From an optimization exercise on the open Yosys and OpenROAD flow, aimed at a short achievable clock period and few clock cycles; shortcuts taken in it are not production practice. At most, simulation tests tie the RTL to the original design; equivalence was not proved. Not every run is shown, and edits may drop behaviour that the tests do not exercise. Only the layout flow was run in runs 3 to 11; the RTL was not checked for function there. The clock cells of runs 1 to 10 come from the design's own scripts or RTL, not from TritonCTS. No driver is modelled on the clock port, so clock power and skew are understated where the tree is cut down; a real chip needs a root buffer or a tree.

--- design.v ---
`timescale 1ns / 1ps
module mem_readout_top_2(
    input clk,
    input reset,
    input wire [2:0] BX,
    input [6:0] clk_cnt,
    input [2:0] BX_pipe,
    input [5:0] number_in1,
    output [5:0] read_add1,
    input [43:0] input_L1L2_1,
    input [5:0] number_in2,
    output [5:0] read_add2,
    input [43:0] input_L1L2_2,
    input [5:0] number_in3,
    output [5:0] read_add3,
    input [43:0] input_L1L2_3,
    input [5:0] number_in4,
    output [5:0] read_add4,
    input [43:0] input_L1L2_4,
    input [5:0] number_in5,
    output [5:0] read_add5,
    input [43:0] input_L3L4_1,
    input [5:0] number_in6,
    output [5:0] read_add6,
    input [43:0] input_L3L4_2,
    input [5:0] number_in7,
    output [5:0] read_add7,
    input [43:0] input_L3L4_3,
    input [5:0] number_in8,
    output [5:0] read_add8,
    input [43:0] input_L3L4_4,
    input [5:0] number_in9,
    output [5:0] read_add9,
    input [43:0] input_L5L6_1,
    input [5:0] number_in10,
    output [5:0] read_add10,
    input [43:0] input_L5L6_2,
    input [5:0] number_in11,
    output [5:0] read_add11,
    input [43:0] input_L5L6_3,
    input [5:0] number_in12,
    output [5:0] read_add12,
    input [43:0] input_L5L6_4,
    output reg [47:0] mem_dat_stream,
    output reg valid,
    output reg send_BX,
    output reg none
);
wire [5:0] num [0:11];
assign num[0] = number_in1;   assign num[1] = number_in2;
assign num[2] = number_in3;   assign num[3] = number_in4;
assign num[4] = number_in5;   assign num[5] = number_in6;
assign num[6] = number_in7;   assign num[7] = number_in8;
assign num[8] = number_in9;   assign num[9] = number_in10;
assign num[10] = number_in11; assign num[11] = number_in12;
wire [43:0] dat [0:11];
assign dat[0] = input_L1L2_1;  assign dat[1] = input_L1L2_2;
assign dat[2] = input_L1L2_3;  assign dat[3] = input_L1L2_4;
assign dat[4] = input_L3L4_1;  assign dat[5] = input_L3L4_2;
assign dat[6] = input_L3L4_3;  assign dat[7] = input_L3L4_4;
assign dat[8] = input_L5L6_1;  assign dat[9] = input_L5L6_2;
assign dat[10] = input_L5L6_3; assign dat[11] = input_L5L6_4;
reg [5:0] addr [0:11];           
assign read_add1 = addr[0];   assign read_add2 = addr[1];
assign read_add3 = addr[2];   assign read_add4 = addr[3];
assign read_add5 = addr[4];   assign read_add6 = addr[5];
assign read_add7 = addr[6];   assign read_add8 = addr[7];
assign read_add9 = addr[8];   assign read_add10 = addr[9];
assign read_add11 = addr[10]; assign read_add12 = addr[11];
function [11:0] lowest;
    input [11:0] m;
    integer j;
    reg seen;
    begin
        seen = 1'b0;
        for (j = 0; j < 12; j = j + 1) begin
            lowest[j] = m[j] & ~seen;
            seen = seen | m[j];
        end
    end
endfunction
function [3:0] code;
    input [11:0] s;
    integer j;
    begin
        code = 4'd0;
        for (j = 0; j < 12; j = j + 1)
            code = code | ({4{s[j]}} & (j[3:0] + 4'd1));
    end
endfunction
reg [11:0] ne;                   
reg [11:0] one, two;             
reg [5:0]  nm2 [0:11];           
integer n;
always @(posedge clk) begin
    for (n = 0; n < 12; n = n + 1) begin
        ne[n]  <= |num[n];
        one[n] <= (num[n] == 6'd1);
        two[n] <= (num[n] == 6'd2);
        nm2[n] <= num[n] - 6'd2;
    end
end
reg        first, second;
reg [11:0] act;
reg [11:0] last;                 
reg [11:0] succ [0:11];
wire [11:0] fst = lowest(ne);
wire [11:0] leave = act & last;
integer i, j;
reg [11:0] act_nxt;
always @(*) begin
    for (j = 0; j < 12; j = j + 1) begin
        act_nxt[j] = act[j] & ~last[j];
        for (i = 0; i < j; i = i + 1)
            act_nxt[j] = act_nxt[j] | (leave[i] & succ[i][j]);
    end
end
reg [11:0] succ_nxt [0:11];
reg        seen;
always @(*) begin
    for (i = 0; i < 12; i = i + 1) begin
        seen = 1'b0;
        for (j = 0; j < 12; j = j + 1) begin
            succ_nxt[i][j] = (j > i) & ne[j] & ~seen;
            if (j > i) seen = seen | ne[j];
        end
    end
end
always @(posedge clk) begin
    first  <= reset;
    second <= ~reset & first;
    if (first)
        act <= fst;
    else
        act <= act_nxt;
    for (n = 0; n < 12; n = n + 1) begin
        succ[n] <= succ_nxt[n];
        if (first)
            last[n] <= one[n] | two[n];
        else if (act[n])
            last[n] <= (addr[n] == nm2[n]);
        else if (second)
            last[n] <= one[n];
        if (reset)
            addr[n] <= 6'd0;
        else if (first)
            addr[n] <= 6'd1;
        else if (act[n])
            addr[n] <= addr[n] + 6'd1;
        else if (second)
            addr[n] <= 6'd0;
    end
end
reg [11:0] sel;                  
reg [3:0]  sel_code;             
reg [2:0]  hdr_bx;               
reg        dvalid;               
reg [43:0] mux;
integer k;
always @(*) begin
    mux = 44'd0;
    for (k = 0; k < 12; k = k + 1)
        mux = mux | ({44{sel[k]}} & dat[k]);
end
always @(posedge clk) begin
    sel      <= reset ? 12'd0 : first ? fst : act;
    sel_code <= reset ? 4'hF : first ? code(fst) : code(act);
    hdr_bx   <= reset ? BX : 3'd0;
    dvalid   <= ~reset & (first ? |ne : |act & ~(second & |(act & one)));
    mem_dat_stream <= {sel_code, mux[43:41] | hdr_bx, mux[40:0]};
    valid   <= ~reset & dvalid;
    send_BX <= ~reset & first;
    none    <= ~reset & (first ? ~|ne : ~|act);
end
endmodule
--- flow/run.sh ---
#!/bin/bash
# Standard ORFS layout with two changes: the ports get plain buffers that
# the resizer may size freely (instead of delay cells of a fixed footprint),
# and the clock tree is built by flow/mytree.tcl, hooked in before ORFS's CTS
# step. Tool output goes to standard.log.
bash standard.sh PRE_CTS_TCL="$PWD/flow/pre_cts.tcl" \
  BUFFER_PORTS_ARGS="-buffer_cell sky130_fd_sc_hd__buf_4" \
  MATCH_CELL_FOOTPRINT=0 finish > standard.log 2>&1
--- flow/mytree.tcl ---
# Two-level clock tree: the clock port drives NROOT root buffers, each root
# drives the leaf buffers of its part of the die, each leaf a cluster of
# nearby flip-flops. Sinks are split into equal clusters by k-means.
proc mt_env {name default} {
  if {[info exists ::env($name)] && $::env($name) ne ""} { return $::env($name) }
  return $default
}
set mt_nroot [mt_env MT_NROOT 4]
set mt_nleaf [mt_env MT_NLEAF 12]
set mt_buf   [mt_env MT_BUF sky130_fd_sc_hd__clkbuf_16]
set mt_rbuf  [mt_env MT_RBUF sky130_fd_sc_hd__clkbuf_16]

set block [ord::get_db_block]
set db [ord::get_db]
set clk_port [$block findBTerm clk]
set clk_net [$clk_port getNet]
set bmaster [$db findMaster $mt_buf]
set rmaster [$db findMaster $mt_rbuf]

set sinks {}
foreach it [$clk_net getITerms] {
  set inst [$it getInst]
  set box [$inst getBBox]
  set x [expr {([$box xMin] + [$box xMax]) / 2.0}]
  set y [expr {([$box yMin] + [$box yMax]) / 2.0}]
  lappend sinks [list $it $x $y]
}
set n [llength $sinks]
puts "mytree: $n sinks, $mt_nroot roots, $mt_nleaf leaves"

# balanced k-means: assign points to centers with a capacity limit
proc mt_kmeans {pts k iters} {
  set n [llength $pts]
  set cap [expr {int(ceil(double($n) / $k))}]
  # initial centers: sort by angle around the centroid
  set cx 0; set cy 0
  foreach p $pts { set cx [expr {$cx + [lindex $p 1]}]; set cy [expr {$cy + [lindex $p 2]}] }
  set cx [expr {$cx / $n}]; set cy [expr {$cy / $n}]
  set ang {}
  set i 0
  foreach p $pts { lappend ang [list $i [expr {atan2([lindex $p 2]-$cy, [lindex $p 1]-$cx)}]]; incr i }
  set ang [lsort -real -index 1 $ang]
  set centers {}
  for {set c 0} {$c < $k} {incr c} {
    set sx 0; set sy 0; set m 0
    for {set j [expr {$c * $n / $k}]} {$j < ($c + 1) * $n / $k} {incr j} {
      set p [lindex $pts [lindex $ang $j 0]]
      set sx [expr {$sx + [lindex $p 1]}]; set sy [expr {$sy + [lindex $p 2]}]; incr m
    }
    lappend centers [list [expr {$sx / $m}] [expr {$sy / $m}]]
  }
  for {set it 0} {$it < $iters} {incr it} {
    # all (point, center) distances, greedy by distance with capacity
    set pairs {}
    set i 0
    foreach p $pts {
      set c 0
      foreach ctr $centers {
        lappend pairs [list $i $c [expr {abs([lindex $p 1]-[lindex $ctr 0]) + abs([lindex $p 2]-[lindex $ctr 1])}]]
        incr c
      }
      incr i
    }
    set pairs [lsort -real -index 2 $pairs]
    set assign [lrepeat $n -1]
    set count [lrepeat $k 0]
    foreach pr $pairs {
      lassign $pr i c d
      if {[lindex $assign $i] >= 0} continue
      if {[lindex $count $c] >= $cap} continue
      lset assign $i $c
      lset count $c [expr {[lindex $count $c] + 1}]
    }
    set sums {}
    for {set c 0} {$c < $k} {incr c} { lappend sums [list 0 0 0] }
    set i 0
    foreach p $pts {
      set c [lindex $assign $i]
      lassign [lindex $sums $c] sx sy m
      lset sums $c [list [expr {$sx + [lindex $p 1]}] [expr {$sy + [lindex $p 2]}] [expr {$m + 1}]]
      incr i
    }
    set centers {}
    foreach s $sums {
      lassign $s sx sy m
      if {$m == 0} { set m 1 }
      lappend centers [list [expr {$sx / $m}] [expr {$sy / $m}]]
    }
  }
  return [list $assign $centers]
}

lassign [mt_kmeans $sinks $mt_nleaf 12] assign lcenters
set lpts {}
set c 0
foreach ctr $lcenters { lappend lpts [list $c [lindex $ctr 0] [lindex $ctr 1]]; incr c }
lassign [mt_kmeans $lpts $mt_nroot 12] rassign rcenters

proc mt_place {inst x y} {
  set m [$inst getMaster]
  set w [$m getWidth]; set h [$m getHeight]
  $inst setLocation [expr {int($x - $w / 2)}] [expr {int($y - $h / 2)}]
  $inst setPlacementStatus PLACED
}

# root buffers on the clock port's net
set rnets {}
for {set r 0} {$r < $mt_nroot} {incr r} {
  set inst [odb::dbInst_create $block $rmaster "mt_root_$r"]
  mt_place $inst [lindex $rcenters $r 0] [lindex $rcenters $r 1]
  set net [odb::dbNet_create $block "mt_rootnet_$r"]
  $net setSigType CLOCK
  [$inst findITerm A] connect $clk_net
  [$inst findITerm X] connect $net
  lappend rnets $net
}
set lnets {}
for {set l 0} {$l < $mt_nleaf} {incr l} {
  set inst [odb::dbInst_create $block $bmaster "mt_leaf_$l"]
  mt_place $inst [lindex $lcenters $l 0] [lindex $lcenters $l 1]
  set net [odb::dbNet_create $block "mt_leafnet_$l"]
  $net setSigType CLOCK
  [$inst findITerm A] connect [lindex $rnets [lindex $rassign $l]]
  [$inst findITerm X] connect $net
  lappend lnets $net
}
set i 0
foreach s $sinks {
  set it [lindex $s 0]
  $it disconnect
  $it connect [lindex $lnets [lindex $assign $i]]
  incr i
}
$clk_net setSigType CLOCK
puts "mytree: done"
--- flow/pre_cts.tcl ---
# Replaces ORFS's clock tree synthesis with the two-level tree of mytree.tcl:
# clock port -> 4 root buffers -> 24 leaf buffers -> flip-flops.
set ::env(MT_NROOT) 4
set ::env(MT_NLEAF) 24
source [file join [file dirname [info script]] mytree.tcl]
proc clock_tree_synthesis {args} {
  puts "clock_tree_synthesis skipped: the tree was built by mytree.tcl"
}
set_propagated_clock [all_clocks]
--- standard.sh ---
#!/bin/bash
# synth_recipe.tcl (not shown) runs the flow's synth.tcl, then flattens the netlist and writes it again
# the make line also repeats each setting of config.mk as NAME=value (left out here)
make -C /OpenROAD-flow-scripts/flow DESIGN_CONFIG=/design/flow/config.mk WORK_HOME=/design/flow/orfs CLKGATE_MAP_FILE= SYNTH_SCRIPT=/design/flow/synth_recipe.tcl "${@:-finish}"
--- config.mk ---
export PLATFORM = sky130hd
export DESIGN_NAME = mem_readout_top_2
export DESIGN_NICKNAME = mem_readout_top_2
export VERILOG_FILES = /design/flow/design.v
export SDC_FILE = /design/flow/constraint.sdc
export NUM_CORES = 4
export LEC_CHECK = 0
export ABC_CLOCK_PERIOD_IN_PS = 1300
export CAP_MARGIN = 20
export CORE_AREA = 6 6 264 264
export DIE_AREA = 0 0 270 270
export PLACE_DENSITY = 0.6
export SETUP_SLACK_MARGIN = 1.8
export SLEW_MARGIN = 20
--- constraint.sdc ---
create_clock -name core_clock -period 3.0 [get_ports {clk}]
set_input_delay 0.6000 -clock core_clock [delete_from_list [all_inputs] [get_ports {clk}]]
set_output_delay 0.6000 -clock core_clock [all_outputs]
set_load 0.01 [all_outputs]
Figure 1. Clock network drawn from the DEF (run 1).
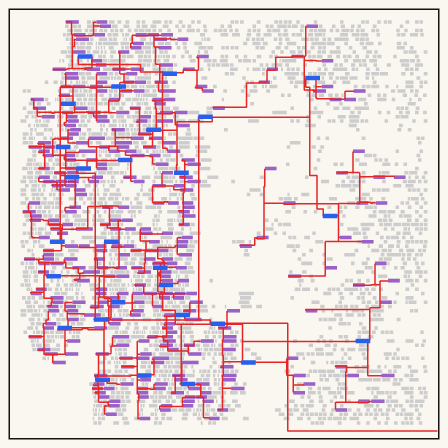
flip-flops: shown in purple, count 342. clock wires: shown in red, length 4700 microns. clock drivers: shown in blue, count 28.
There are 29 routed clock nets.
Worst Skew: 36.74 ps
clk latency of the worst-skew pair: 370 ps

Figure 2. Signal metal coverage by tile (run 1).
Scale bar: 100 microns. 27 x 27 tiles, from black (low) to pale yellow (high), scaled to the fullest tile. Values are wire area over tile area, all layers added.
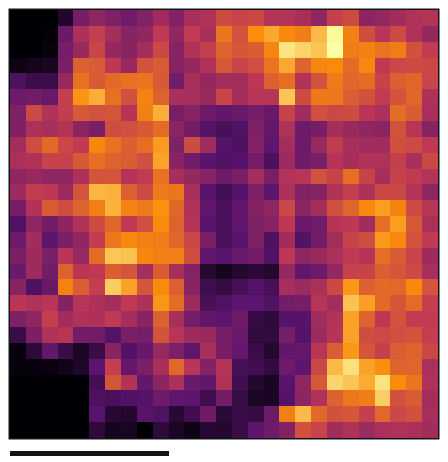
The emptiest ninth of the die: south-west. 40% of the tiles are over half the peak. The mean over all tiles is 0.31.
final WL: 128300 microns
Global Route Usage Sum: 0.3241
vias: 19030

==> impl_metrics.yaml, run 1 <==
floorplan:
  core_sq_mm: 0.06575
  tap-cell-count: 864
  num_rows: 94
  initial_utilization: 0.2363
  die_h_microns: 270
layout:
  instances_no_fill: 3532
  largest_class: "buffers"
  sh_seq_area: 0.2523
  multi_input_area_share: 0.3458
  seq_area_sq_mm: 0.007420
  nFillCells: 6196
  drive_gt1_frac: 0.6179
  multiInputGateArea_sq_mm: 0.01017
  area_delta_synth_final_pct: 89.27
  nNonClkInverters: 58
  final_area_sq_mm: 0.02941
  antenna_cells: 56
  final_nets: 3253
  top_regs: "addr: 72 flops, nm2: 72 flops, succ: 66 flops"
  final_util: 0.4473
  final_cell_mix: "771 x buf_4, 176 x buf_6, 172 x dfxtp_1"
  multi_input_cells: 1141
  final_common_cell: "buf_4"
critical_path:
  critPathMaxFanout: 7
  worstRegToRegCells: 4
  rrSetupSlack_ps: 1420
  r2r-start: "act[2]$_DFF_P_"
  cp.arrival_ps: 1850
  r2r_end: "none$_DFF_P_"
  critPathLaunchType: "register"
  end_kind: "register"
  cp_num_buf_inv: 0
  crit_family: "simple AND/OR/NAND/NOR gates"
  critical_path_class: "reg2reg"
  critPathLaunch: "act[2]$_DFF_P_"
  cp_slowest_cell: "or4_4"
  cp_num_cells: 4
  cp.required_ps: 3270
global_routing:
  globalRouteMet2Util: 0.5403
  grt_max_degree: 27
  antenna_found_initial: 116
  grt_busiest_layer: "met2"
  grt-ovfl-total: 0
  grt_pass1_wl_microns: 166100
  grt_pass1_vias: 19030
route:
  drt_iter0_markers: 1677
  highest_layer: "met5"
  detail-route-antenna-nets: 0
  dr_wl_met2_microns: 60290
  routedWlPerCell_microns: 36.33
  vias_per_cell: 5.389
  first_pass_iters: 8
  wl_met1_microns: 44130
  dr_wl_met3_microns: 16480
  drc: 0
logic_synthesis:
  synth.top_cell.area_share: 0.4252
  yosys-top-cells-count: "330 x dfxtp_1, 132 x a221oi_1, 130 x a22o_1"
  synth_flop_cell: "dfxtp_1"
  synth-edff-count: 12
  yosysSeqAreaShare: 0.4484
  synth.yosys.warnings: 5
  yosysTopAreaCell: "dfxtp_1"
  synth_area_per_cell_sq_um: 9.348
  muxShareOfSynthArea: 0
  netlist_area_sq_mm: 0.01554
  ys_types: 61
  synthCells: 1662
  synth.most_common_cell: "dfxtp_1"
  synth-async-reset-ratio: 0
  synthAdderAreaFrac: 0.01933
  syn_nets: 2301
  ys_top_cells_by_area: "dfxtp_1 43%, a221oi_1 7.4%, a22o_1 7.3%"
  ys_seq_elements: 342
  synth_compound_area_frac: 0.2509
  synth_top_family_by_area: "compound AO/OA/AOI/OAI gates"
sta:
  setup_tns_ps: 0
  whs_ps: 350.7
  tightest_slew_ps: 604.4
  fmaxAchievable_mhz: 633.5
  drv_slew: 0
  relSlewSlack: 0.5920
  period_needed_ps: 1579
  final-setup-viol-count: 0
  hold_viol_final: 0
  rsz0062_at_grt: "true"
  finalWorstSetupSlack_ps: 1421
cts:
  ctsHoldBuffers: 0
  post_cts_buffers: 209
  path_clk_slew_ps: 60
  cts_resized: 562
flow_run:
  drv_cap: 0
min_path:
  min-delay-start: "sel_code[3]$_SDFF_PP1_"
  hold_end: "mem_dat_stream[47]$_DFF_P_"
  min_path_type: "reg2reg"
placement:
  dp_cells: 3156
  dpl.hpwl_microns: 93920
  place_congestion: 0.9688
  port-buffer-count: 727
  place_area_sq_mm: 0.02289
  pre_cts_slack_ps: 976.4
outcome:
  status: "finished clean"
Testbench counts for the RTL of run 1, summed over its fixed seeds: cycles 29,813.
Figure 3. Sequential cells grouped by signal name (run 1).
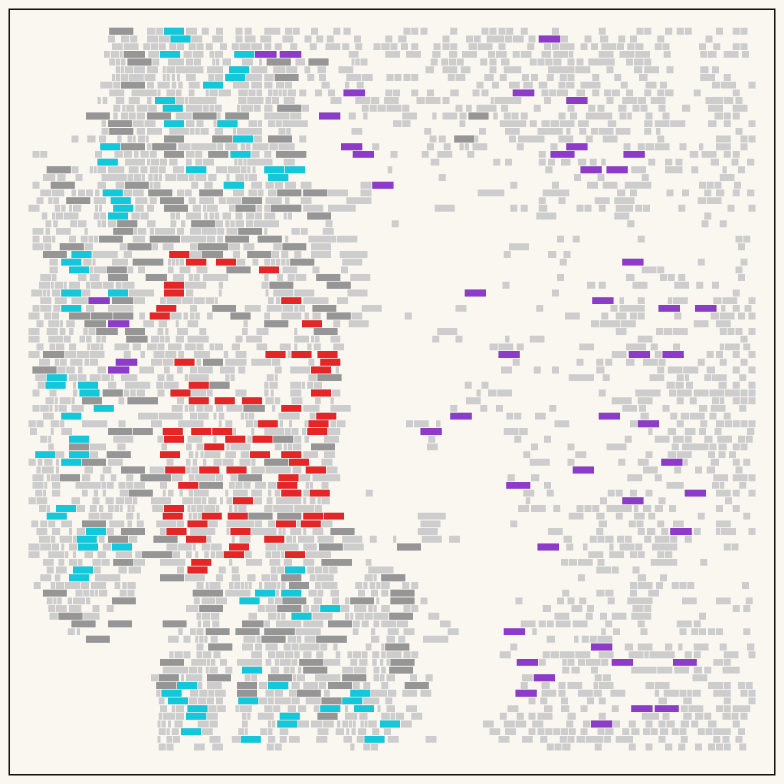
succ: shown in red, flops 66. nm2: shown in cyan, flops 72. mem_dat_stream: shown in purple, flops 48.

Figure 4. Wiring by layer (run 1).
Only two layers are drawn.
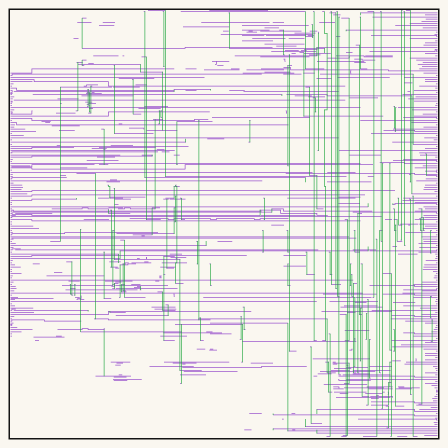

==> run 2, diff against run 1 <==
--- a/config.mk
+++ b/config.mk
@@ -11,4 +11,4 @@
 export DIE_AREA = 0 0 270 270
 export PLACE_DENSITY = 0.6
-export SETUP_SLACK_MARGIN = 1.8
+export SETUP_SLACK_MARGIN = 1.6
 export SLEW_MARGIN = 20
Figure 5. Wiring by layer (run 2).
Only two layers are drawn.
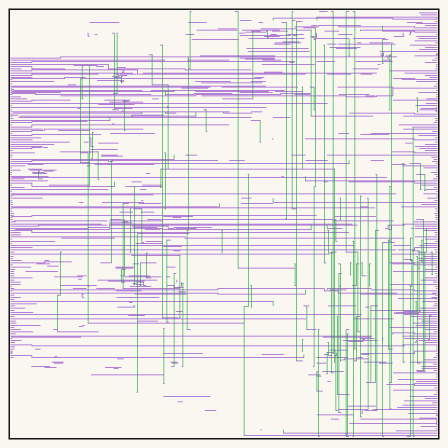
metal 4: shown in green, wire length 6560 microns. metal 3: shown in purple, wire length 16800 microns.

Figure 6. Clock network drawn from the DEF (run 2).
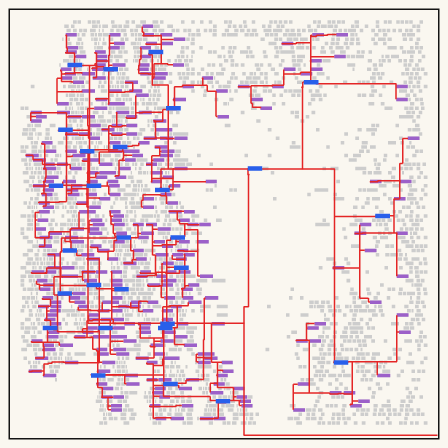
clock drivers: shown in blue, count 28. clock wires: shown in red, length 4820 microns. flip-flops: shown in purple, count 342.
There are 29 routed clock nets.
clk latency of the worst-skew pair: 390 ps
Worst Skew: 60.01 ps

==> run 2 against run 1 <==
- cell area shrank 8.7%
- wire length shrank 4.1%
- via count shrank 2.0%
- flip-flop and latch count is the same
- clock skew grew 23 ps
- critical path type unchanged
==> impl_metrics.yaml, run 2 <==
outcome:
  status: "finished clean"
logic_synthesis:
  yosys-top-cells-count: "330 x dfxtp_1, 132 x a221oi_1, 130 x a22o_1"
  yosysSeqAreaShare: 0.4484
  ys_types: 61
  synth.most_common_cell: "dfxtp_1"
  synthCells: 1662
  synth-async-reset-ratio: 0
  synth_compound_area_frac: 0.2509
  netlist_area_sq_mm: 0.01554
  synth-edff-count: 12
  synthAdderAreaFrac: 0.01933
  synth_area_per_cell_sq_um: 9.348
  ys_top_cells_by_area: "dfxtp_1 43%, a221oi_1 7.4%, a22o_1 7.3%"
layout:
  final_nets: 3177
  antenna_cells: 53
  multi_input_cells: 1139
  final_cell_mix: "773 x buf_4, 173 x dfxtp_1, 140 x buf_6"
  multiInputGateArea_sq_mm: 0.008867
  drive_gt1_frac: 0.5296
  final_common_cell: "buf_4"
  nNonClkInverters: 56
  largest_class: "buffers"
  top_regs: "addr: 72 flops, nm2: 72 flops, succ: 66 flops"
  instances_no_fill: 3453
sta:
  rsz0062_at_grt: "true"
  hold_viol_final: 0
  setup_tns_ps: 0
  tightest_slew_ps: 779.3
  fmaxAchievable_mhz: 621.8
  final-setup-viol-count: 0
  period_needed_ps: 1608
  drv_slew: 0
route:
  vias_per_cell: 5.404
  drt_iter0_markers: 1576
  num_vias: 18660
  wl_met1_microns: 42980
  dr_wl_met2_microns: 56350
  postRouteWirelength_microns: 123100
  detail-route-antenna-nets: 0
  dr_wl_met3_microns: 16780
  routedWlPerCell_microns: 35.66
  first_pass_iters: 5
  drc: 0
floorplan:
  tap-cell-count: 864
  num_rows: 94
placement:
  pre_cts_slack_ps: 929.3
  dpl.hpwl_microns: 93800
  place_area_sq_mm: 0.02196
  place_congestion: 0.9908
critical_path:
  critPathLaunch: "act[3]$_DFF_P_"
  cp.arrival_ps: 1890
  cp_num_buf_inv: 1
  critPathLaunchType: "register"
  end_kind: "register"
  cp.required_ps: 3280
  r2r_end: "none$_DFF_P_"
  r2r-start: "act[3]$_DFF_P_"
  cp_slowest_cell: "or4_4"
  cp_num_cells: 5
  crit_family: "simple AND/OR/NAND/NOR gates"
flow_run:
  drv_cap: 0
global_routing:
  grt_use_total: 0.3080
  grt_pass1_vias: 18600
  grt_busiest_layer: "met2"
  antenna_found_initial: 111
cts:
  path_clk_slew_ps: 70
  ctsHoldBuffers: 0
  post_cts_buffers: 152
  cts_resized: 460
min_path:
  hold_end: "mem_dat_stream[44]$_DFF_P_"
  min-delay-start: "sel_code[0]$_SDFF_PP1_"
Figure 7. Sequential cells grouped by signal name (run 2).
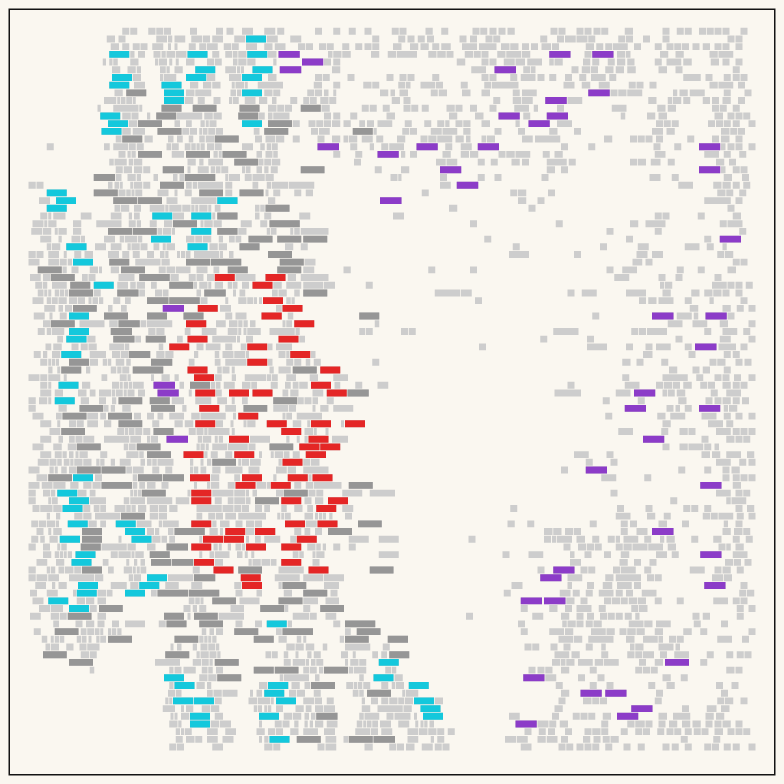
fraction of area in registers: 0.2755
FF/Latch Area: 0.007396 sq mm
utilization after layout: 0.4083

Figure 8. Signal metal coverage by tile (run 2).
Scale bar: 100 microns. 27 x 27 tiles, from black (low) to pale yellow (high), scaled to the fullest tile. Values are wire area over tile area, all layers added.
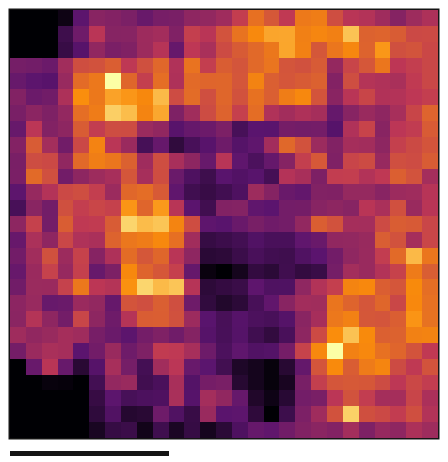
The fullest tile reaches 0.72. 4.5% of the tiles are nearly empty. 38% of the tiles are over half the peak. The mean over all tiles is 0.30.

==> run 3, diff against run 2 <==
--- a/design.v
+++ b/design.v
@@ -68,16 +68,4 @@
 assign read_add9 = addr[8];   assign read_add10 = addr[9];
 assign read_add11 = addr[10]; assign read_add12 = addr[11];
-function [11:0] lowest;
-    input [11:0] m;
-    integer j;
-    reg seen;
-    begin
-        seen = 1'b0;
-        for (j = 0; j < 12; j = j + 1) begin
-            lowest[j] = m[j] & ~seen;
-            seen = seen | m[j];
-        end
-    end
-endfunction
 function [3:0] code;
     input [11:0] s;
@@ -90,6 +78,14 @@
 endfunction
 reg [11:0] ne;                   
+reg [12:0] none_before;          
 reg [11:0] one, two;             
 reg [5:0]  nm2 [0:11];           
+reg [12:0] nb_in;                
+integer m;
+always @(*) begin
+    nb_in[0] = 1'b1;
+    for (m = 0; m < 12; m = m + 1)
+        nb_in[m+1] = nb_in[m] & ~|num[m];
+end
 integer n;
 always @(posedge clk) begin
@@ -100,16 +96,19 @@
         nm2[n] <= num[n] - 6'd2;
     end
+    none_before <= nb_in;
 end
-reg        first, second;
+reg        first;                
+reg        ghost;                
 reg [11:0] act;
 reg [11:0] last;                 
 reg [11:0] succ [0:11];
-wire [11:0] fst = lowest(ne);
-wire [11:0] leave = act & last;
+wire [11:0] fst = ne & none_before[11:0];   
+wire [11:0] cur = first ? fst : act;        
+wire [11:0] leave = act & (last | {12{ghost}});
 integer i, j;
 reg [11:0] act_nxt;
 always @(*) begin
     for (j = 0; j < 12; j = j + 1) begin
-        act_nxt[j] = act[j] & ~last[j];
+        act_nxt[j] = act[j] & ~last[j] & ~ghost;
         for (i = 0; i < j; i = i + 1)
             act_nxt[j] = act_nxt[j] | (leave[i] & succ[i][j]);
@@ -128,26 +127,24 @@
 end
 always @(posedge clk) begin
-    first  <= reset;
-    second <= ~reset & first;
-    if (first)
-        act <= fst;
-    else
-        act <= act_nxt;
+    if (reset) begin
+        first <= 1'b1;
+        ghost <= 1'b0;
+    end else begin
+        act   <= first ? fst : act_nxt;
+        first <= 1'b0;
+        ghost <= first & |(fst & one);
+    end
     for (n = 0; n < 12; n = n + 1) begin
         succ[n] <= succ_nxt[n];
         if (first)
-            last[n] <= one[n] | two[n];
+            last[n] <= one[n] | (fst[n] & two[n]);
         else if (act[n])
             last[n] <= (addr[n] == nm2[n]);
-        else if (second)
-            last[n] <= one[n];
         if (reset)
             addr[n] <= 6'd0;
         else if (first)
-            addr[n] <= 6'd1;
+            addr[n] <= {5'd0, fst[n]};
         else if (act[n])
             addr[n] <= addr[n] + 6'd1;
-        else if (second)
-            addr[n] <= 6'd0;
     end
 end
@@ -156,4 +153,5 @@
 reg [2:0]  hdr_bx;               
 reg        dvalid;               
+reg        hdr;                  
 reg [43:0] mux;
 integer k;
@@ -164,12 +162,13 @@
 end
 always @(posedge clk) begin
-    sel      <= reset ? 12'd0 : first ? fst : act;
-    sel_code <= reset ? 4'hF : first ? code(fst) : code(act);
+    sel      <= reset ? 12'd0 : cur;
+    sel_code <= reset ? 4'hF : code(cur);
     hdr_bx   <= reset ? BX : 3'd0;
-    dvalid   <= ~reset & (first ? |ne : |act & ~(second & |(act & one)));
+    hdr      <= reset;
+    dvalid   <= ~reset & (first ? ~none_before[12] : ~ghost & |act);
     mem_dat_stream <= {sel_code, mux[43:41] | hdr_bx, mux[40:0]};
     valid   <= ~reset & dvalid;
-    send_BX <= ~reset & first;
-    none    <= ~reset & (first ? ~|ne : ~|act);
+    send_BX <= ~reset & hdr;
+    none    <= ~reset & (first ? none_before[12] : ~|act);
 end
 endmodule
Figure 9. Signal metal coverage by tile (run 3).
Scale bar: 100 microns. 27 x 27 tiles, from black (low) to pale yellow (high), scaled to the fullest tile. Values are wire area over tile area, all layers added.
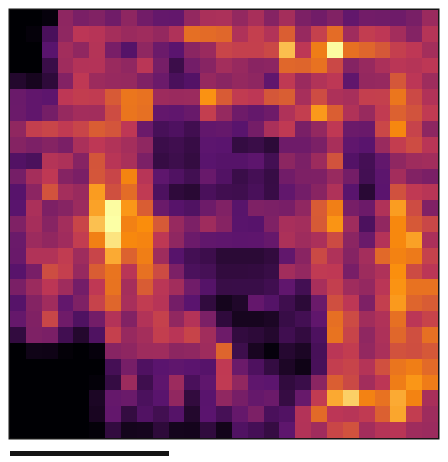
The mean over all tiles is 0.28. 26% of the tiles are over half the peak. 5.8% of the tiles are nearly empty. The fullest tile reaches 0.74.
wire per inst: 34.35 microns
final WL: 116000 microns
vias: 17570
Global Route Usage Sum: 0.2909

Figure 10. Sequential cells grouped by signal name (run 3).
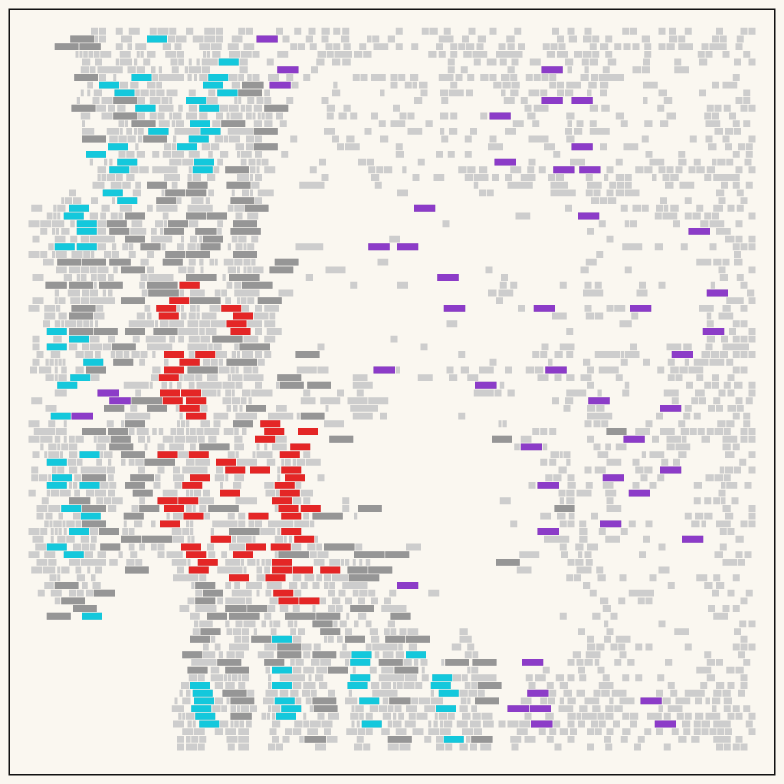
succ: shown in red, flops 66. mem_dat_stream: shown in purple, flops 48. nm2: shown in cyan, flops 72.

Figure 11. Clock network drawn from the DEF (run 3).
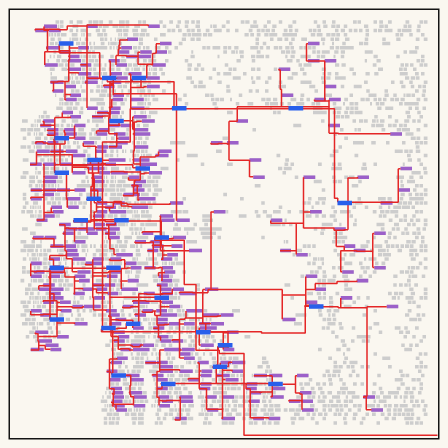
clk latency of the worst-skew pair: 370 ps
Worst Skew: 39.12 ps

Figure 12. Wiring by layer (run 3).
Only two layers are drawn.
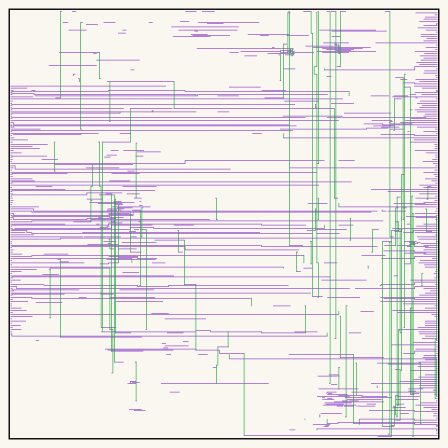
metal 4: shown in green, wire length 4790 microns. metal 3: shown in purple, wire length 15000 microns.

==> run 3 against run 2 <==
- still clean
- largest cell class unchanged
- critical path type is now in2reg
- synthesized cell count decreased by 5.8%
- die area unchanged
- sequential share of layout area increased by 1.0 points
- via count shrank 5.9%
- global-route usage fell by 1.7 points
==> impl_metrics.yaml, run 3 <==
logic_synthesis:
  syn_nets: 2205
  netlist_area_sq_mm: 0.01533
  synth_top_family_by_area: "compound AO/OA/AOI/OAI gates"
  yosysSeqAreaShare: 0.4793
  synthSimpleGateAreaFrac: 0.1509
  synth.most_common_cell: "dfxtp_1"
  ys_top_cells_by_area: "dfxtp_1 43%, a221oi_1 8.1%, a22o_1 7.4%"
  ys_types: 55
  synthXorXnorAreaFrac: 0.08914
  synth.top_cell.area_share: 0.4323
  yosys-top-cells-count: "331 x dfxtp_1, 141 x a221oi_1, 129 x a22o_1"
  synthCells: 1566
  synth_compound_area_frac: 0.2133
  synth_flop_cell: "dfxtp_1"
  synth.yosys.warnings: 5
  ys_seq_elements: 355
  yosysTopAreaCell: "dfxtp_1"
  synth-edff-count: 24
  synth-async-reset-ratio: 0
  muxShareOfSynthArea: 0.007837
  synthAdderAreaFrac: 0.01959
  synth_area_per_cell_sq_um: 9.787
sta:
  final-setup-viol-count: 0
  setup_tns_ps: 0
  whs_ps: 341.2
  hold_viol_final: 0
  relSlewSlack: 0.5695
  drv_slew: 0
  period_needed_ps: 2009
  period_share: 0.6697
  rsz0062_at_grt: "true"
  tightest_slew_ps: 645.8
  finalWorstSetupSlack_ps: 990.9
  fmaxAchievable_mhz: 497.7
outcome:
  status: "finished clean"
critical_path:
  critPathLaunchType: "input pin"
  crit_family: "simple AND/OR/NAND/NOR gates"
  critPathMaxFanout: 6
  slowest_delay_ps: 570
  cp_num_cells: 6
  critical_path_class: "in2reg"
  cp.required_ps: 3250
  r2r_end: "act[6]$_DFFE_PN_"
  critPathLaunch: "number_in1[0]"
  rrSetupSlack_ps: 1360
  crit_path_end: "none_before[11]$_DFF_P_"
  worstPathCellList: "buf_6 -> or4_4 -> nor4_4 -> nand4_4 -> buf_4 -> nor4_2"
  cp_slowest_cell: "or4_4"
  cp_num_buf_inv: 2
  r2r-start: "ghost$_SDFF_PP0_"
  worstRegToRegCells: 6
  cp.arrival_ps: 2260
  end_kind: "register"
floorplan:
  initial_utilization: 0.2331
  die_area_sq_mm: 0.07290
  dieWidth_microns: 270
  tap-cell-count: 864
  ios: 738
  die_h_microns: 270
  core_sq_mm: 0.06575
  num_rows: 94
global_routing:
  grt_max_degree: 41
  grt-ovfl-total: 0
  grt_pass1_vias: 17850
  grt_pass1_wl_microns: 150700
  globalRouteMet2Util: 0.4869
  grt.met3_usage: 0.1529
  antenna_found_initial: 83
  use_met1: 0.3148
  grt_busiest_layer: "met2"
layout:
  seq_area_sq_mm: 0.007711
  nFillCells: 6383
  final_area_sq_mm: 0.02698
  antenna_cells: 45
  multiInputGateArea_sq_mm: 0.008578
  final_nets: 3108
  final_util: 0.4104
  top_regs: "addr: 72 flops, nm2: 72 flops, succ: 66 flops"
  instances_no_fill: 3376
  multi_input_cells: 1052
  multi_input_area_share: 0.3179
  final_common_cell: "buf_4"
  area_delta_synth_final_pct: 76.06
  drive_gt1_frac: 0.5497
  nNonClkInverters: 55
  largest_class: "buffers"
  sh_seq_area: 0.2858
  n_sequential_cell: 355
  final_cell_mix: "771 x buf_4, 194 x dfxtp_1, 143 x buf_6"
route:
  detail-route-antenna-nets: 0
  dr_wl_met3_microns: 14990
  vias_per_cell: 5.203
  highest_layer: "met5"
  drc: 0
  wl_met1_microns: 41000
  first_pass_iters: 7
  drt_iter0_markers: 1212
  dr_wl_met2_microns: 54900
cts:
  post_cts_buffers: 165
  path_clk_slew_ps: 70
  cts_resized: 465
  ctsHoldBuffers: 0
min_path:
  hold_end: "mem_dat_stream[47]$_DFF_P_"
  min-delay-start: "sel_code[3]$_SDFF_PP1_"
  min_path_type: "reg2reg"
  min_path_cells: 0
placement:
  dpl.hpwl_microns: 88670
  place_area_sq_mm: 0.02192
  dp_cells: 3086
  place_congestion: 0.9859
  port-buffer-count: 727
  pre_cts_slack_ps: 632.3
flow_run:
  drv_cap: 0
==> run 4, diff against run 3 <==
--- a/config.mk
+++ b/config.mk
@@ -11,4 +11,4 @@
 export DIE_AREA = 0 0 270 270
 export PLACE_DENSITY = 0.6
-export SETUP_SLACK_MARGIN = 1.6
+export SETUP_SLACK_MARGIN = 1.8
 export SLEW_MARGIN = 20
Figure 13. Signal metal coverage by tile (run 4).
Scale bar: 100 microns. 27 x 27 tiles, from black (low) to pale yellow (high), scaled to the fullest tile. Values are wire area over tile area, all layers added.
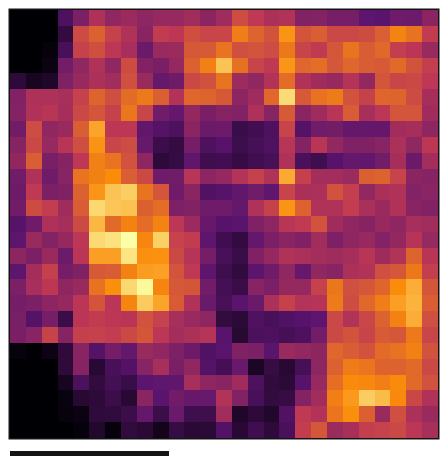
The emptiest ninth of the die: south-west. The mean over all tiles is 0.31. 4.3% of the tiles are nearly empty. 36% of the tiles are over half the peak.

Figure 14. Clock network drawn from the DEF (run 4).
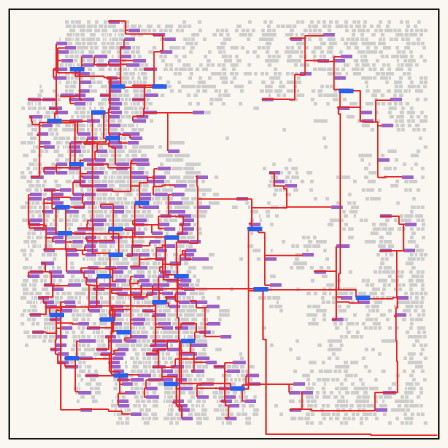
clk latency of the worst-skew pair: 390 ps
Worst Skew: 64.05 ps

==> run 4 against run 3 <==
- utilization is 4.7 points higher
- worst setup slack worse by 43 ps
- global-route usage up 3.5 points
- die area is the same
- cell area is 11% higher
- critical path depth is the same
- via count rose by 5.9%
- clock skew rose by 25 ps
- first-iteration DRC count increased by 29%
- highest routed layer unchanged
==> impl_metrics.yaml, run 4 <==
sta:
  relSlewSlack: 0.4896
  whs_ps: 327.3
  period_needed_ps: 2052
  final-setup-viol-count: 0
  period_share: 0.6839
  drv_slew: 0
  hold_viol_final: 0
  tightest_slew_ps: 765.6
  fmaxAchievable_mhz: 487.4
  rsz0062_at_grt: "true"
  finalWorstSetupSlack_ps: 948.3
  setup_tns_ps: 0
logic_synthesis:
  synthXorXnorAreaFrac: 0.08914
  synth_top_family_by_area: "compound AO/OA/AOI/OAI gates"
  synth.most_common_cell: "dfxtp_1"
  ys_types: 55
  ys_top_cells_by_area: "dfxtp_1 43%, a221oi_1 8.1%, a22o_1 7.4%"
  synth-edff-count: 24
  synth.top_cell.area_share: 0.4323
  synth_flop_cell: "dfxtp_1"
  synth-async-reset-ratio: 0
  synth_area_per_cell_sq_um: 9.787
  muxShareOfSynthArea: 0.007837
  ys_seq_elements: 355
  synthCells: 1566
  synthSimpleGateAreaFrac: 0.1509
  yosysTopAreaCell: "dfxtp_1"
  yosysSeqAreaShare: 0.4793
  synth_compound_area_frac: 0.2133
  synthAdderAreaFrac: 0.01959
  synth.yosys.warnings: 5
  yosys-top-cells-count: "331 x dfxtp_1, 141 x a221oi_1, 129 x a22o_1"
  syn_nets: 2205
  netlist_area_sq_mm: 0.01533
critical_path:
  cp_num_buf_inv: 2
  critPathLaunchType: "input pin"
  rrSetupSlack_ps: 1410
  crit_path_end: "none_before[11]$_DFF_P_"
  slowest_delay_ps: 530
  crit_family: "simple AND/OR/NAND/NOR gates"
  worstRegToRegCells: 5
  critPathMaxFanout: 6
  r2r-start: "ghost$_SDFF_PP0_"
  cp_num_cells: 6
  cp.arrival_ps: 2270
  critPathLaunch: "number_in2[4]"
  r2r_end: "act[10]$_DFFE_PN_"
  cp.required_ps: 3220
  cp_common_cell: "buf_6"
  cp_slowest_cell: "or4_4"
  end_kind: "register"
  worstPathCellList: "buf_6 -> or4_4 -> nor4_4 -> buf_6 -> nand4_4 -> nor4_2"
  critical_path_class: "in2reg"
route:
  wl_met1_microns: 45440
  vias_per_cell: 5.339
  drc: 0
  dr_wl_met3_microns: 16460
  dr_wl_met2_microns: 59140
  highest_layer: "met5"
  detail-route-antenna-nets: 0
  first_pass_iters: 7
  drt_iter0_markers: 1564
layout:
  drive_gt1_frac: 0.6455
  final_cell_mix: "759 x buf_4, 199 x buf_6, 184 x dfxtp_1"
  final_nets: 3211
  nNonClkInverters: 55
  area_delta_synth_final_pct: 96.30
  largest_class: "buffers"
  instances_no_fill: 3485
  nFillCells: 6046
  antenna_cells: 51
  multiInputGateArea_sq_mm: 0.009853
  final_area_sq_mm: 0.03009
  multi_input_area_share: 0.3275
  top_regs: "addr: 72 flops, nm2: 72 flops, succ: 66 flops"
  final_common_cell: "buf_4"
  n_sequential_cell: 355
  multi_input_cells: 1052
  seq_area_sq_mm: 0.007734
min_path:
  min_path_cells: 0
  min-delay-start: "sel_code[0]$_SDFF_PP1_"
  min_path_type: "reg2reg"
  hold_end: "mem_dat_stream[44]$_DFF_P_"
cts:
  post_cts_buffers: 256
  ctsHoldBuffers: 0
  path_clk_slew_ps: 70
  cts_resized: 633
floorplan:
  ios: 738
  num_rows: 94
  dieWidth_microns: 270
  tap-cell-count: 864
  die_h_microns: 270
  die_area_sq_mm: 0.07290
  initial_utilization: 0.2331
  core_sq_mm: 0.06575
placement:
  port-buffer-count: 727
  place_area_sq_mm: 0.02268
  dp_cells: 3067
  place_congestion: 0.9583
  pre_cts_slack_ps: 401.2
  dpl.hpwl_microns: 88830
global_routing:
  globalRouteMet2Util: 0.5322
  grt_pass1_vias: 19180
  use_met1: 0.3549
  grt_pass1_wl_microns: 167300
  grt.met3_usage: 0.1657
  grt_max_degree: 32
  grt_busiest_layer: "met2"
  grt-ovfl-total: 0
  antenna_found_initial: 91
flow_run:
  drv_cap: 0
outcome:
  status: "finished clean"
Figure 15. Wiring by layer (run 4).
Only two layers are drawn.
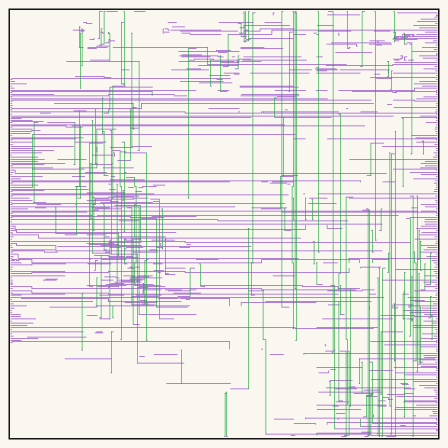
metal 4: shown in green, wire length 7500 microns. metal 3: shown in purple, wire length 16500 microns.
vias: 18610
wire per inst: 36.96 microns
Global Route Usage Sum: 0.3263
final WL: 128800 microns

Figure 16. Sequential cells grouped by signal name (run 4).
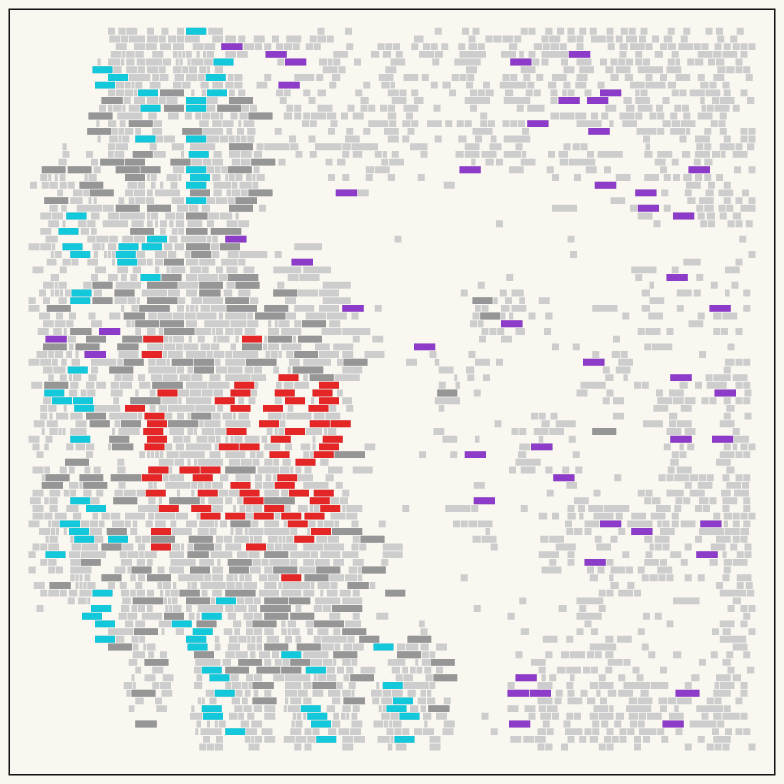
nm2: shown in cyan, flops 72. mem_dat_stream: shown in purple, flops 48. succ: shown in red, flops 66.
utilization after layout: 0.4576
fraction of area in registers: 0.2570

==> run 5, diff against run 4 <==
--- a/design.v
+++ b/design.v
@@ -68,4 +68,16 @@
 assign read_add9 = addr[8];   assign read_add10 = addr[9];
 assign read_add11 = addr[10]; assign read_add12 = addr[11];
+function [11:0] lowest;
+    input [11:0] m;
+    integer j;
+    reg seen;
+    begin
+        seen = 1'b0;
+        for (j = 0; j < 12; j = j + 1) begin
+            lowest[j] = m[j] & ~seen;
+            seen = seen | m[j];
+        end
+    end
+endfunction
 function [3:0] code;
     input [11:0] s;
@@ -78,31 +90,12 @@
 endfunction
 reg [11:0] ne;                   
-reg [12:0] none_before;          
-reg [11:0] one, two;             
-reg [5:0]  nm2 [0:11];           
-reg [12:0] nb_in;                
-integer m;
-always @(*) begin
-    nb_in[0] = 1'b1;
-    for (m = 0; m < 12; m = m + 1)
-        nb_in[m+1] = nb_in[m] & ~|num[m];
-end
-integer n;
-always @(posedge clk) begin
-    for (n = 0; n < 12; n = n + 1) begin
-        ne[n]  <= |num[n];
-        one[n] <= (num[n] == 6'd1);
-        two[n] <= (num[n] == 6'd2);
-        nm2[n] <= num[n] - 6'd2;
-    end
-    none_before <= nb_in;
-end
 reg        first;                
 reg        ghost;                
 reg [11:0] act;
 reg [11:0] last;                 
+reg [5:0]  nm2 [0:11];           
 reg [11:0] succ [0:11];
-wire [11:0] fst = ne & none_before[11:0];   
-wire [11:0] cur = first ? fst : act;        
+wire [11:0] fst = lowest(ne);    
+wire [11:0] cur = first ? fst : act;    
 wire [11:0] leave = act & (last | {12{ghost}});
 integer i, j;
@@ -126,4 +119,5 @@
     end
 end
+integer n;
 always @(posedge clk) begin
     if (reset) begin
@@ -133,18 +127,21 @@
         act   <= first ? fst : act_nxt;
         first <= 1'b0;
-        ghost <= first & |(fst & one);
+        ghost <= first & |(fst & last);
     end
     for (n = 0; n < 12; n = n + 1) begin
         succ[n] <= succ_nxt[n];
-        if (first)
-            last[n] <= one[n] | (fst[n] & two[n]);
-        else if (act[n])
+        if (reset) begin
+            ne[n]   <= |num[n];
+            nm2[n]  <= num[n] - 6'd2;
+            addr[n] <= 6'd0;
+            last[n] <= (num[n] == 6'd1);
+        end else if (first) begin
+            addr[n] <= {5'd0, fst[n]};
+            if (fst[n])
+                last[n] <= last[n] | (nm2[n] == 6'd0);
+        end else if (act[n]) begin
+            addr[n] <= addr[n] + 6'd1;
             last[n] <= (addr[n] == nm2[n]);
-        if (reset)
-            addr[n] <= 6'd0;
-        else if (first)
-            addr[n] <= {5'd0, fst[n]};
-        else if (act[n])
-            addr[n] <= addr[n] + 6'd1;
+        end
     end
 end
@@ -166,9 +163,9 @@
     hdr_bx   <= reset ? BX : 3'd0;
     hdr      <= reset;
-    dvalid   <= ~reset & (first ? ~none_before[12] : ~ghost & |act);
+    dvalid   <= ~reset & (first ? |ne : ~ghost & |act);
     mem_dat_stream <= {sel_code, mux[43:41] | hdr_bx, mux[40:0]};
     valid   <= ~reset & dvalid;
     send_BX <= ~reset & hdr;
-    none    <= ~reset & (first ? none_before[12] : ~|act);
+    none    <= ~reset & (first ? ~|ne : ~|act);
 end
 endmodule
Figure 17. Wiring by layer (run 5).
Only two layers are drawn.
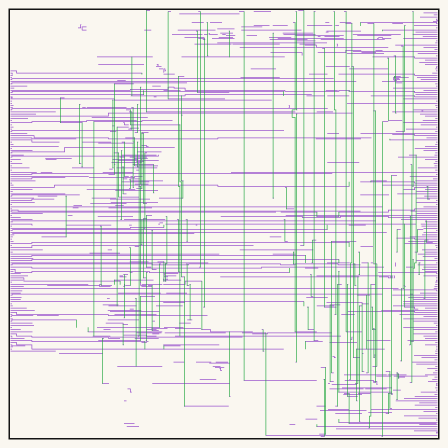
vias: 18410
wire per inst: 36.86 microns

Figure 18. Signal metal coverage by tile (run 5).
Scale bar: 100 microns. 27 x 27 tiles, from black (low) to pale yellow (high), scaled to the fullest tile. Values are wire area over tile area, all layers added.
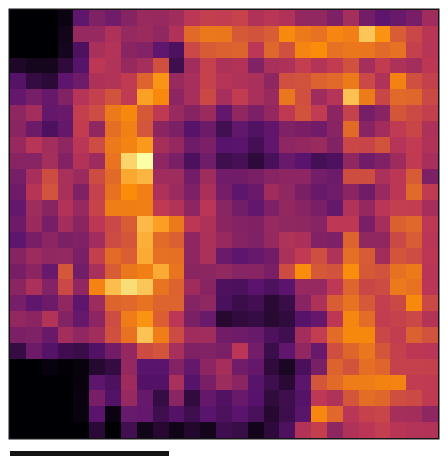
Global Route Usage Sum: 0.3251
final WL: 127100 microns

Figure 19. Clock network drawn from the DEF (run 5).
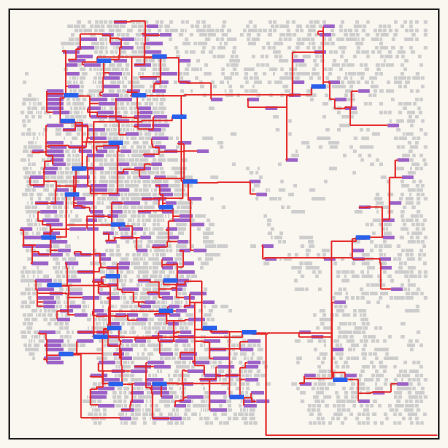
flip-flops: shown in purple, count 319. clock wires: shown in red, length 4690 microns. clock drivers: shown in blue, count 28.
There are 29 routed clock nets.
Worst Skew: 39.38 ps

Figure 20. Sequential cells grouped by signal name (run 5).
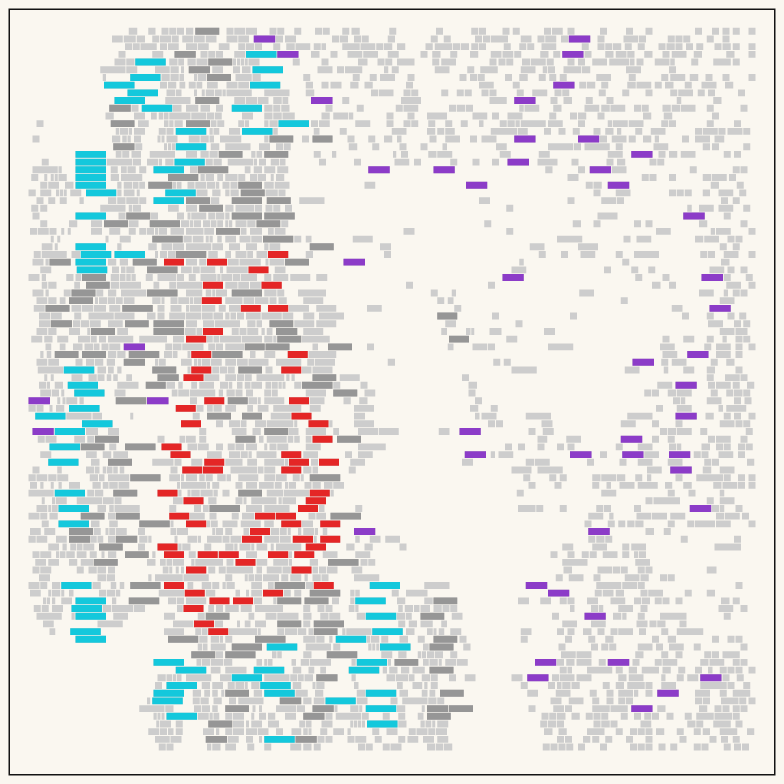
succ: shown in red, flops 66. mem_dat_stream: shown in purple, flops 48. nm2: shown in cyan, flops 72.
Another 133 sequential cells are not colored.
fraction of area in registers: 0.2607
utilization after layout: 0.4561
FF/Latch Area: 0.007816 sq mm

==> run 5 against run 4 <==
- still clean
- die area did not move
- synthesized cell count fell by 2.6%
- worst setup slack improved by 330 ps
- via count fell by 1.0%
- maximum frequency rose by 19%
- largest cell class unchanged
- highest routed layer unchanged
==> impl_metrics.yaml, run 5 <==
logic_synthesis:
  yosysSeqAreaShare: 0.4834
  synth_compound_area_frac: 0.2167
  synth_area_per_cell_sq_um: 10.12
  synth.most_common_cell: "dfxtp_1"
  synth_top_family_by_area: "compound AO/OA/AOI/OAI gates"
  ys_types: 64
  synthXorXnorAreaFrac: 0.08277
  synthCells: 1526
  syn_nets: 2165
  synthAdderAreaFrac: 0.01944
  synth.yosys.warnings: 5
  ys_top_cells_by_area: "dfxtp_1 27%, edfxtp_1 21%, a221oi_1 8.0%"
  synth-edff-count: 108
  ys_seq_elements: 319
critical_path:
  crit_family: "buffers and inverters"
  r2r_end: "last[6]$_DFFE_PP_"
  critPathLaunchType: "register"
  critPathLaunch: "ne[1]$_DFFE_PP_"
  critPathMaxFanout: 7
  crit_path_end: "last[6]$_DFFE_PP_"
  rrSetupSlack_ps: 1270
  r2r-start: "ne[1]$_DFFE_PP_"
  cp_num_buf_inv: 4
  cp.arrival_ps: 1790
  end_kind: "register"
sta:
  period_share: 0.5755
  hold_viol_final: 0
  relSlewSlack: 0.6812
  rsz0062_at_grt: "true"
  drv_slew: 0
  final-setup-viol-count: 0
  finalWorstSetupSlack_ps: 1273
  whs_ps: 358.1
  tightest_slew_ps: 478.1
floorplan:
  core_sq_mm: 0.06575
  tap-cell-count: 864
  initial_utilization: 0.2350
  ios: 738
  die_h_microns: 270
  die_area_sq_mm: 0.07290
  num_rows: 94
layout:
  top_regs: "addr: 72 flops, nm2: 72 flops, succ: 66 flops"
  drive_gt1_frac: 0.6504
  final_common_cell: "buf_4"
  multi_input_cells: 1052
  final_cell_mix: "773 x buf_4, 205 x buf_6, 130 x a221oi_2"
  n_sequential_cell: 319
  antenna_cells: 50
  largest_class: "buffers"
  final_nets: 3175
  final_area_sq_mm: 0.02998
route:
  highest_layer: "met5"
  vias_per_cell: 5.339
  dr_wl_met3_microns: 16230
  wl_met1_microns: 44230
global_routing:
  grt_pass1_wl_microns: 166300
  use_met1: 0.3481
  globalRouteMet2Util: 0.5245
  grt-ovfl-total: 0
  grt_max_degree: 52
  grt_busiest_layer: "met2"
outcome:
  status: "finished clean"
cts:
  path_clk_slew_ps: 70
  cts_resized: 626
  ctsHoldBuffers: 0
min_path:
  min_path_type: "reg2reg"
placement:
  port-buffer-count: 727
  place_congestion: 1.017
  dpl.hpwl_microns: 91330
==> run 6, diff against run 5 <==
--- a/config.mk
+++ b/config.mk
@@ -11,4 +11,4 @@
 export DIE_AREA = 0 0 270 270
 export PLACE_DENSITY = 0.6
-export SETUP_SLACK_MARGIN = 1.8
+export SETUP_SLACK_MARGIN = 1.6
 export SLEW_MARGIN = 20
Figure 21. Sequential cells grouped by signal name (run 6).
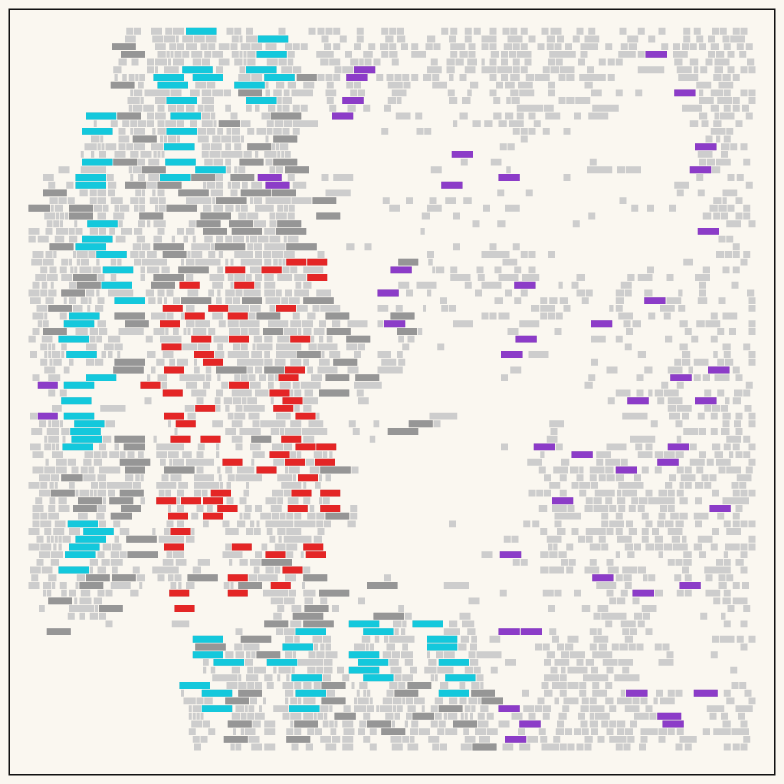
utilization after layout: 0.4392
fraction of area in registers: 0.2716
FF/Latch Area: 0.007843 sq mm

Figure 22. Wiring by layer (run 6).
Only two layers are drawn.
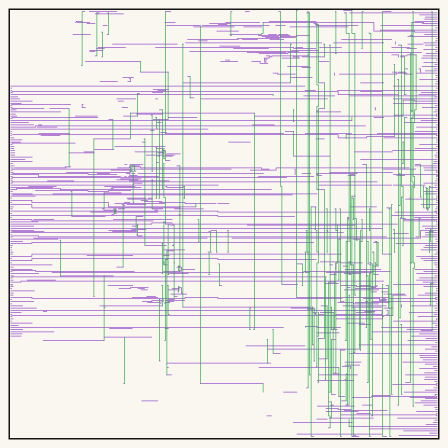
wire per inst: 37.22 microns
final WL: 129000 microns
vias: 18730
Global Route Usage Sum: 0.3278

==> run 6 against run 5 <==
- critical path type unchanged
- via count grew 1.8%
- utilization shrank 1.7 points
- highest routed layer unchanged
==> impl_metrics.yaml, run 6 <==
min_path:
  min_path_cells: 0
  hold_end: "mem_dat_stream[46]$_DFF_P_"
  min_path_type: "reg2reg"
  min-delay-start: "sel_code[2]$_SDFF_PP1_"
layout:
  final_common_cell: "buf_4"
  drive_gt1_frac: 0.6134
  multi_input_cells: 1048
  final_nets: 3171
  instances_no_fill: 3467
  antenna_cells: 73
  top_regs: "addr: 72 flops, nm2: 72 flops, succ: 66 flops"
  largest_class: "buffers"
  final_cell_mix: "823 x buf_4, 189 x buf_6, 122 x a22o_1"
  nFillCells: 6290
  multi_input_area_share: 0.3199
  n_sequential_cell: 319
  area_delta_synth_final_pct: 86.93
  multiInputGateArea_sq_mm: 0.009238
  final_area_sq_mm: 0.02888
  nNonClkInverters: 53
cts:
  ctsHoldBuffers: 0
  path_clk_slew_ps: 70
  cts_resized: 585
  post_cts_buffers: 234
sta:
  rsz0062_at_grt: "true"
  period_share: 0.5822
  whs_ps: 375.1
  hold_viol_final: 0
  relSlewSlack: 0.4473
  final-setup-viol-count: 0
  tightest_slew_ps: 829.1
  setup_tns_ps: 0
  fmaxAchievable_mhz: 572.6
  finalWorstSetupSlack_ps: 1253
  period_needed_ps: 1747
  drv_slew: 0
global_routing:
  grt.met3_usage: 0.1511
  antenna_found_initial: 130
  globalRouteMet2Util: 0.5445
  grt-ovfl-total: 0
  use_met1: 0.3431
  grt_max_degree: 57
  grt_pass1_vias: 18910
  grt_busiest_layer: "met2"
  grt_pass1_wl_microns: 166600
route:
  drc: 0
  drt_iter0_markers: 1471
  highest_layer: "met5"
  first_pass_iters: 5
  vias_per_cell: 5.403
  wl_met1_microns: 43130
  detail-route-antenna-nets: 0
  dr_wl_met3_microns: 15710
  dr_wl_met2_microns: 61660
floorplan:
  tap-cell-count: 864
  core_sq_mm: 0.06575
  initial_utilization: 0.2350
  die_area_sq_mm: 0.07290
  die_h_microns: 270
  ios: 738
  dieWidth_microns: 270
  num_rows: 94
logic_synthesis:
  netlist_area_sq_mm: 0.01545
  synth_flop_cell: "dfxtp_1"
  synth_top_family_by_area: "compound AO/OA/AOI/OAI gates"
  yosysTopAreaCell: "dfxtp_1"
  synthSimpleGateAreaFrac: 0.1485
  synth-edff-count: 108
  yosys-top-cells-count: "211 x dfxtp_1, 141 x a221oi_1, 135 x a22o_1"
  synth.top_cell.area_share: 0.2734
  synth.yosys.warnings: 5
  ys_types: 64
  synthXorXnorAreaFrac: 0.08277
  yosysSeqAreaShare: 0.4834
  synthAdderAreaFrac: 0.01944
  synth_compound_area_frac: 0.2167
  synth.most_common_cell: "dfxtp_1"
  muxShareOfSynthArea: 0.007775
  ys_seq_elements: 319
  synthCells: 1526
  synth-async-reset-ratio: 0
  synth_area_per_cell_sq_um: 10.12
  ys_top_cells_by_area: "dfxtp_1 27%, edfxtp_1 21%, a221oi_1 8.0%"
  syn_nets: 2165
critical_path:
  critPathLaunch: "ne[5]$_DFFE_PP_"
  cp.required_ps: 3050
  worstPathCellList: "buf_6 -> nor4_4 -> buf_6 -> nand2_8 -> a2bb2oi_4 -> nand2_1"
  worstRegToRegCells: 6
  critical_path_class: "reg2reg"
  cp_slowest_cell: "edfxtp_1"
  r2r_end: "last[9]$_DFFE_PP_"
  r2r-start: "ne[5]$_DFFE_PP_"
  critPathMaxFanout: 8
  cp_num_cells: 6
  slowest_delay_ps: 480
  cp_num_buf_inv: 2
  crit_family: "flip-flops"
  end_kind: "register"
  crit_path_end: "last[9]$_DFFE_PP_"
  critPathLaunchType: "register"
  rrSetupSlack_ps: 1250
  cp.arrival_ps: 1800
  cp_common_cell: "buf_6"
placement:
  port-buffer-count: 727
  place_area_sq_mm: 0.02220
  dp_cells: 3058
  pre_cts_slack_ps: 805.1
  place_congestion: 1.003
  dpl.hpwl_microns: 100100
outcome:
  status: "finished clean"
flow_run:
  drv_cap: 0
Figure 23. Signal metal coverage by tile (run 6).
Scale bar: 100 microns. 27 x 27 tiles, from black (low) to pale yellow (high), scaled to the fullest tile. Values are wire area over tile area, all layers added.
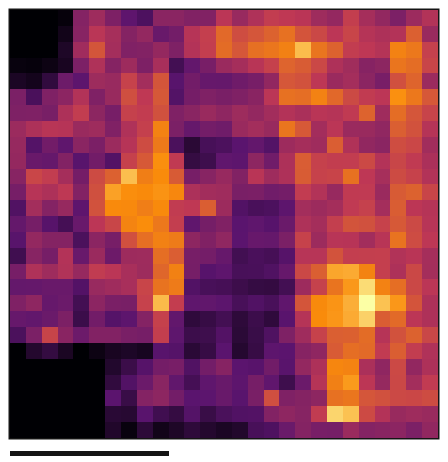
The mean over all tiles is 0.31. 5.9% of the tiles are nearly empty. 30% of the tiles are over half the peak.

Figure 24. Clock network drawn from the DEF (run 6).
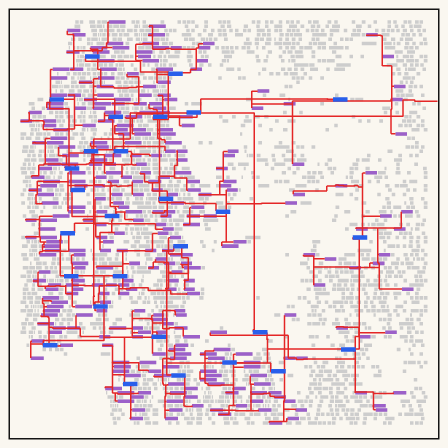
clk latency of the worst-skew pair: 370 ps
Worst Skew: 37.50 ps

==> run 7, diff against run 6 <==
--- a/design.v
+++ b/design.v
@@ -68,16 +68,4 @@
 assign read_add9 = addr[8];   assign read_add10 = addr[9];
 assign read_add11 = addr[10]; assign read_add12 = addr[11];
-function [11:0] lowest;
-    input [11:0] m;
-    integer j;
-    reg seen;
-    begin
-        seen = 1'b0;
-        for (j = 0; j < 12; j = j + 1) begin
-            lowest[j] = m[j] & ~seen;
-            seen = seen | m[j];
-        end
-    end
-endfunction
 function [3:0] code;
     input [11:0] s;
@@ -89,13 +77,25 @@
     end
 endfunction
+wire [11:0] ne_in;               
+wire [11:0] pre_in;              
+genvar g;
+generate
+    for (g = 0; g < 12; g = g + 1) begin : g_ne
+        assign ne_in[g] = |num[g];
+        if (g == 0) begin : g_p0
+            assign pre_in[g] = 1'b0;
+        end else begin : g_pn
+            assign pre_in[g] = |ne_in[g-1:0];
+        end
+    end
+endgenerate
 reg [11:0] ne;                   
+reg [11:0] act, mask;
 reg        first;                
 reg        ghost;                
-reg [11:0] act;
 reg [11:0] last;                 
-reg [5:0]  nm2 [0:11];           
+reg [5:0]  rem [0:11];           
 reg [11:0] succ [0:11];
-wire [11:0] fst = lowest(ne);    
-wire [11:0] cur = first ? fst : act;    
+wire [11:0] cur = act & ~mask;   
 wire [11:0] leave = act & (last | {12{ghost}});
 integer i, j;
@@ -122,25 +122,25 @@
 always @(posedge clk) begin
     if (reset) begin
+        ne    <= ne_in;
+        act   <= ne_in;
+        mask  <= pre_in;
         first <= 1'b1;
         ghost <= 1'b0;
     end else begin
-        act   <= first ? fst : act_nxt;
+        act   <= first ? cur : act_nxt;
+        mask  <= 12'd0;
         first <= 1'b0;
-        ghost <= first & |(fst & last);
+        ghost <= first & |(cur & last);
     end
     for (n = 0; n < 12; n = n + 1) begin
         succ[n] <= succ_nxt[n];
         if (reset) begin
-            ne[n]   <= |num[n];
-            nm2[n]  <= num[n] - 6'd2;
             addr[n] <= 6'd0;
+            rem[n]  <= num[n];
             last[n] <= (num[n] == 6'd1);
-        end else if (first) begin
-            addr[n] <= {5'd0, fst[n]};
-            if (fst[n])
-                last[n] <= last[n] | (nm2[n] == 6'd0);
-        end else if (act[n]) begin
+        end else if (cur[n]) begin
             addr[n] <= addr[n] + 6'd1;
-            last[n] <= (addr[n] == nm2[n]);
+            rem[n]  <= rem[n] - 6'd1;
+            last[n] <= (rem[n] == 6'd2) | (first & last[n]);
         end
     end
@@ -163,9 +163,9 @@
     hdr_bx   <= reset ? BX : 3'd0;
     hdr      <= reset;
-    dvalid   <= ~reset & (first ? |ne : ~ghost & |act);
+    dvalid   <= ~reset & ~ghost & |act;
     mem_dat_stream <= {sel_code, mux[43:41] | hdr_bx, mux[40:0]};
     valid   <= ~reset & dvalid;
     send_BX <= ~reset & hdr;
-    none    <= ~reset & (first ? ~|ne : ~|act);
+    none    <= ~reset & ~|act;
 end
 endmodule
--- a/config.mk
+++ b/config.mk
@@ -11,4 +11,4 @@
 export DIE_AREA = 0 0 270 270
 export PLACE_DENSITY = 0.6
-export SETUP_SLACK_MARGIN = 1.6
+export SETUP_SLACK_MARGIN = 1.3
 export SLEW_MARGIN = 20
Figure 25. Sequential cells grouped by signal name (run 7).
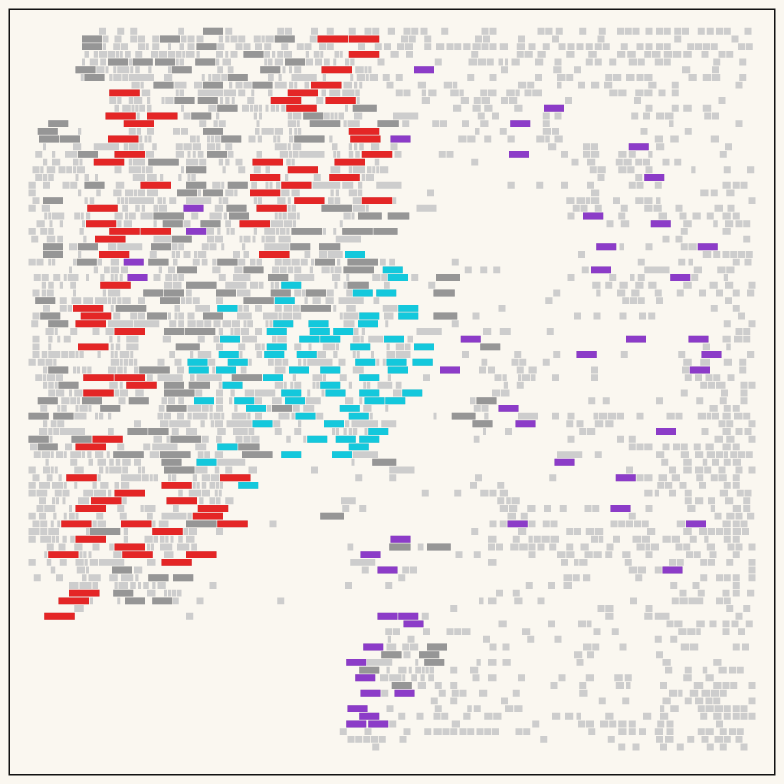
succ: shown in cyan, flops 66, where center. mem_dat_stream: shown in purple, flops 48. rem: shown in red, flops 72.
utilization after layout: 0.3604
FF/Latch Area: 0.007595 sq mm
fraction of area in registers: 0.3205

Figure 26. Clock network drawn from the DEF (run 7).
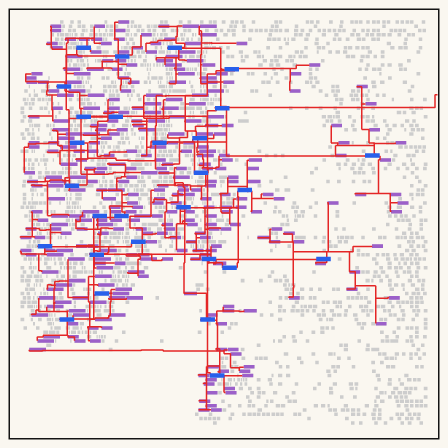

==> run 7 against run 6 <==
- register-to-register slack worse by 80 ps
- wire length decreased by 8.3%
- global-route usage down 2.6 points
- clock skew increased by 5.2 ps
- via count is 7.2% lower
- still clean on timing, DRC and antenna
- die area unchanged
- flip-flop and latch count increased by 10
- worst setup slack got worse by 440 ps
- sequential share of layout area rose by 4.9 points
- cell area shrank 18%
- cell count decreased by 6.0%
==> impl_metrics.yaml, run 7 <==
sta:
  period_share: 0.7297
  rsz0062_at_grt: "true"
  relSlewSlack: 0.5871
  drv_slew: 0
  final-setup-viol-count: 0
  whs_ps: 333.1
  period_needed_ps: 2189
  hold_viol_final: 0
  clock_skew_ps: 42.66
  tightest_slew_ps: 619.3
  setup_tns_ps: 0
  finalWorstSetupSlack_ps: 810.9
  fmaxAchievable_mhz: 456.8
cts:
  post_cts_buffers: 15
  insertion_delay_ps: 360
  cts_resized: 42
  ctsHoldBuffers: 0
  path_clk_slew_ps: 70
floorplan:
  tap-cell-count: 864
  initial_utilization: 0.2374
  dieWidth_microns: 270
  num_rows: 94
  core_sq_mm: 0.06575
  die_h_microns: 270
  ios: 738
  die_area_sq_mm: 0.07290
layout:
  multiInputGateArea_sq_mm: 0.007701
  instances_no_fill: 3260
  nFillCells: 6733
  largest_class: "multi-input combinational cells"
  nNonClkInverters: 54
  multi_input_cells: 1113
  top_regs: "addr: 72 flops, rem: 72 flops, succ: 66 flops"
  multi_input_area_share: 0.3250
  final_area_sq_mm: 0.02370
  antenna_cells: 62
  drive_gt1_frac: 0.3920
  area_delta_synth_final_pct: 51.80
  n_sequential_cell: 329
  final_cell_mix: "791 x buf_4, 215 x dfxtp_1, 148 x a221oi_1"
  final_nets: 2987
  final_common_cell: "buf_4"
outcome:
  status: "finished clean"
critical_path:
  end_kind: "register"
  crit_path_end: "mask[7]$_SDFF_PN0_"
  slowest_delay_ps: 540
  crit_family: "simple AND/OR/NAND/NOR gates"
  rrSetupSlack_ps: 1170
  r2r_end: "act[4]$_DFF_P_"
  r2r-start: "ghost$_SDFF_PP0_"
  critPathMaxFanout: 4
  cp_common_cell: "buf_6"
  worstPathCellList: "buf_6 -> or4_4 -> or3_4 -> nor4_4 -> buf_6 -> nand3_4 -> o31a_1"
  critPathLaunch: "number_in4[2]"
  worstRegToRegCells: 6
  cp_num_cells: 7
  cp_slowest_cell: "or4_4"
  critical_path_class: "in2reg"
  cp.required_ps: 3210
  critPathLaunchType: "input pin"
  cp_num_buf_inv: 2
  cp.arrival_ps: 2400
global_routing:
  grt_pass1_wl_microns: 154500
  antenna_found_initial: 102
  grt_pass1_vias: 17100
  grt.met3_usage: 0.09630
  grt_use_total: 0.3018
  grt-ovfl-total: 0
  globalRouteMet2Util: 0.5008
  grt_busiest_layer: "met2"
  grt_max_degree: 81
  use_met1: 0.3477
route:
  wl_met1_microns: 43370
  drc: 0
  routedWlPerCell_microns: 36.31
  vias_per_cell: 5.335
  detail-route-antenna-nets: 0
  drt_iter0_markers: 1643
  highest_layer: "met5"
  postRouteWirelength_microns: 118400
  dr_wl_met2_microns: 55260
  num_vias: 17390
  dr_wl_met3_microns: 11620
  first_pass_iters: 6
logic_synthesis:
  synth.most_common_cell: "dfxtp_1"
  synth.yosys.warnings: 5
  synthXorXnorAreaFrac: 0.05386
  synthSimpleGateAreaFrac: 0.1527
  synth.top_cell.area_share: 0.2988
  yosysTopAreaCell: "dfxtp_1"
  netlist_area_sq_mm: 0.01561
  synth-async-reset-ratio: 0
  synth_flop_cell: "dfxtp_1"
  ys_types: 52
  syn_nets: 2260
  synthCells: 1609
  synth_top_family_by_area: "compound AO/OA/AOI/OAI gates"
  ys_seq_elements: 329
  synthAdderAreaFrac: 0.02885
  yosys-top-cells-count: "233 x dfxtp_1, 159 x a221oi_1, 142 x nand2_1"
  yosysSeqAreaShare: 0.4834
  ys_top_cells_by_area: "dfxtp_1 30%, edfxtp_1 18%, a221oi_1 8.9%"
  muxShareOfSynthArea: 0.01250
  synth_area_per_cell_sq_um: 9.702
  synth-edff-count: 96
  synth_compound_area_frac: 0.2285
min_path:
  min-delay-start: "sel_code[2]$_SDFF_PP1_"
  min_path_cells: 0
  min_path_type: "reg2reg"
  hold_end: "mem_dat_stream[46]$_DFF_P_"
placement:
  pre_cts_slack_ps: 322.1
  place_congestion: 0.9723
  port-buffer-count: 727
  place_area_sq_mm: 0.02213
  dpl.hpwl_microns: 98730
  dp_cells: 3128
flow_run:
  drv_cap: 0
Figure 27. Signal metal coverage by tile (run 7).
Scale bar: 100 microns. 27 x 27 tiles, from black (low) to pale yellow (high), scaled to the fullest tile. Values are wire area over tile area, all layers added.
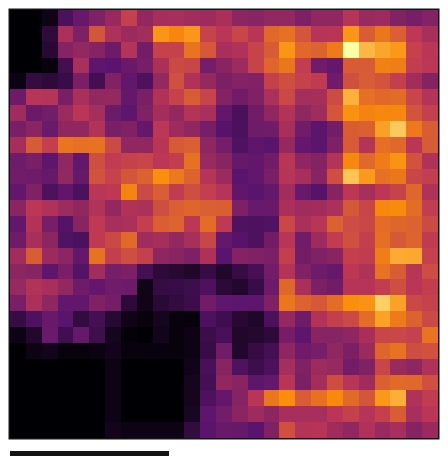
The mean over all tiles is 0.28. The fullest tile reaches 0.73. The emptiest ninth of the die: south-west. 30% of the tiles are over half the peak. 9.1% of the tiles are nearly empty.

Figure 28. Wiring by layer (run 7).
Only two layers are drawn.
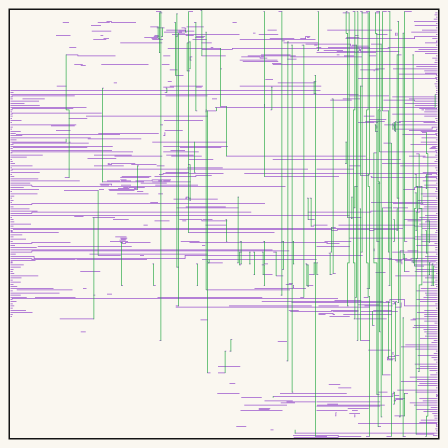
metal 3: shown in purple, wire length 11600 microns. metal 4: shown in green, wire length 8050 microns.

==> run 8, diff against run 7 <==
--- a/config.mk
+++ b/config.mk
@@ -11,4 +11,4 @@
 export DIE_AREA = 0 0 270 270
 export PLACE_DENSITY = 0.6
-export SETUP_SLACK_MARGIN = 1.3
+export SETUP_SLACK_MARGIN = 1.0
 export SLEW_MARGIN = 20
Figure 29. Signal metal coverage by tile (run 8).
Scale bar: 100 microns. 27 x 27 tiles, from black (low) to pale yellow (high), scaled to the fullest tile. Values are wire area over tile area, all layers added.
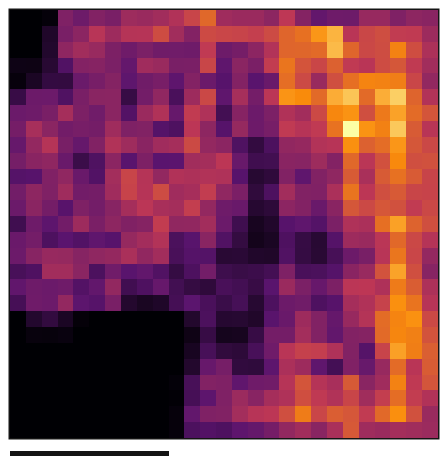
vias: 17230
final WL: 113500 microns

Figure 30. Sequential cells grouped by signal name (run 8).
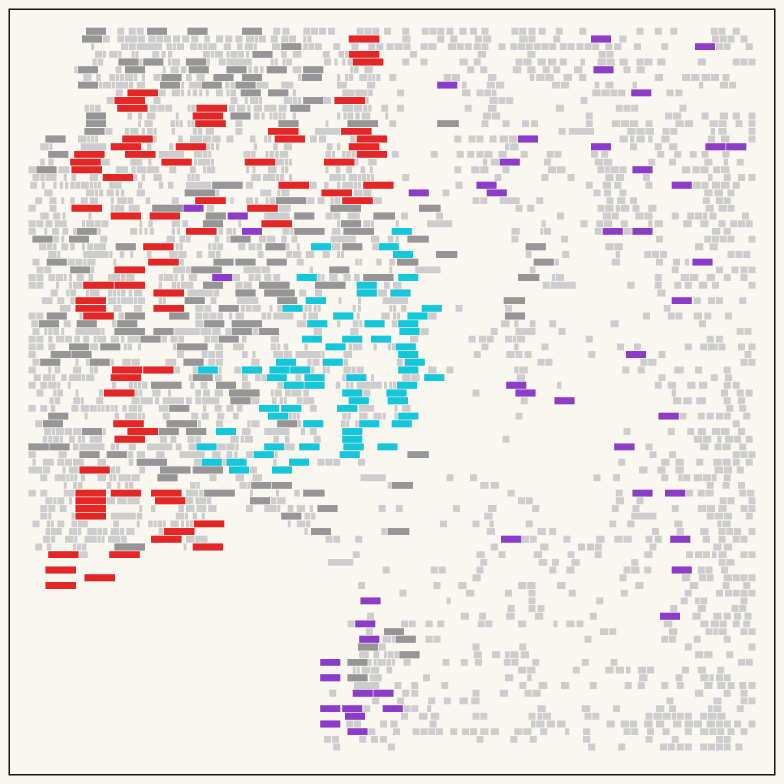
fraction of area in registers: 0.3273
FF/Latch Area: 0.007562 sq mm
utilization after layout: 0.3515

Figure 31. Wiring by layer (run 8).
Only two layers are drawn.
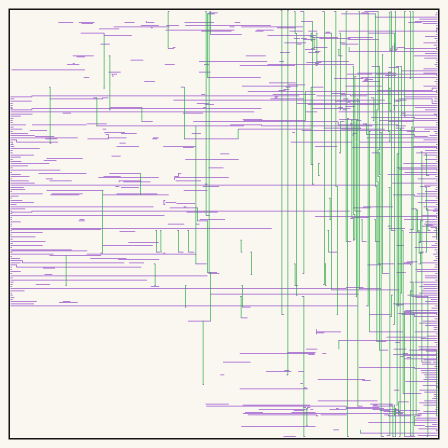
metal 3: shown in purple, wire length 10300 microns. metal 4: shown in green, wire length 7560 microns.

Figure 32. Clock network drawn from the DEF (run 8).
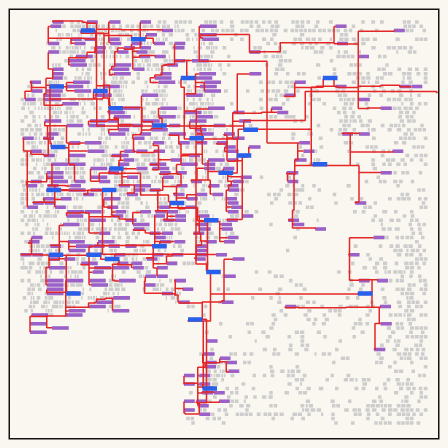
clock drivers: shown in blue, count 28. clock wires: shown in red, length 4890 microns. flip-flops: shown in purple, count 329.
There are 29 routed clock nets.
Worst Skew: 35.19 ps
clk latency of the worst-skew pair: 360 ps

==> run 8 against run 7 <==
- still clean
- cell area decreased by 2.5%
- worst setup slack got worse by 35 ps
- sequential share of layout area rose by 0.68 points
- die area unchanged
- global-route usage fell by 1.1 points
- hold slack worse by 3.4 ps
- area after synthesis unchanged
- cell count shrank 1.3%
- critical endpoint unchanged
==> impl_metrics.yaml, run 8 <==
route:
  drt_iter0_markers: 1498
  detail-route-antenna-nets: 0
  routedWlPerCell_microns: 35.29
  dr_wl_met2_microns: 52420
  first_pass_iters: 5
  drc: 0
  vias_per_cell: 5.355
logic_synthesis:
  yosysTopAreaCell: "dfxtp_1"
  synth_flop_cell: "dfxtp_1"
  synthAdderAreaFrac: 0.02885
  ys_seq_elements: 329
  synth_area_per_cell_sq_um: 9.702
  synth_top_family_by_area: "compound AO/OA/AOI/OAI gates"
  netlist_area_sq_mm: 0.01561
  synthCells: 1609
  synth-async-reset-ratio: 0
  synthXorXnorAreaFrac: 0.05386
  synth.top_cell.area_share: 0.2988
  yosysSeqAreaShare: 0.4834
  muxShareOfSynthArea: 0.01250
  ys_top_cells_by_area: "dfxtp_1 30%, edfxtp_1 18%, a221oi_1 8.9%"
  synthSimpleGateAreaFrac: 0.1527
layout:
  instances_no_fill: 3217
  area_delta_synth_final_pct: 48.02
  final_common_cell: "buf_4"
  nNonClkInverters: 54
  top_regs: "addr: 72 flops, rem: 72 flops, succ: 66 flops"
  final_nets: 2954
  multiInputGateArea_sq_mm: 0.007527
  drive_gt1_frac: 0.3698
  largest_class: "flip-flops and latches"
  antenna_cells: 52
critical_path:
  cp.required_ps: 3240
  cp_num_buf_inv: 2
  slowest_delay_ps: 520
  cp_slowest_cell: "or4_4"
  cp.arrival_ps: 2460
  rrSetupSlack_ps: 1010
  critical_path_class: "in2reg"
  r2r_end: "mem_dat_stream[25]$_DFF_P_"
  crit_path_end: "mask[7]$_SDFF_PN0_"
  cp_num_cells: 7
  crit_family: "simple AND/OR/NAND/NOR gates"
  worstRegToRegCells: 3
  critPathLaunchType: "input pin"
global_routing:
  grt_use_total: 0.2909
  grt_max_degree: 104
  grt-ovfl-total: 0
  antenna_found_initial: 91
  globalRouteMet2Util: 0.4755
  grt_pass1_vias: 17000
cts:
  ctsHoldBuffers: 0
  path_clk_slew_ps: 60
  cts_resized: 12
floorplan:
  die_h_microns: 270
  tap-cell-count: 864
  num_rows: 94
  dieWidth_microns: 270
  ios: 738
  die_area_sq_mm: 0.07290
sta:
  final-setup-viol-count: 0
  tightest_slew_ps: 1138
  relSlewSlack: 0.2416
  drv_slew: 0
  period_share: 0.7413
  finalWorstSetupSlack_ps: 776.0
  whs_ps: 329.7
  rsz0062_at_grt: "true"
  period_needed_ps: 2224
min_path:
  min-delay-start: "sel_code[2]$_SDFF_PP1_"
placement:
  place_congestion: 1.055
  dp_cells: 3132
  port-buffer-count: 727
  pre_cts_slack_ps: 331.0
  dpl.hpwl_microns: 96140
flow_run:
  drv_cap: 0
outcome:
  status: "finished clean"
==> run 9, diff against run 8 <==
--- a/config.mk
+++ b/config.mk
@@ -6,9 +6,9 @@
 export NUM_CORES = 4
 export LEC_CHECK = 0
-export ABC_CLOCK_PERIOD_IN_PS = 1300
+export ABC_CLOCK_PERIOD_IN_PS = 600
 export CAP_MARGIN = 20
 export CORE_AREA = 6 6 264 264
 export DIE_AREA = 0 0 270 270
 export PLACE_DENSITY = 0.6
-export SETUP_SLACK_MARGIN = 1.0
+export SETUP_SLACK_MARGIN = 1.8
 export SLEW_MARGIN = 20
Figure 33. Sequential cells grouped by signal name (run 9).
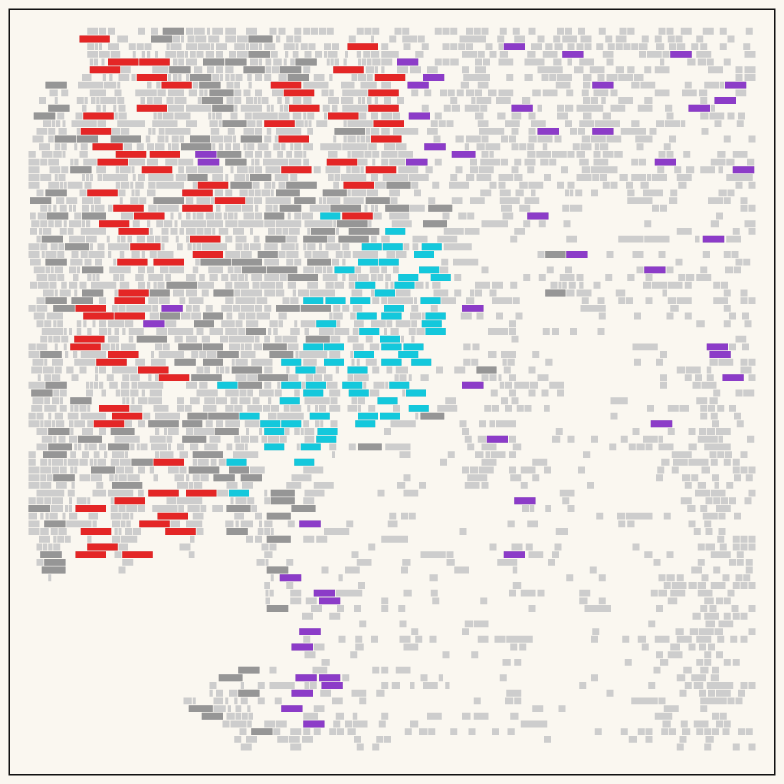
mem_dat_stream: shown in purple, flops 48. succ: shown in cyan, flops 66, where center. rem: shown in red, flops 72.
Another 143 sequential cells are not colored.
FF/Latch Area: 0.007838 sq mm

Figure 34. Clock network drawn from the DEF (run 9).
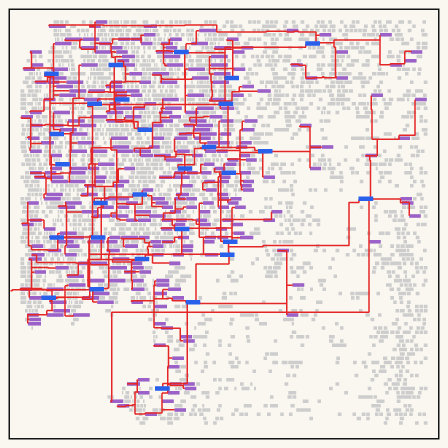
clk latency of the worst-skew pair: 380 ps
Worst Skew: 62.42 ps

==> run 9 against run 8 <==
- worst setup slack got worse by 99 ps
- critical path type unchanged
- global-route usage rose by 3.2 points
- maximum frequency fell by 4.2%
- highest routed layer unchanged
- still clean
- clock skew rose by 27 ps
- largest cell class is now buffers
- flip-flop and latch count did not move
==> impl_metrics.yaml, run 9 <==
critical_path:
  r2r-start: "last[6]$_DFFE_PP_"
  cp.arrival_ps: 2530
  crit_path_end: "mask[11]$_SDFF_PN0_"
  end_kind: "register"
  cp_slowest_cell: "or4_4"
  worstPathCellList: "buf_6 -> or4_4 -> or3_4 -> nor4_4 -> nand3_2 -> o31a_1"
  critical_path_class: "in2reg"
  critPathLaunch: "number_in4[2]"
  critPathMaxFanout: 4
  r2r_end: "act[7]$_DFF_P_"
  rrSetupSlack_ps: 1290
  cp_num_cells: 6
  worstRegToRegCells: 5
  critPathLaunchType: "input pin"
  slowest_delay_ps: 550
  cp_num_buf_inv: 1
  cp.required_ps: 3210
  crit_family: "simple AND/OR/NAND/NOR gates"
outcome:
  status: "finished clean"
sta:
  tightest_slew_ps: 617.1
  period_share: 0.7742
  final-setup-viol-count: 0
  fmaxAchievable_mhz: 430.6
  hold_viol_final: 0
  drv_slew: 0
  relSlewSlack: 0.5886
  finalWorstSetupSlack_ps: 677.4
  rsz0062_at_grt: "true"
  setup_tns_ps: 0
  whs_ps: 332.1
  period_needed_ps: 2323
layout:
  nFillCells: 6120
  sh_seq_area: 0.2625
  antenna_cells: 49
  nNonClkInverters: 54
  n_sequential_cell: 329
  drive_gt1_frac: 0.6407
  multi_input_area_share: 0.3331
  top_regs: "addr: 72 flops, rem: 72 flops, succ: 66 flops"
  final_common_cell: "buf_4"
  instances_no_fill: 3543
  final_cell_mix: "831 x buf_4, 205 x buf_6, 129 x a22o_1"
  area_delta_synth_final_pct: 91.24
  final_util: 0.4541
  multi_input_cells: 1115
  largest_class: "buffers"
  final_nets: 3283
  multiInputGateArea_sq_mm: 0.009945
  final_area_sq_mm: 0.02985
logic_synthesis:
  synth-async-reset-ratio: 0
  synthAdderAreaFrac: 0.02885
  netlist_area_sq_mm: 0.01561
  synth_area_per_cell_sq_um: 9.702
  yosysTopAreaCell: "dfxtp_1"
  synth_compound_area_frac: 0.2285
  synth-edff-count: 96
  syn_nets: 2260
  synth.most_common_cell: "dfxtp_1"
  synth.yosys.warnings: 5
  synthXorXnorAreaFrac: 0.05386
  ys_top_cells_by_area: "dfxtp_1 30%, edfxtp_1 18%, a221oi_1 8.9%"
  ys_types: 52
  synth_flop_cell: "dfxtp_1"
  ys_seq_elements: 329
  yosys-top-cells-count: "233 x dfxtp_1, 159 x a221oi_1, 142 x nand2_1"
  synth.top_cell.area_share: 0.2988
  synthCells: 1609
  yosysSeqAreaShare: 0.4834
  muxShareOfSynthArea: 0.01250
  synthSimpleGateAreaFrac: 0.1527
  synth_top_family_by_area: "compound AO/OA/AOI/OAI gates"
cts:
  path_clk_slew_ps: 70
  post_cts_buffers: 221
  ctsHoldBuffers: 0
  cts_resized: 528
floorplan:
  dieWidth_microns: 270
  num_rows: 94
  initial_utilization: 0.2374
  die_h_microns: 270
  tap-cell-count: 864
  core_sq_mm: 0.06575
  die_area_sq_mm: 0.07290
  ios: 738
route:
  first_pass_iters: 7
  detail-route-antenna-nets: 0
  postRouteWirelength_microns: 128200
  drc: 0
  vias_per_cell: 5.365
  wl_met1_microns: 48730
  dr_wl_met3_microns: 10400
  drt_iter0_markers: 1616
  dr_wl_met2_microns: 61930
  highest_layer: "met5"
global_routing:
  grt.met3_usage: 0.08984
  grt_pass1_wl_microns: 165600
  grt_busiest_layer: "met2"
  use_met1: 0.3785
  grt-ovfl-total: 0
  grt_max_degree: 45
  globalRouteMet2Util: 0.5514
  grt_pass1_vias: 18600
  antenna_found_initial: 68
placement:
  place_congestion: 0.9923
  place_area_sq_mm: 0.02322
  dp_cells: 3127
  pre_cts_slack_ps: 340.8
  dpl.hpwl_microns: 96570
  port-buffer-count: 727
min_path:
  hold_end: "mem_dat_stream[47]$_DFF_P_"
  min-delay-start: "sel_code[3]$_SDFF_PP1_"
  min_path_type: "reg2reg"
  min_path_cells: 0
flow_run:
  drv_cap: 0
Figure 35. Wiring by layer (run 9).
Only two layers are drawn.
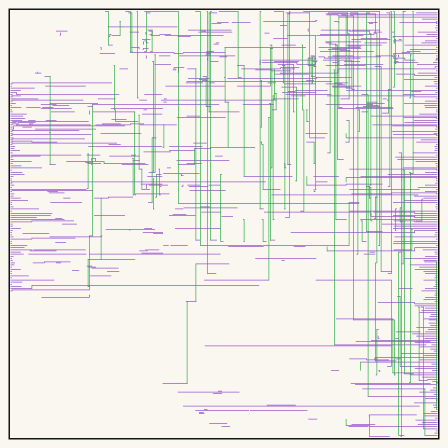
metal 3: shown in purple, wire length 10400 microns. metal 4: shown in green, wire length 7010 microns.

Figure 36. Signal metal coverage by tile (run 9).
Scale bar: 100 microns. 27 x 27 tiles, from black (low) to pale yellow (high), scaled to the fullest tile. Values are wire area over tile area, all layers added.
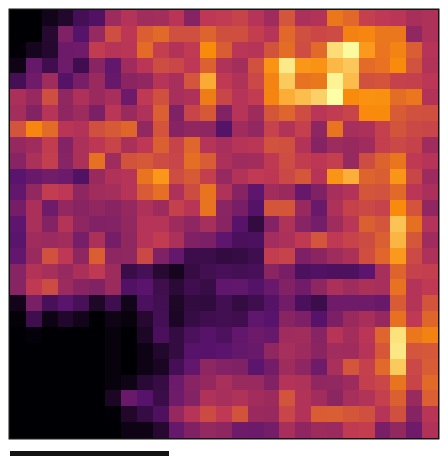
vias: 19010
Global Route Usage Sum: 0.3227
wire per inst: 36.19 microns

==> run 10, diff against run 9 <==
--- a/config.mk
+++ b/config.mk
@@ -11,4 +11,4 @@
 export DIE_AREA = 0 0 270 270
 export PLACE_DENSITY = 0.6
-export SETUP_SLACK_MARGIN = 1.8
+export SETUP_SLACK_MARGIN = 1.6
 export SLEW_MARGIN = 20
Figure 37. Signal metal coverage by tile (run 10).
Scale bar: 100 microns. 27 x 27 tiles, from black (low) to pale yellow (high), scaled to the fullest tile. Values are wire area over tile area, all layers added.
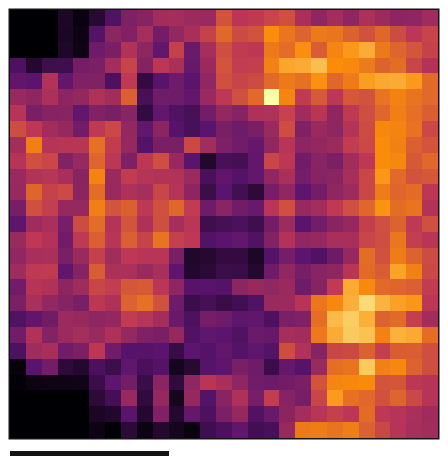
3.6% of the tiles are nearly empty. The fullest tile reaches 0.71. 34% of the tiles are over half the peak. The emptiest ninth of the die: south-west. The mean over all tiles is 0.30.
final WL: 124200 microns
Global Route Usage Sum: 0.3149

Figure 38. Sequential cells grouped by signal name (run 10).
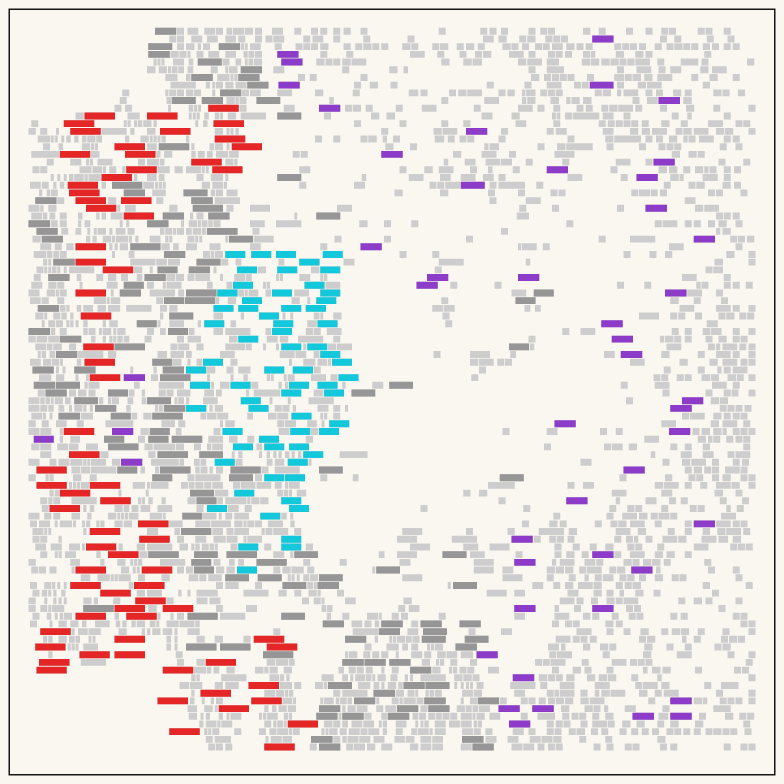
mem_dat_stream: shown in purple, flops 48. succ: shown in cyan, flops 66. rem: shown in red, flops 72, where a vertical strip on the left.
Another 143 sequential cells are not colored.

==> run 10 against run 9 <==
- maximum frequency rose by 6.6%
- first-iteration DRC count fell by 15%
- critical path depth rose by 1
- die area did not move
- cell area fell by 8.9%
- flip-flop and latch count did not move
- critical path type unchanged
==> impl_metrics.yaml, run 10 <==
outcome:
  status: "finished clean"
critical_path:
  slowest_delay_ps: 520
  cp_num_cells: 7
  cp_num_buf_inv: 2
  end_kind: "register"
  worstPathCellList: "buf_6 -> or4_4 -> or3_4 -> nor4_4 -> buf_6 -> nand3_4 -> o31a_1"
  r2r-start: "ghost$_SDFF_PP0_"
  cp.arrival_ps: 2400
  rrSetupSlack_ps: 1310
  crit_family: "simple AND/OR/NAND/NOR gates"
  worstRegToRegCells: 6
  cp.required_ps: 3220
  critPathLaunch: "number_in4[2]"
  cp_slowest_cell: "or4_4"
  r2r_end: "act[10]$_DFF_P_"
  critPathMaxFanout: 4
logic_synthesis:
  synth-async-reset-ratio: 0
  synthAdderAreaFrac: 0.02885
  syn_nets: 2260
  synthXorXnorAreaFrac: 0.05386
  ys_types: 52
  synth_area_per_cell_sq_um: 9.702
  netlist_area_sq_mm: 0.01561
  ys_seq_elements: 329
  muxShareOfSynthArea: 0.01250
  synth.yosys.warnings: 5
  synth_flop_cell: "dfxtp_1"
  yosys-top-cells-count: "233 x dfxtp_1, 159 x a221oi_1, 142 x nand2_1"
  synth_compound_area_frac: 0.2285
  yosysTopAreaCell: "dfxtp_1"
  yosysSeqAreaShare: 0.4834
  synth-edff-count: 96
floorplan:
  core_sq_mm: 0.06575
  die_area_sq_mm: 0.07290
  die_h_microns: 270
  dieWidth_microns: 270
  num_rows: 94
  initial_utilization: 0.2374
layout:
  n_sequential_cell: 329
  instances_no_fill: 3440
  seq_area_sq_mm: 0.007825
  drive_gt1_frac: 0.5510
  multi_input_cells: 1114
  nNonClkInverters: 54
  largest_class: "buffers"
  final_nets: 3172
  final_util: 0.4136
  multi_input_area_share: 0.3205
  final_area_sq_mm: 0.02719
  nFillCells: 6424
placement:
  dp_cells: 3128
  pre_cts_slack_ps: 287.4
  place_area_sq_mm: 0.02225
  port-buffer-count: 727
cts:
  cts_resized: 423
  path_clk_slew_ps: 70
  ctsHoldBuffers: 0
  insertion_delay_ps: 380
global_routing:
  grt_pass1_vias: 18410
  grt.met3_usage: 0.1414
  grt_pass1_wl_microns: 160900
  grt-ovfl-total: 0
  grt_busiest_layer: "met2"
  antenna_found_initial: 116
flow_run:
  drv_cap: 0
min_path:
  hold_end: "mem_dat_stream[47]$_DFF_P_"
  min_path_type: "reg2reg"
  min-delay-start: "sel_code[3]$_SDFF_PP1_"
sta:
  setup_tns_ps: 0
  final-setup-viol-count: 0
  hold_viol_final: 0
  tightest_slew_ps: 705.6
  period_needed_ps: 2179
  finalWorstSetupSlack_ps: 821.4
  period_share: 0.7262
route:
  dr_wl_met3_microns: 14780
  detail-route-antenna-nets: 0
  dr_wl_met2_microns: 56530
  vias_per_cell: 5.275
  drc: 0
Figure 39. Clock network drawn from the DEF (run 10).
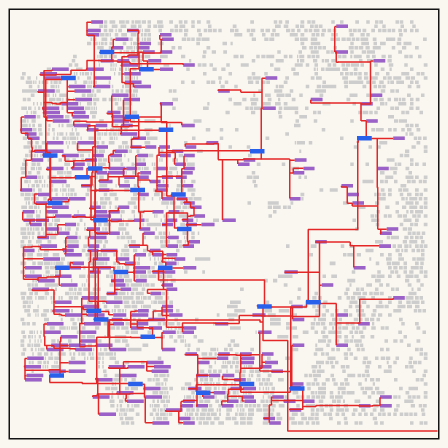
clock drivers: shown in blue, count 28. clock wires: shown in red, length 5050 microns. flip-flops: shown in purple, count 329.
There are 29 routed clock nets.

Figure 40. Wiring by layer (run 10).
Only two layers are drawn.
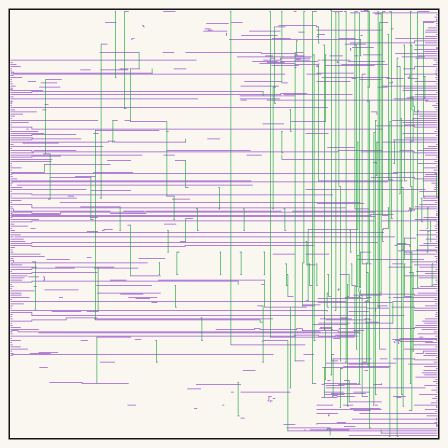
metal 4: shown in green, wire length 8590 microns. metal 3: shown in purple, wire length 14800 microns.
vias: 18150
wire per inst: 36.10 microns

==> run 11, diff against run 10 <==
--- a/design.v
+++ b/design.v
@@ -68,4 +68,16 @@
 assign read_add9 = addr[8];   assign read_add10 = addr[9];
 assign read_add11 = addr[10]; assign read_add12 = addr[11];
+function [11:0] lowest;
+    input [11:0] m;
+    integer j;
+    reg seen;
+    begin
+        seen = 1'b0;
+        for (j = 0; j < 12; j = j + 1) begin
+            lowest[j] = m[j] & ~seen;
+            seen = seen | m[j];
+        end
+    end
+endfunction
 function [3:0] code;
     input [11:0] s;
@@ -77,70 +89,37 @@
     end
 endfunction
-wire [11:0] ne_in;               
-wire [11:0] pre_in;              
+reg [11:0] act, pend;
+reg [5:0]  rem [0:11];           
+reg [11:0] last;                 
+reg        idle;                 
+wire [11:0] ne_in;
 genvar g;
 generate
     for (g = 0; g < 12; g = g + 1) begin : g_ne
         assign ne_in[g] = |num[g];
-        if (g == 0) begin : g_p0
-            assign pre_in[g] = 1'b0;
-        end else begin : g_pn
-            assign pre_in[g] = |ne_in[g-1:0];
-        end
     end
 endgenerate
-reg [11:0] ne;                   
-reg [11:0] act, mask;
-reg        first;                
-reg        ghost;                
-reg [11:0] last;                 
-reg [5:0]  rem [0:11];           
-reg [11:0] succ [0:11];
-wire [11:0] cur = act & ~mask;   
-wire [11:0] leave = act & (last | {12{ghost}});
-integer i, j;
-reg [11:0] act_nxt;
-always @(*) begin
-    for (j = 0; j < 12; j = j + 1) begin
-        act_nxt[j] = act[j] & ~last[j] & ~ghost;
-        for (i = 0; i < j; i = i + 1)
-            act_nxt[j] = act_nxt[j] | (leave[i] & succ[i][j]);
-    end
-end
-reg [11:0] succ_nxt [0:11];
-reg        seen;
-always @(*) begin
-    for (i = 0; i < 12; i = i + 1) begin
-        seen = 1'b0;
-        for (j = 0; j < 12; j = j + 1) begin
-            succ_nxt[i][j] = (j > i) & ne[j] & ~seen;
-            if (j > i) seen = seen | ne[j];
-        end
-    end
-end
+wire        sw = |(act & last);              
+wire [11:0] nxt = lowest(pend & ~act);       
 integer n;
 always @(posedge clk) begin
     if (reset) begin
-        ne    <= ne_in;
-        act   <= ne_in;
-        mask  <= pre_in;
-        first <= 1'b1;
-        ghost <= 1'b0;
-    end else begin
-        act   <= first ? cur : act_nxt;
-        mask  <= 12'd0;
-        first <= 1'b0;
-        ghost <= first & |(cur & last);
+        act  <= lowest(ne_in);
+        pend <= ne_in;
+        idle <= ~|ne_in;
+    end else if (sw) begin
+        act  <= nxt;
+        pend <= pend & ~act;
+        idle <= ~|nxt;
     end
     for (n = 0; n < 12; n = n + 1) begin
-        succ[n] <= succ_nxt[n];
         if (reset) begin
             addr[n] <= 6'd0;
             rem[n]  <= num[n];
             last[n] <= (num[n] == 6'd1);
-        end else if (cur[n]) begin
+        end else if (act[n]) begin
             addr[n] <= addr[n] + 6'd1;
             rem[n]  <= rem[n] - 6'd1;
-            last[n] <= (rem[n] == 6'd2) | (first & last[n]);
+            last[n] <= (rem[n] == 6'd2);
         end
     end
@@ -159,13 +138,13 @@
 end
 always @(posedge clk) begin
-    sel      <= reset ? 12'd0 : cur;
-    sel_code <= reset ? 4'hF : code(cur);
+    sel      <= reset ? 12'd0 : act;
+    sel_code <= reset ? 4'hF : code(act);
     hdr_bx   <= reset ? BX : 3'd0;
     hdr      <= reset;
-    dvalid   <= ~reset & ~ghost & |act;
+    dvalid   <= ~reset & ~idle;
     mem_dat_stream <= {sel_code, mux[43:41] | hdr_bx, mux[40:0]};
     valid   <= ~reset & dvalid;
     send_BX <= ~reset & hdr;
-    none    <= ~reset & ~|act;
+    none    <= ~reset & ~hdr & idle;
 end
 endmodule
==> run.sh (new file) <==
#!/bin/bash
# synth_recipe.tcl (not shown) runs the flow's synth.tcl, then flattens the netlist and writes it again
# the make line also repeats each setting of config.mk as NAME=value (left out here)
make -C /OpenROAD-flow-scripts/flow DESIGN_CONFIG=/design/flow/config.mk WORK_HOME=/design/flow/orfs CLKGATE_MAP_FILE= SYNTH_SCRIPT=/design/flow/synth_recipe.tcl finish
--- a/config.mk
+++ b/config.mk
@@ -6,9 +6,7 @@
 export NUM_CORES = 4
 export LEC_CHECK = 0
-export ABC_CLOCK_PERIOD_IN_PS = 600
 export CAP_MARGIN = 20
-export CORE_AREA = 6 6 264 264
-export DIE_AREA = 0 0 270 270
+export CORE_AREA = 10 10 290 290
+export DIE_AREA = 0 0 300 300
 export PLACE_DENSITY = 0.6
-export SETUP_SLACK_MARGIN = 1.6
 export SLEW_MARGIN = 20
removed: flow/run.sh
removed: flow/mytree.tcl
removed: flow/pre_cts.tcl
removed: standard.sh
Figure 41. Sequential cells grouped by signal name (run 11).
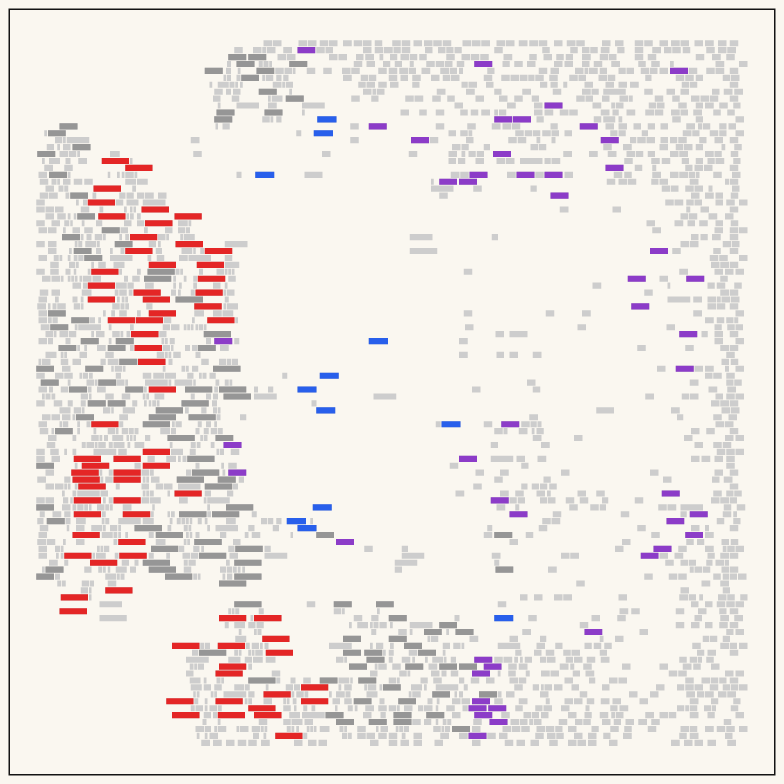
sel: shown in blue, flops 12. rem: shown in red, flops 72, where a vertical strip on the left. mem_dat_stream: shown in purple, flops 48.
Another 120 sequential cells are not colored.
utilization after layout: 0.2981
fraction of area in registers: 0.2654

Figure 42. Signal metal coverage by tile (run 11).
Scale bar: 100 microns. 30 x 30 tiles, from black (low) to pale yellow (high), scaled to the fullest tile. Values are wire area over tile area, all layers added.
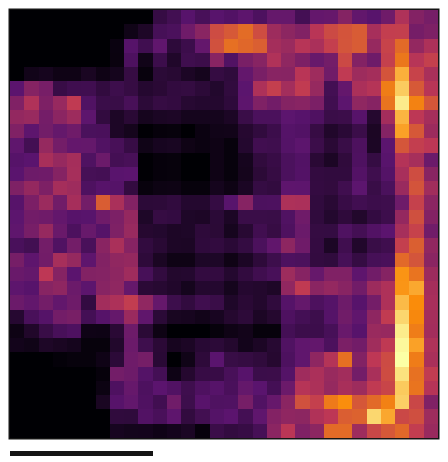
11% of the tiles are nearly empty. The mean over all tiles is 0.19. 11% of the tiles are over half the peak. The densest ninth of the die: south-east.
final WL: 97150 microns
wire per inst: 30.58 microns
vias: 14840
Global Route Usage Sum: 0.2049

Figure 43. Clock network drawn from the DEF (run 11).
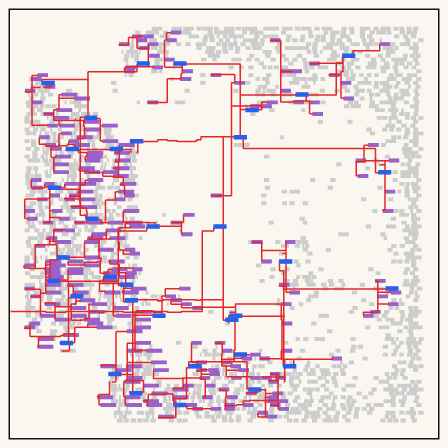
clock drivers: shown in blue, count 35. flip-flops: shown in purple, count 252. clock wires: shown in red, length 4710 microns.
There are 36 routed clock nets.

Figure 44. Wiring by layer (run 11).
Only two layers are drawn.
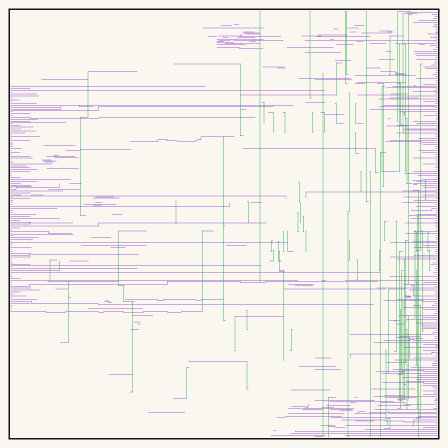

==> run 11 against run 10 <==
- still clean on timing, DRC and antenna
- hold slack got worse by 5.2 ps
- clock skew down 41 ps
- synthesized cell count fell by 14%
- die area rose by 23%
- critical path type unchanged
- highest routed layer unchanged
==> impl_metrics.yaml, run 11 <==
critical_path:
  crit_family: "simple AND/OR/NAND/NOR gates"
  critPathLaunch: "number_in1[1]"
  r2r-start: "sel[3]$_SDFF_PP0_"
  cp.required_ps: 3340
  slowest_delay_ps: 580
  critPathLaunchType: "input pin"
  cp_num_buf_inv: 1
  end_kind: "register"
  r2r_end: "mem_dat_stream[26]$_DFF_P_"
  cp_slowest_cell: "or4_4"
  rrSetupSlack_ps: 970
  cp_num_cells: 6
  worstPathCellList: "clkdlybuf4s50_1 -> or4_4 -> or4_4 -> nor3_2 -> nand2_1 -> o41ai_1"
  cp.arrival_ps: 2670
  critPathMaxFanout: 3
  worstRegToRegCells: 4
cts:
  ctsHoldBuffers: 0
  cts_resized: 0
  insertion_delay_ps: 550
  path_clk_slew_ps: 60
layout:
  nNonClkInverters: 39
  largest_class: "buffers"
  n_sequential_cell: 252
  multi_input_cells: 987
  drive_gt1_frac: 0.06632
  nFillCells: 8221
  instances_no_fill: 3177
  multi_input_area_share: 0.2900
  final_area_sq_mm: 0.02313
  antenna_cells: 26
  final_nets: 2735
  seq_area_sq_mm: 0.006141
sta:
  fmaxAchievable_mhz: 428.7
  setup_tns_ps: 0
  tightest_slew_ps: 1198
  hold_viol_final: 0
  finalWorstSetupSlack_ps: 667.3
  final-setup-viol-count: 0
  period_share: 0.7776
  period_needed_ps: 2333
  clock_skew_ps: 15.35
logic_synthesis:
  muxShareOfSynthArea: 0.02741
  ys_types: 45
  syn_nets: 2031
  synthXorXnorAreaFrac: 0.06287
  synth-edff-count: 108
  synthAdderAreaFrac: 0.03368
  yosys-top-cells-count: "144 x dfxtp_1, 137 x nand2_1, 131 x a221oi_1"
  synth_compound_area_frac: 0.2183
  yosysTopAreaCell: "edfxtp_1"
  synth.yosys.warnings: 3
  ys_seq_elements: 252
  synth-async-reset-ratio: 0
  netlist_area_sq_mm: 0.01337
  synthCells: 1380
  synth_area_per_cell_sq_um: 9.691
  synth_flop_cell: "dfxtp_1"
  yosysSeqAreaShare: 0.4580
placement:
  port-buffer-count: 727
  dp_cells: 3087
  pre_cts_slack_ps: 120.3
  place_area_sq_mm: 0.02194
route:
  drc: 0
  dr_wl_met3_microns: 10670
  detail-route-antenna-nets: 0
  vias_per_cell: 4.670
  dr_wl_met2_microns: 46850
floorplan:
  num_rows: 102
  initial_utilization: 0.1724
  dieWidth_microns: 300
  die_area_sq_mm: 0.09000
  die_h_microns: 300
  core_sq_mm: 0.07759
min_path:
  min_path_type: "reg2reg"
  min-delay-start: "sel_code[0]$_SDFF_PP1_"
  hold_end: "mem_dat_stream[44]$_DFF_P_"
flow_run:
  drv_cap: 0
global_routing:
  grt_pass1_vias: 15050
  grt-ovfl-total: 0
  grt_pass1_wl_microns: 128800
  grt.met3_usage: 0.08717
  antenna_found_initial: 69
  grt_busiest_layer: "met2"
  use_met1: 0.2159
outcome:
  status: "finished clean"

## separate check: timing with driven ports
The results above use ideal ports. As a check the final layouts listed here were re-extracted and re-timed, cells and wires unchanged.
Step 1: set_driving_cell puts a clkbuf_16 on clk and a buf_2 on each other input, an assumption about the parent block.
Step 2 times the ports against the registers' clock, not the clock port: input delays grow and output delays shrink by t, the midpoint of the rising clock arrivals with the driver on.
Slacks: ideal / step 1 / step 2; pairs: ideal / step 1.
run | t (ns) | slack for setup (ns) | clock arrival spread, ns | slew at the worst register clock pin (ns)
run 1 | 0.488 | 1.421 / 1.356 / 1.200 | 0.049 / 0.049 | 0.09 / 0.09
run 2 | 0.482 | 1.392 / 1.355 / 1.157 | 0.066 / 0.067 | 0.09 / 0.09
run 3 | 0.480 | 0.991 / 1.074 / 0.594 | 0.047 / 0.046 | 0.09 / 0.09
run 4 | 0.486 | 0.948 / 1.041 / 0.555 | 0.070 / 0.070 | 0.10 / 0.10
run 5 | 0.479 | 1.273 / 1.274 / 1.053 | 0.053 / 0.053 | 0.09 / 0.09
run 6 | 0.484 | 1.253 / 1.253 / 1.071 | 0.054 / 0.054 | 0.09 / 0.09
run 7 | 0.461 | 0.811 / 0.901 / 0.440 | 0.046 / 0.045 | 0.09 / 0.09
run 8 | 0.473 | 0.776 / 0.871 / 0.399 | 0.043 / 0.043 | 0.10 / 0.10
run 9 | 0.464 | 0.677 / 0.758 / 0.294 | 0.066 / 0.066 | 0.11 / 0.11
run 10 | 0.493 | 0.821 / 0.926 / 0.434 | 0.060 / 0.061 | 0.09 / 0.09
run 11 | 0.599 | 0.667 / 0.625 / 0.099 | 0.016 / 0.015 | 0.06 / 0.06
After both steps setup and hold are still met in every run listed. For run 11, which loses most, drivers alone change the setup slack by -0.042 ns; drivers and shift together by -0.568 ns.
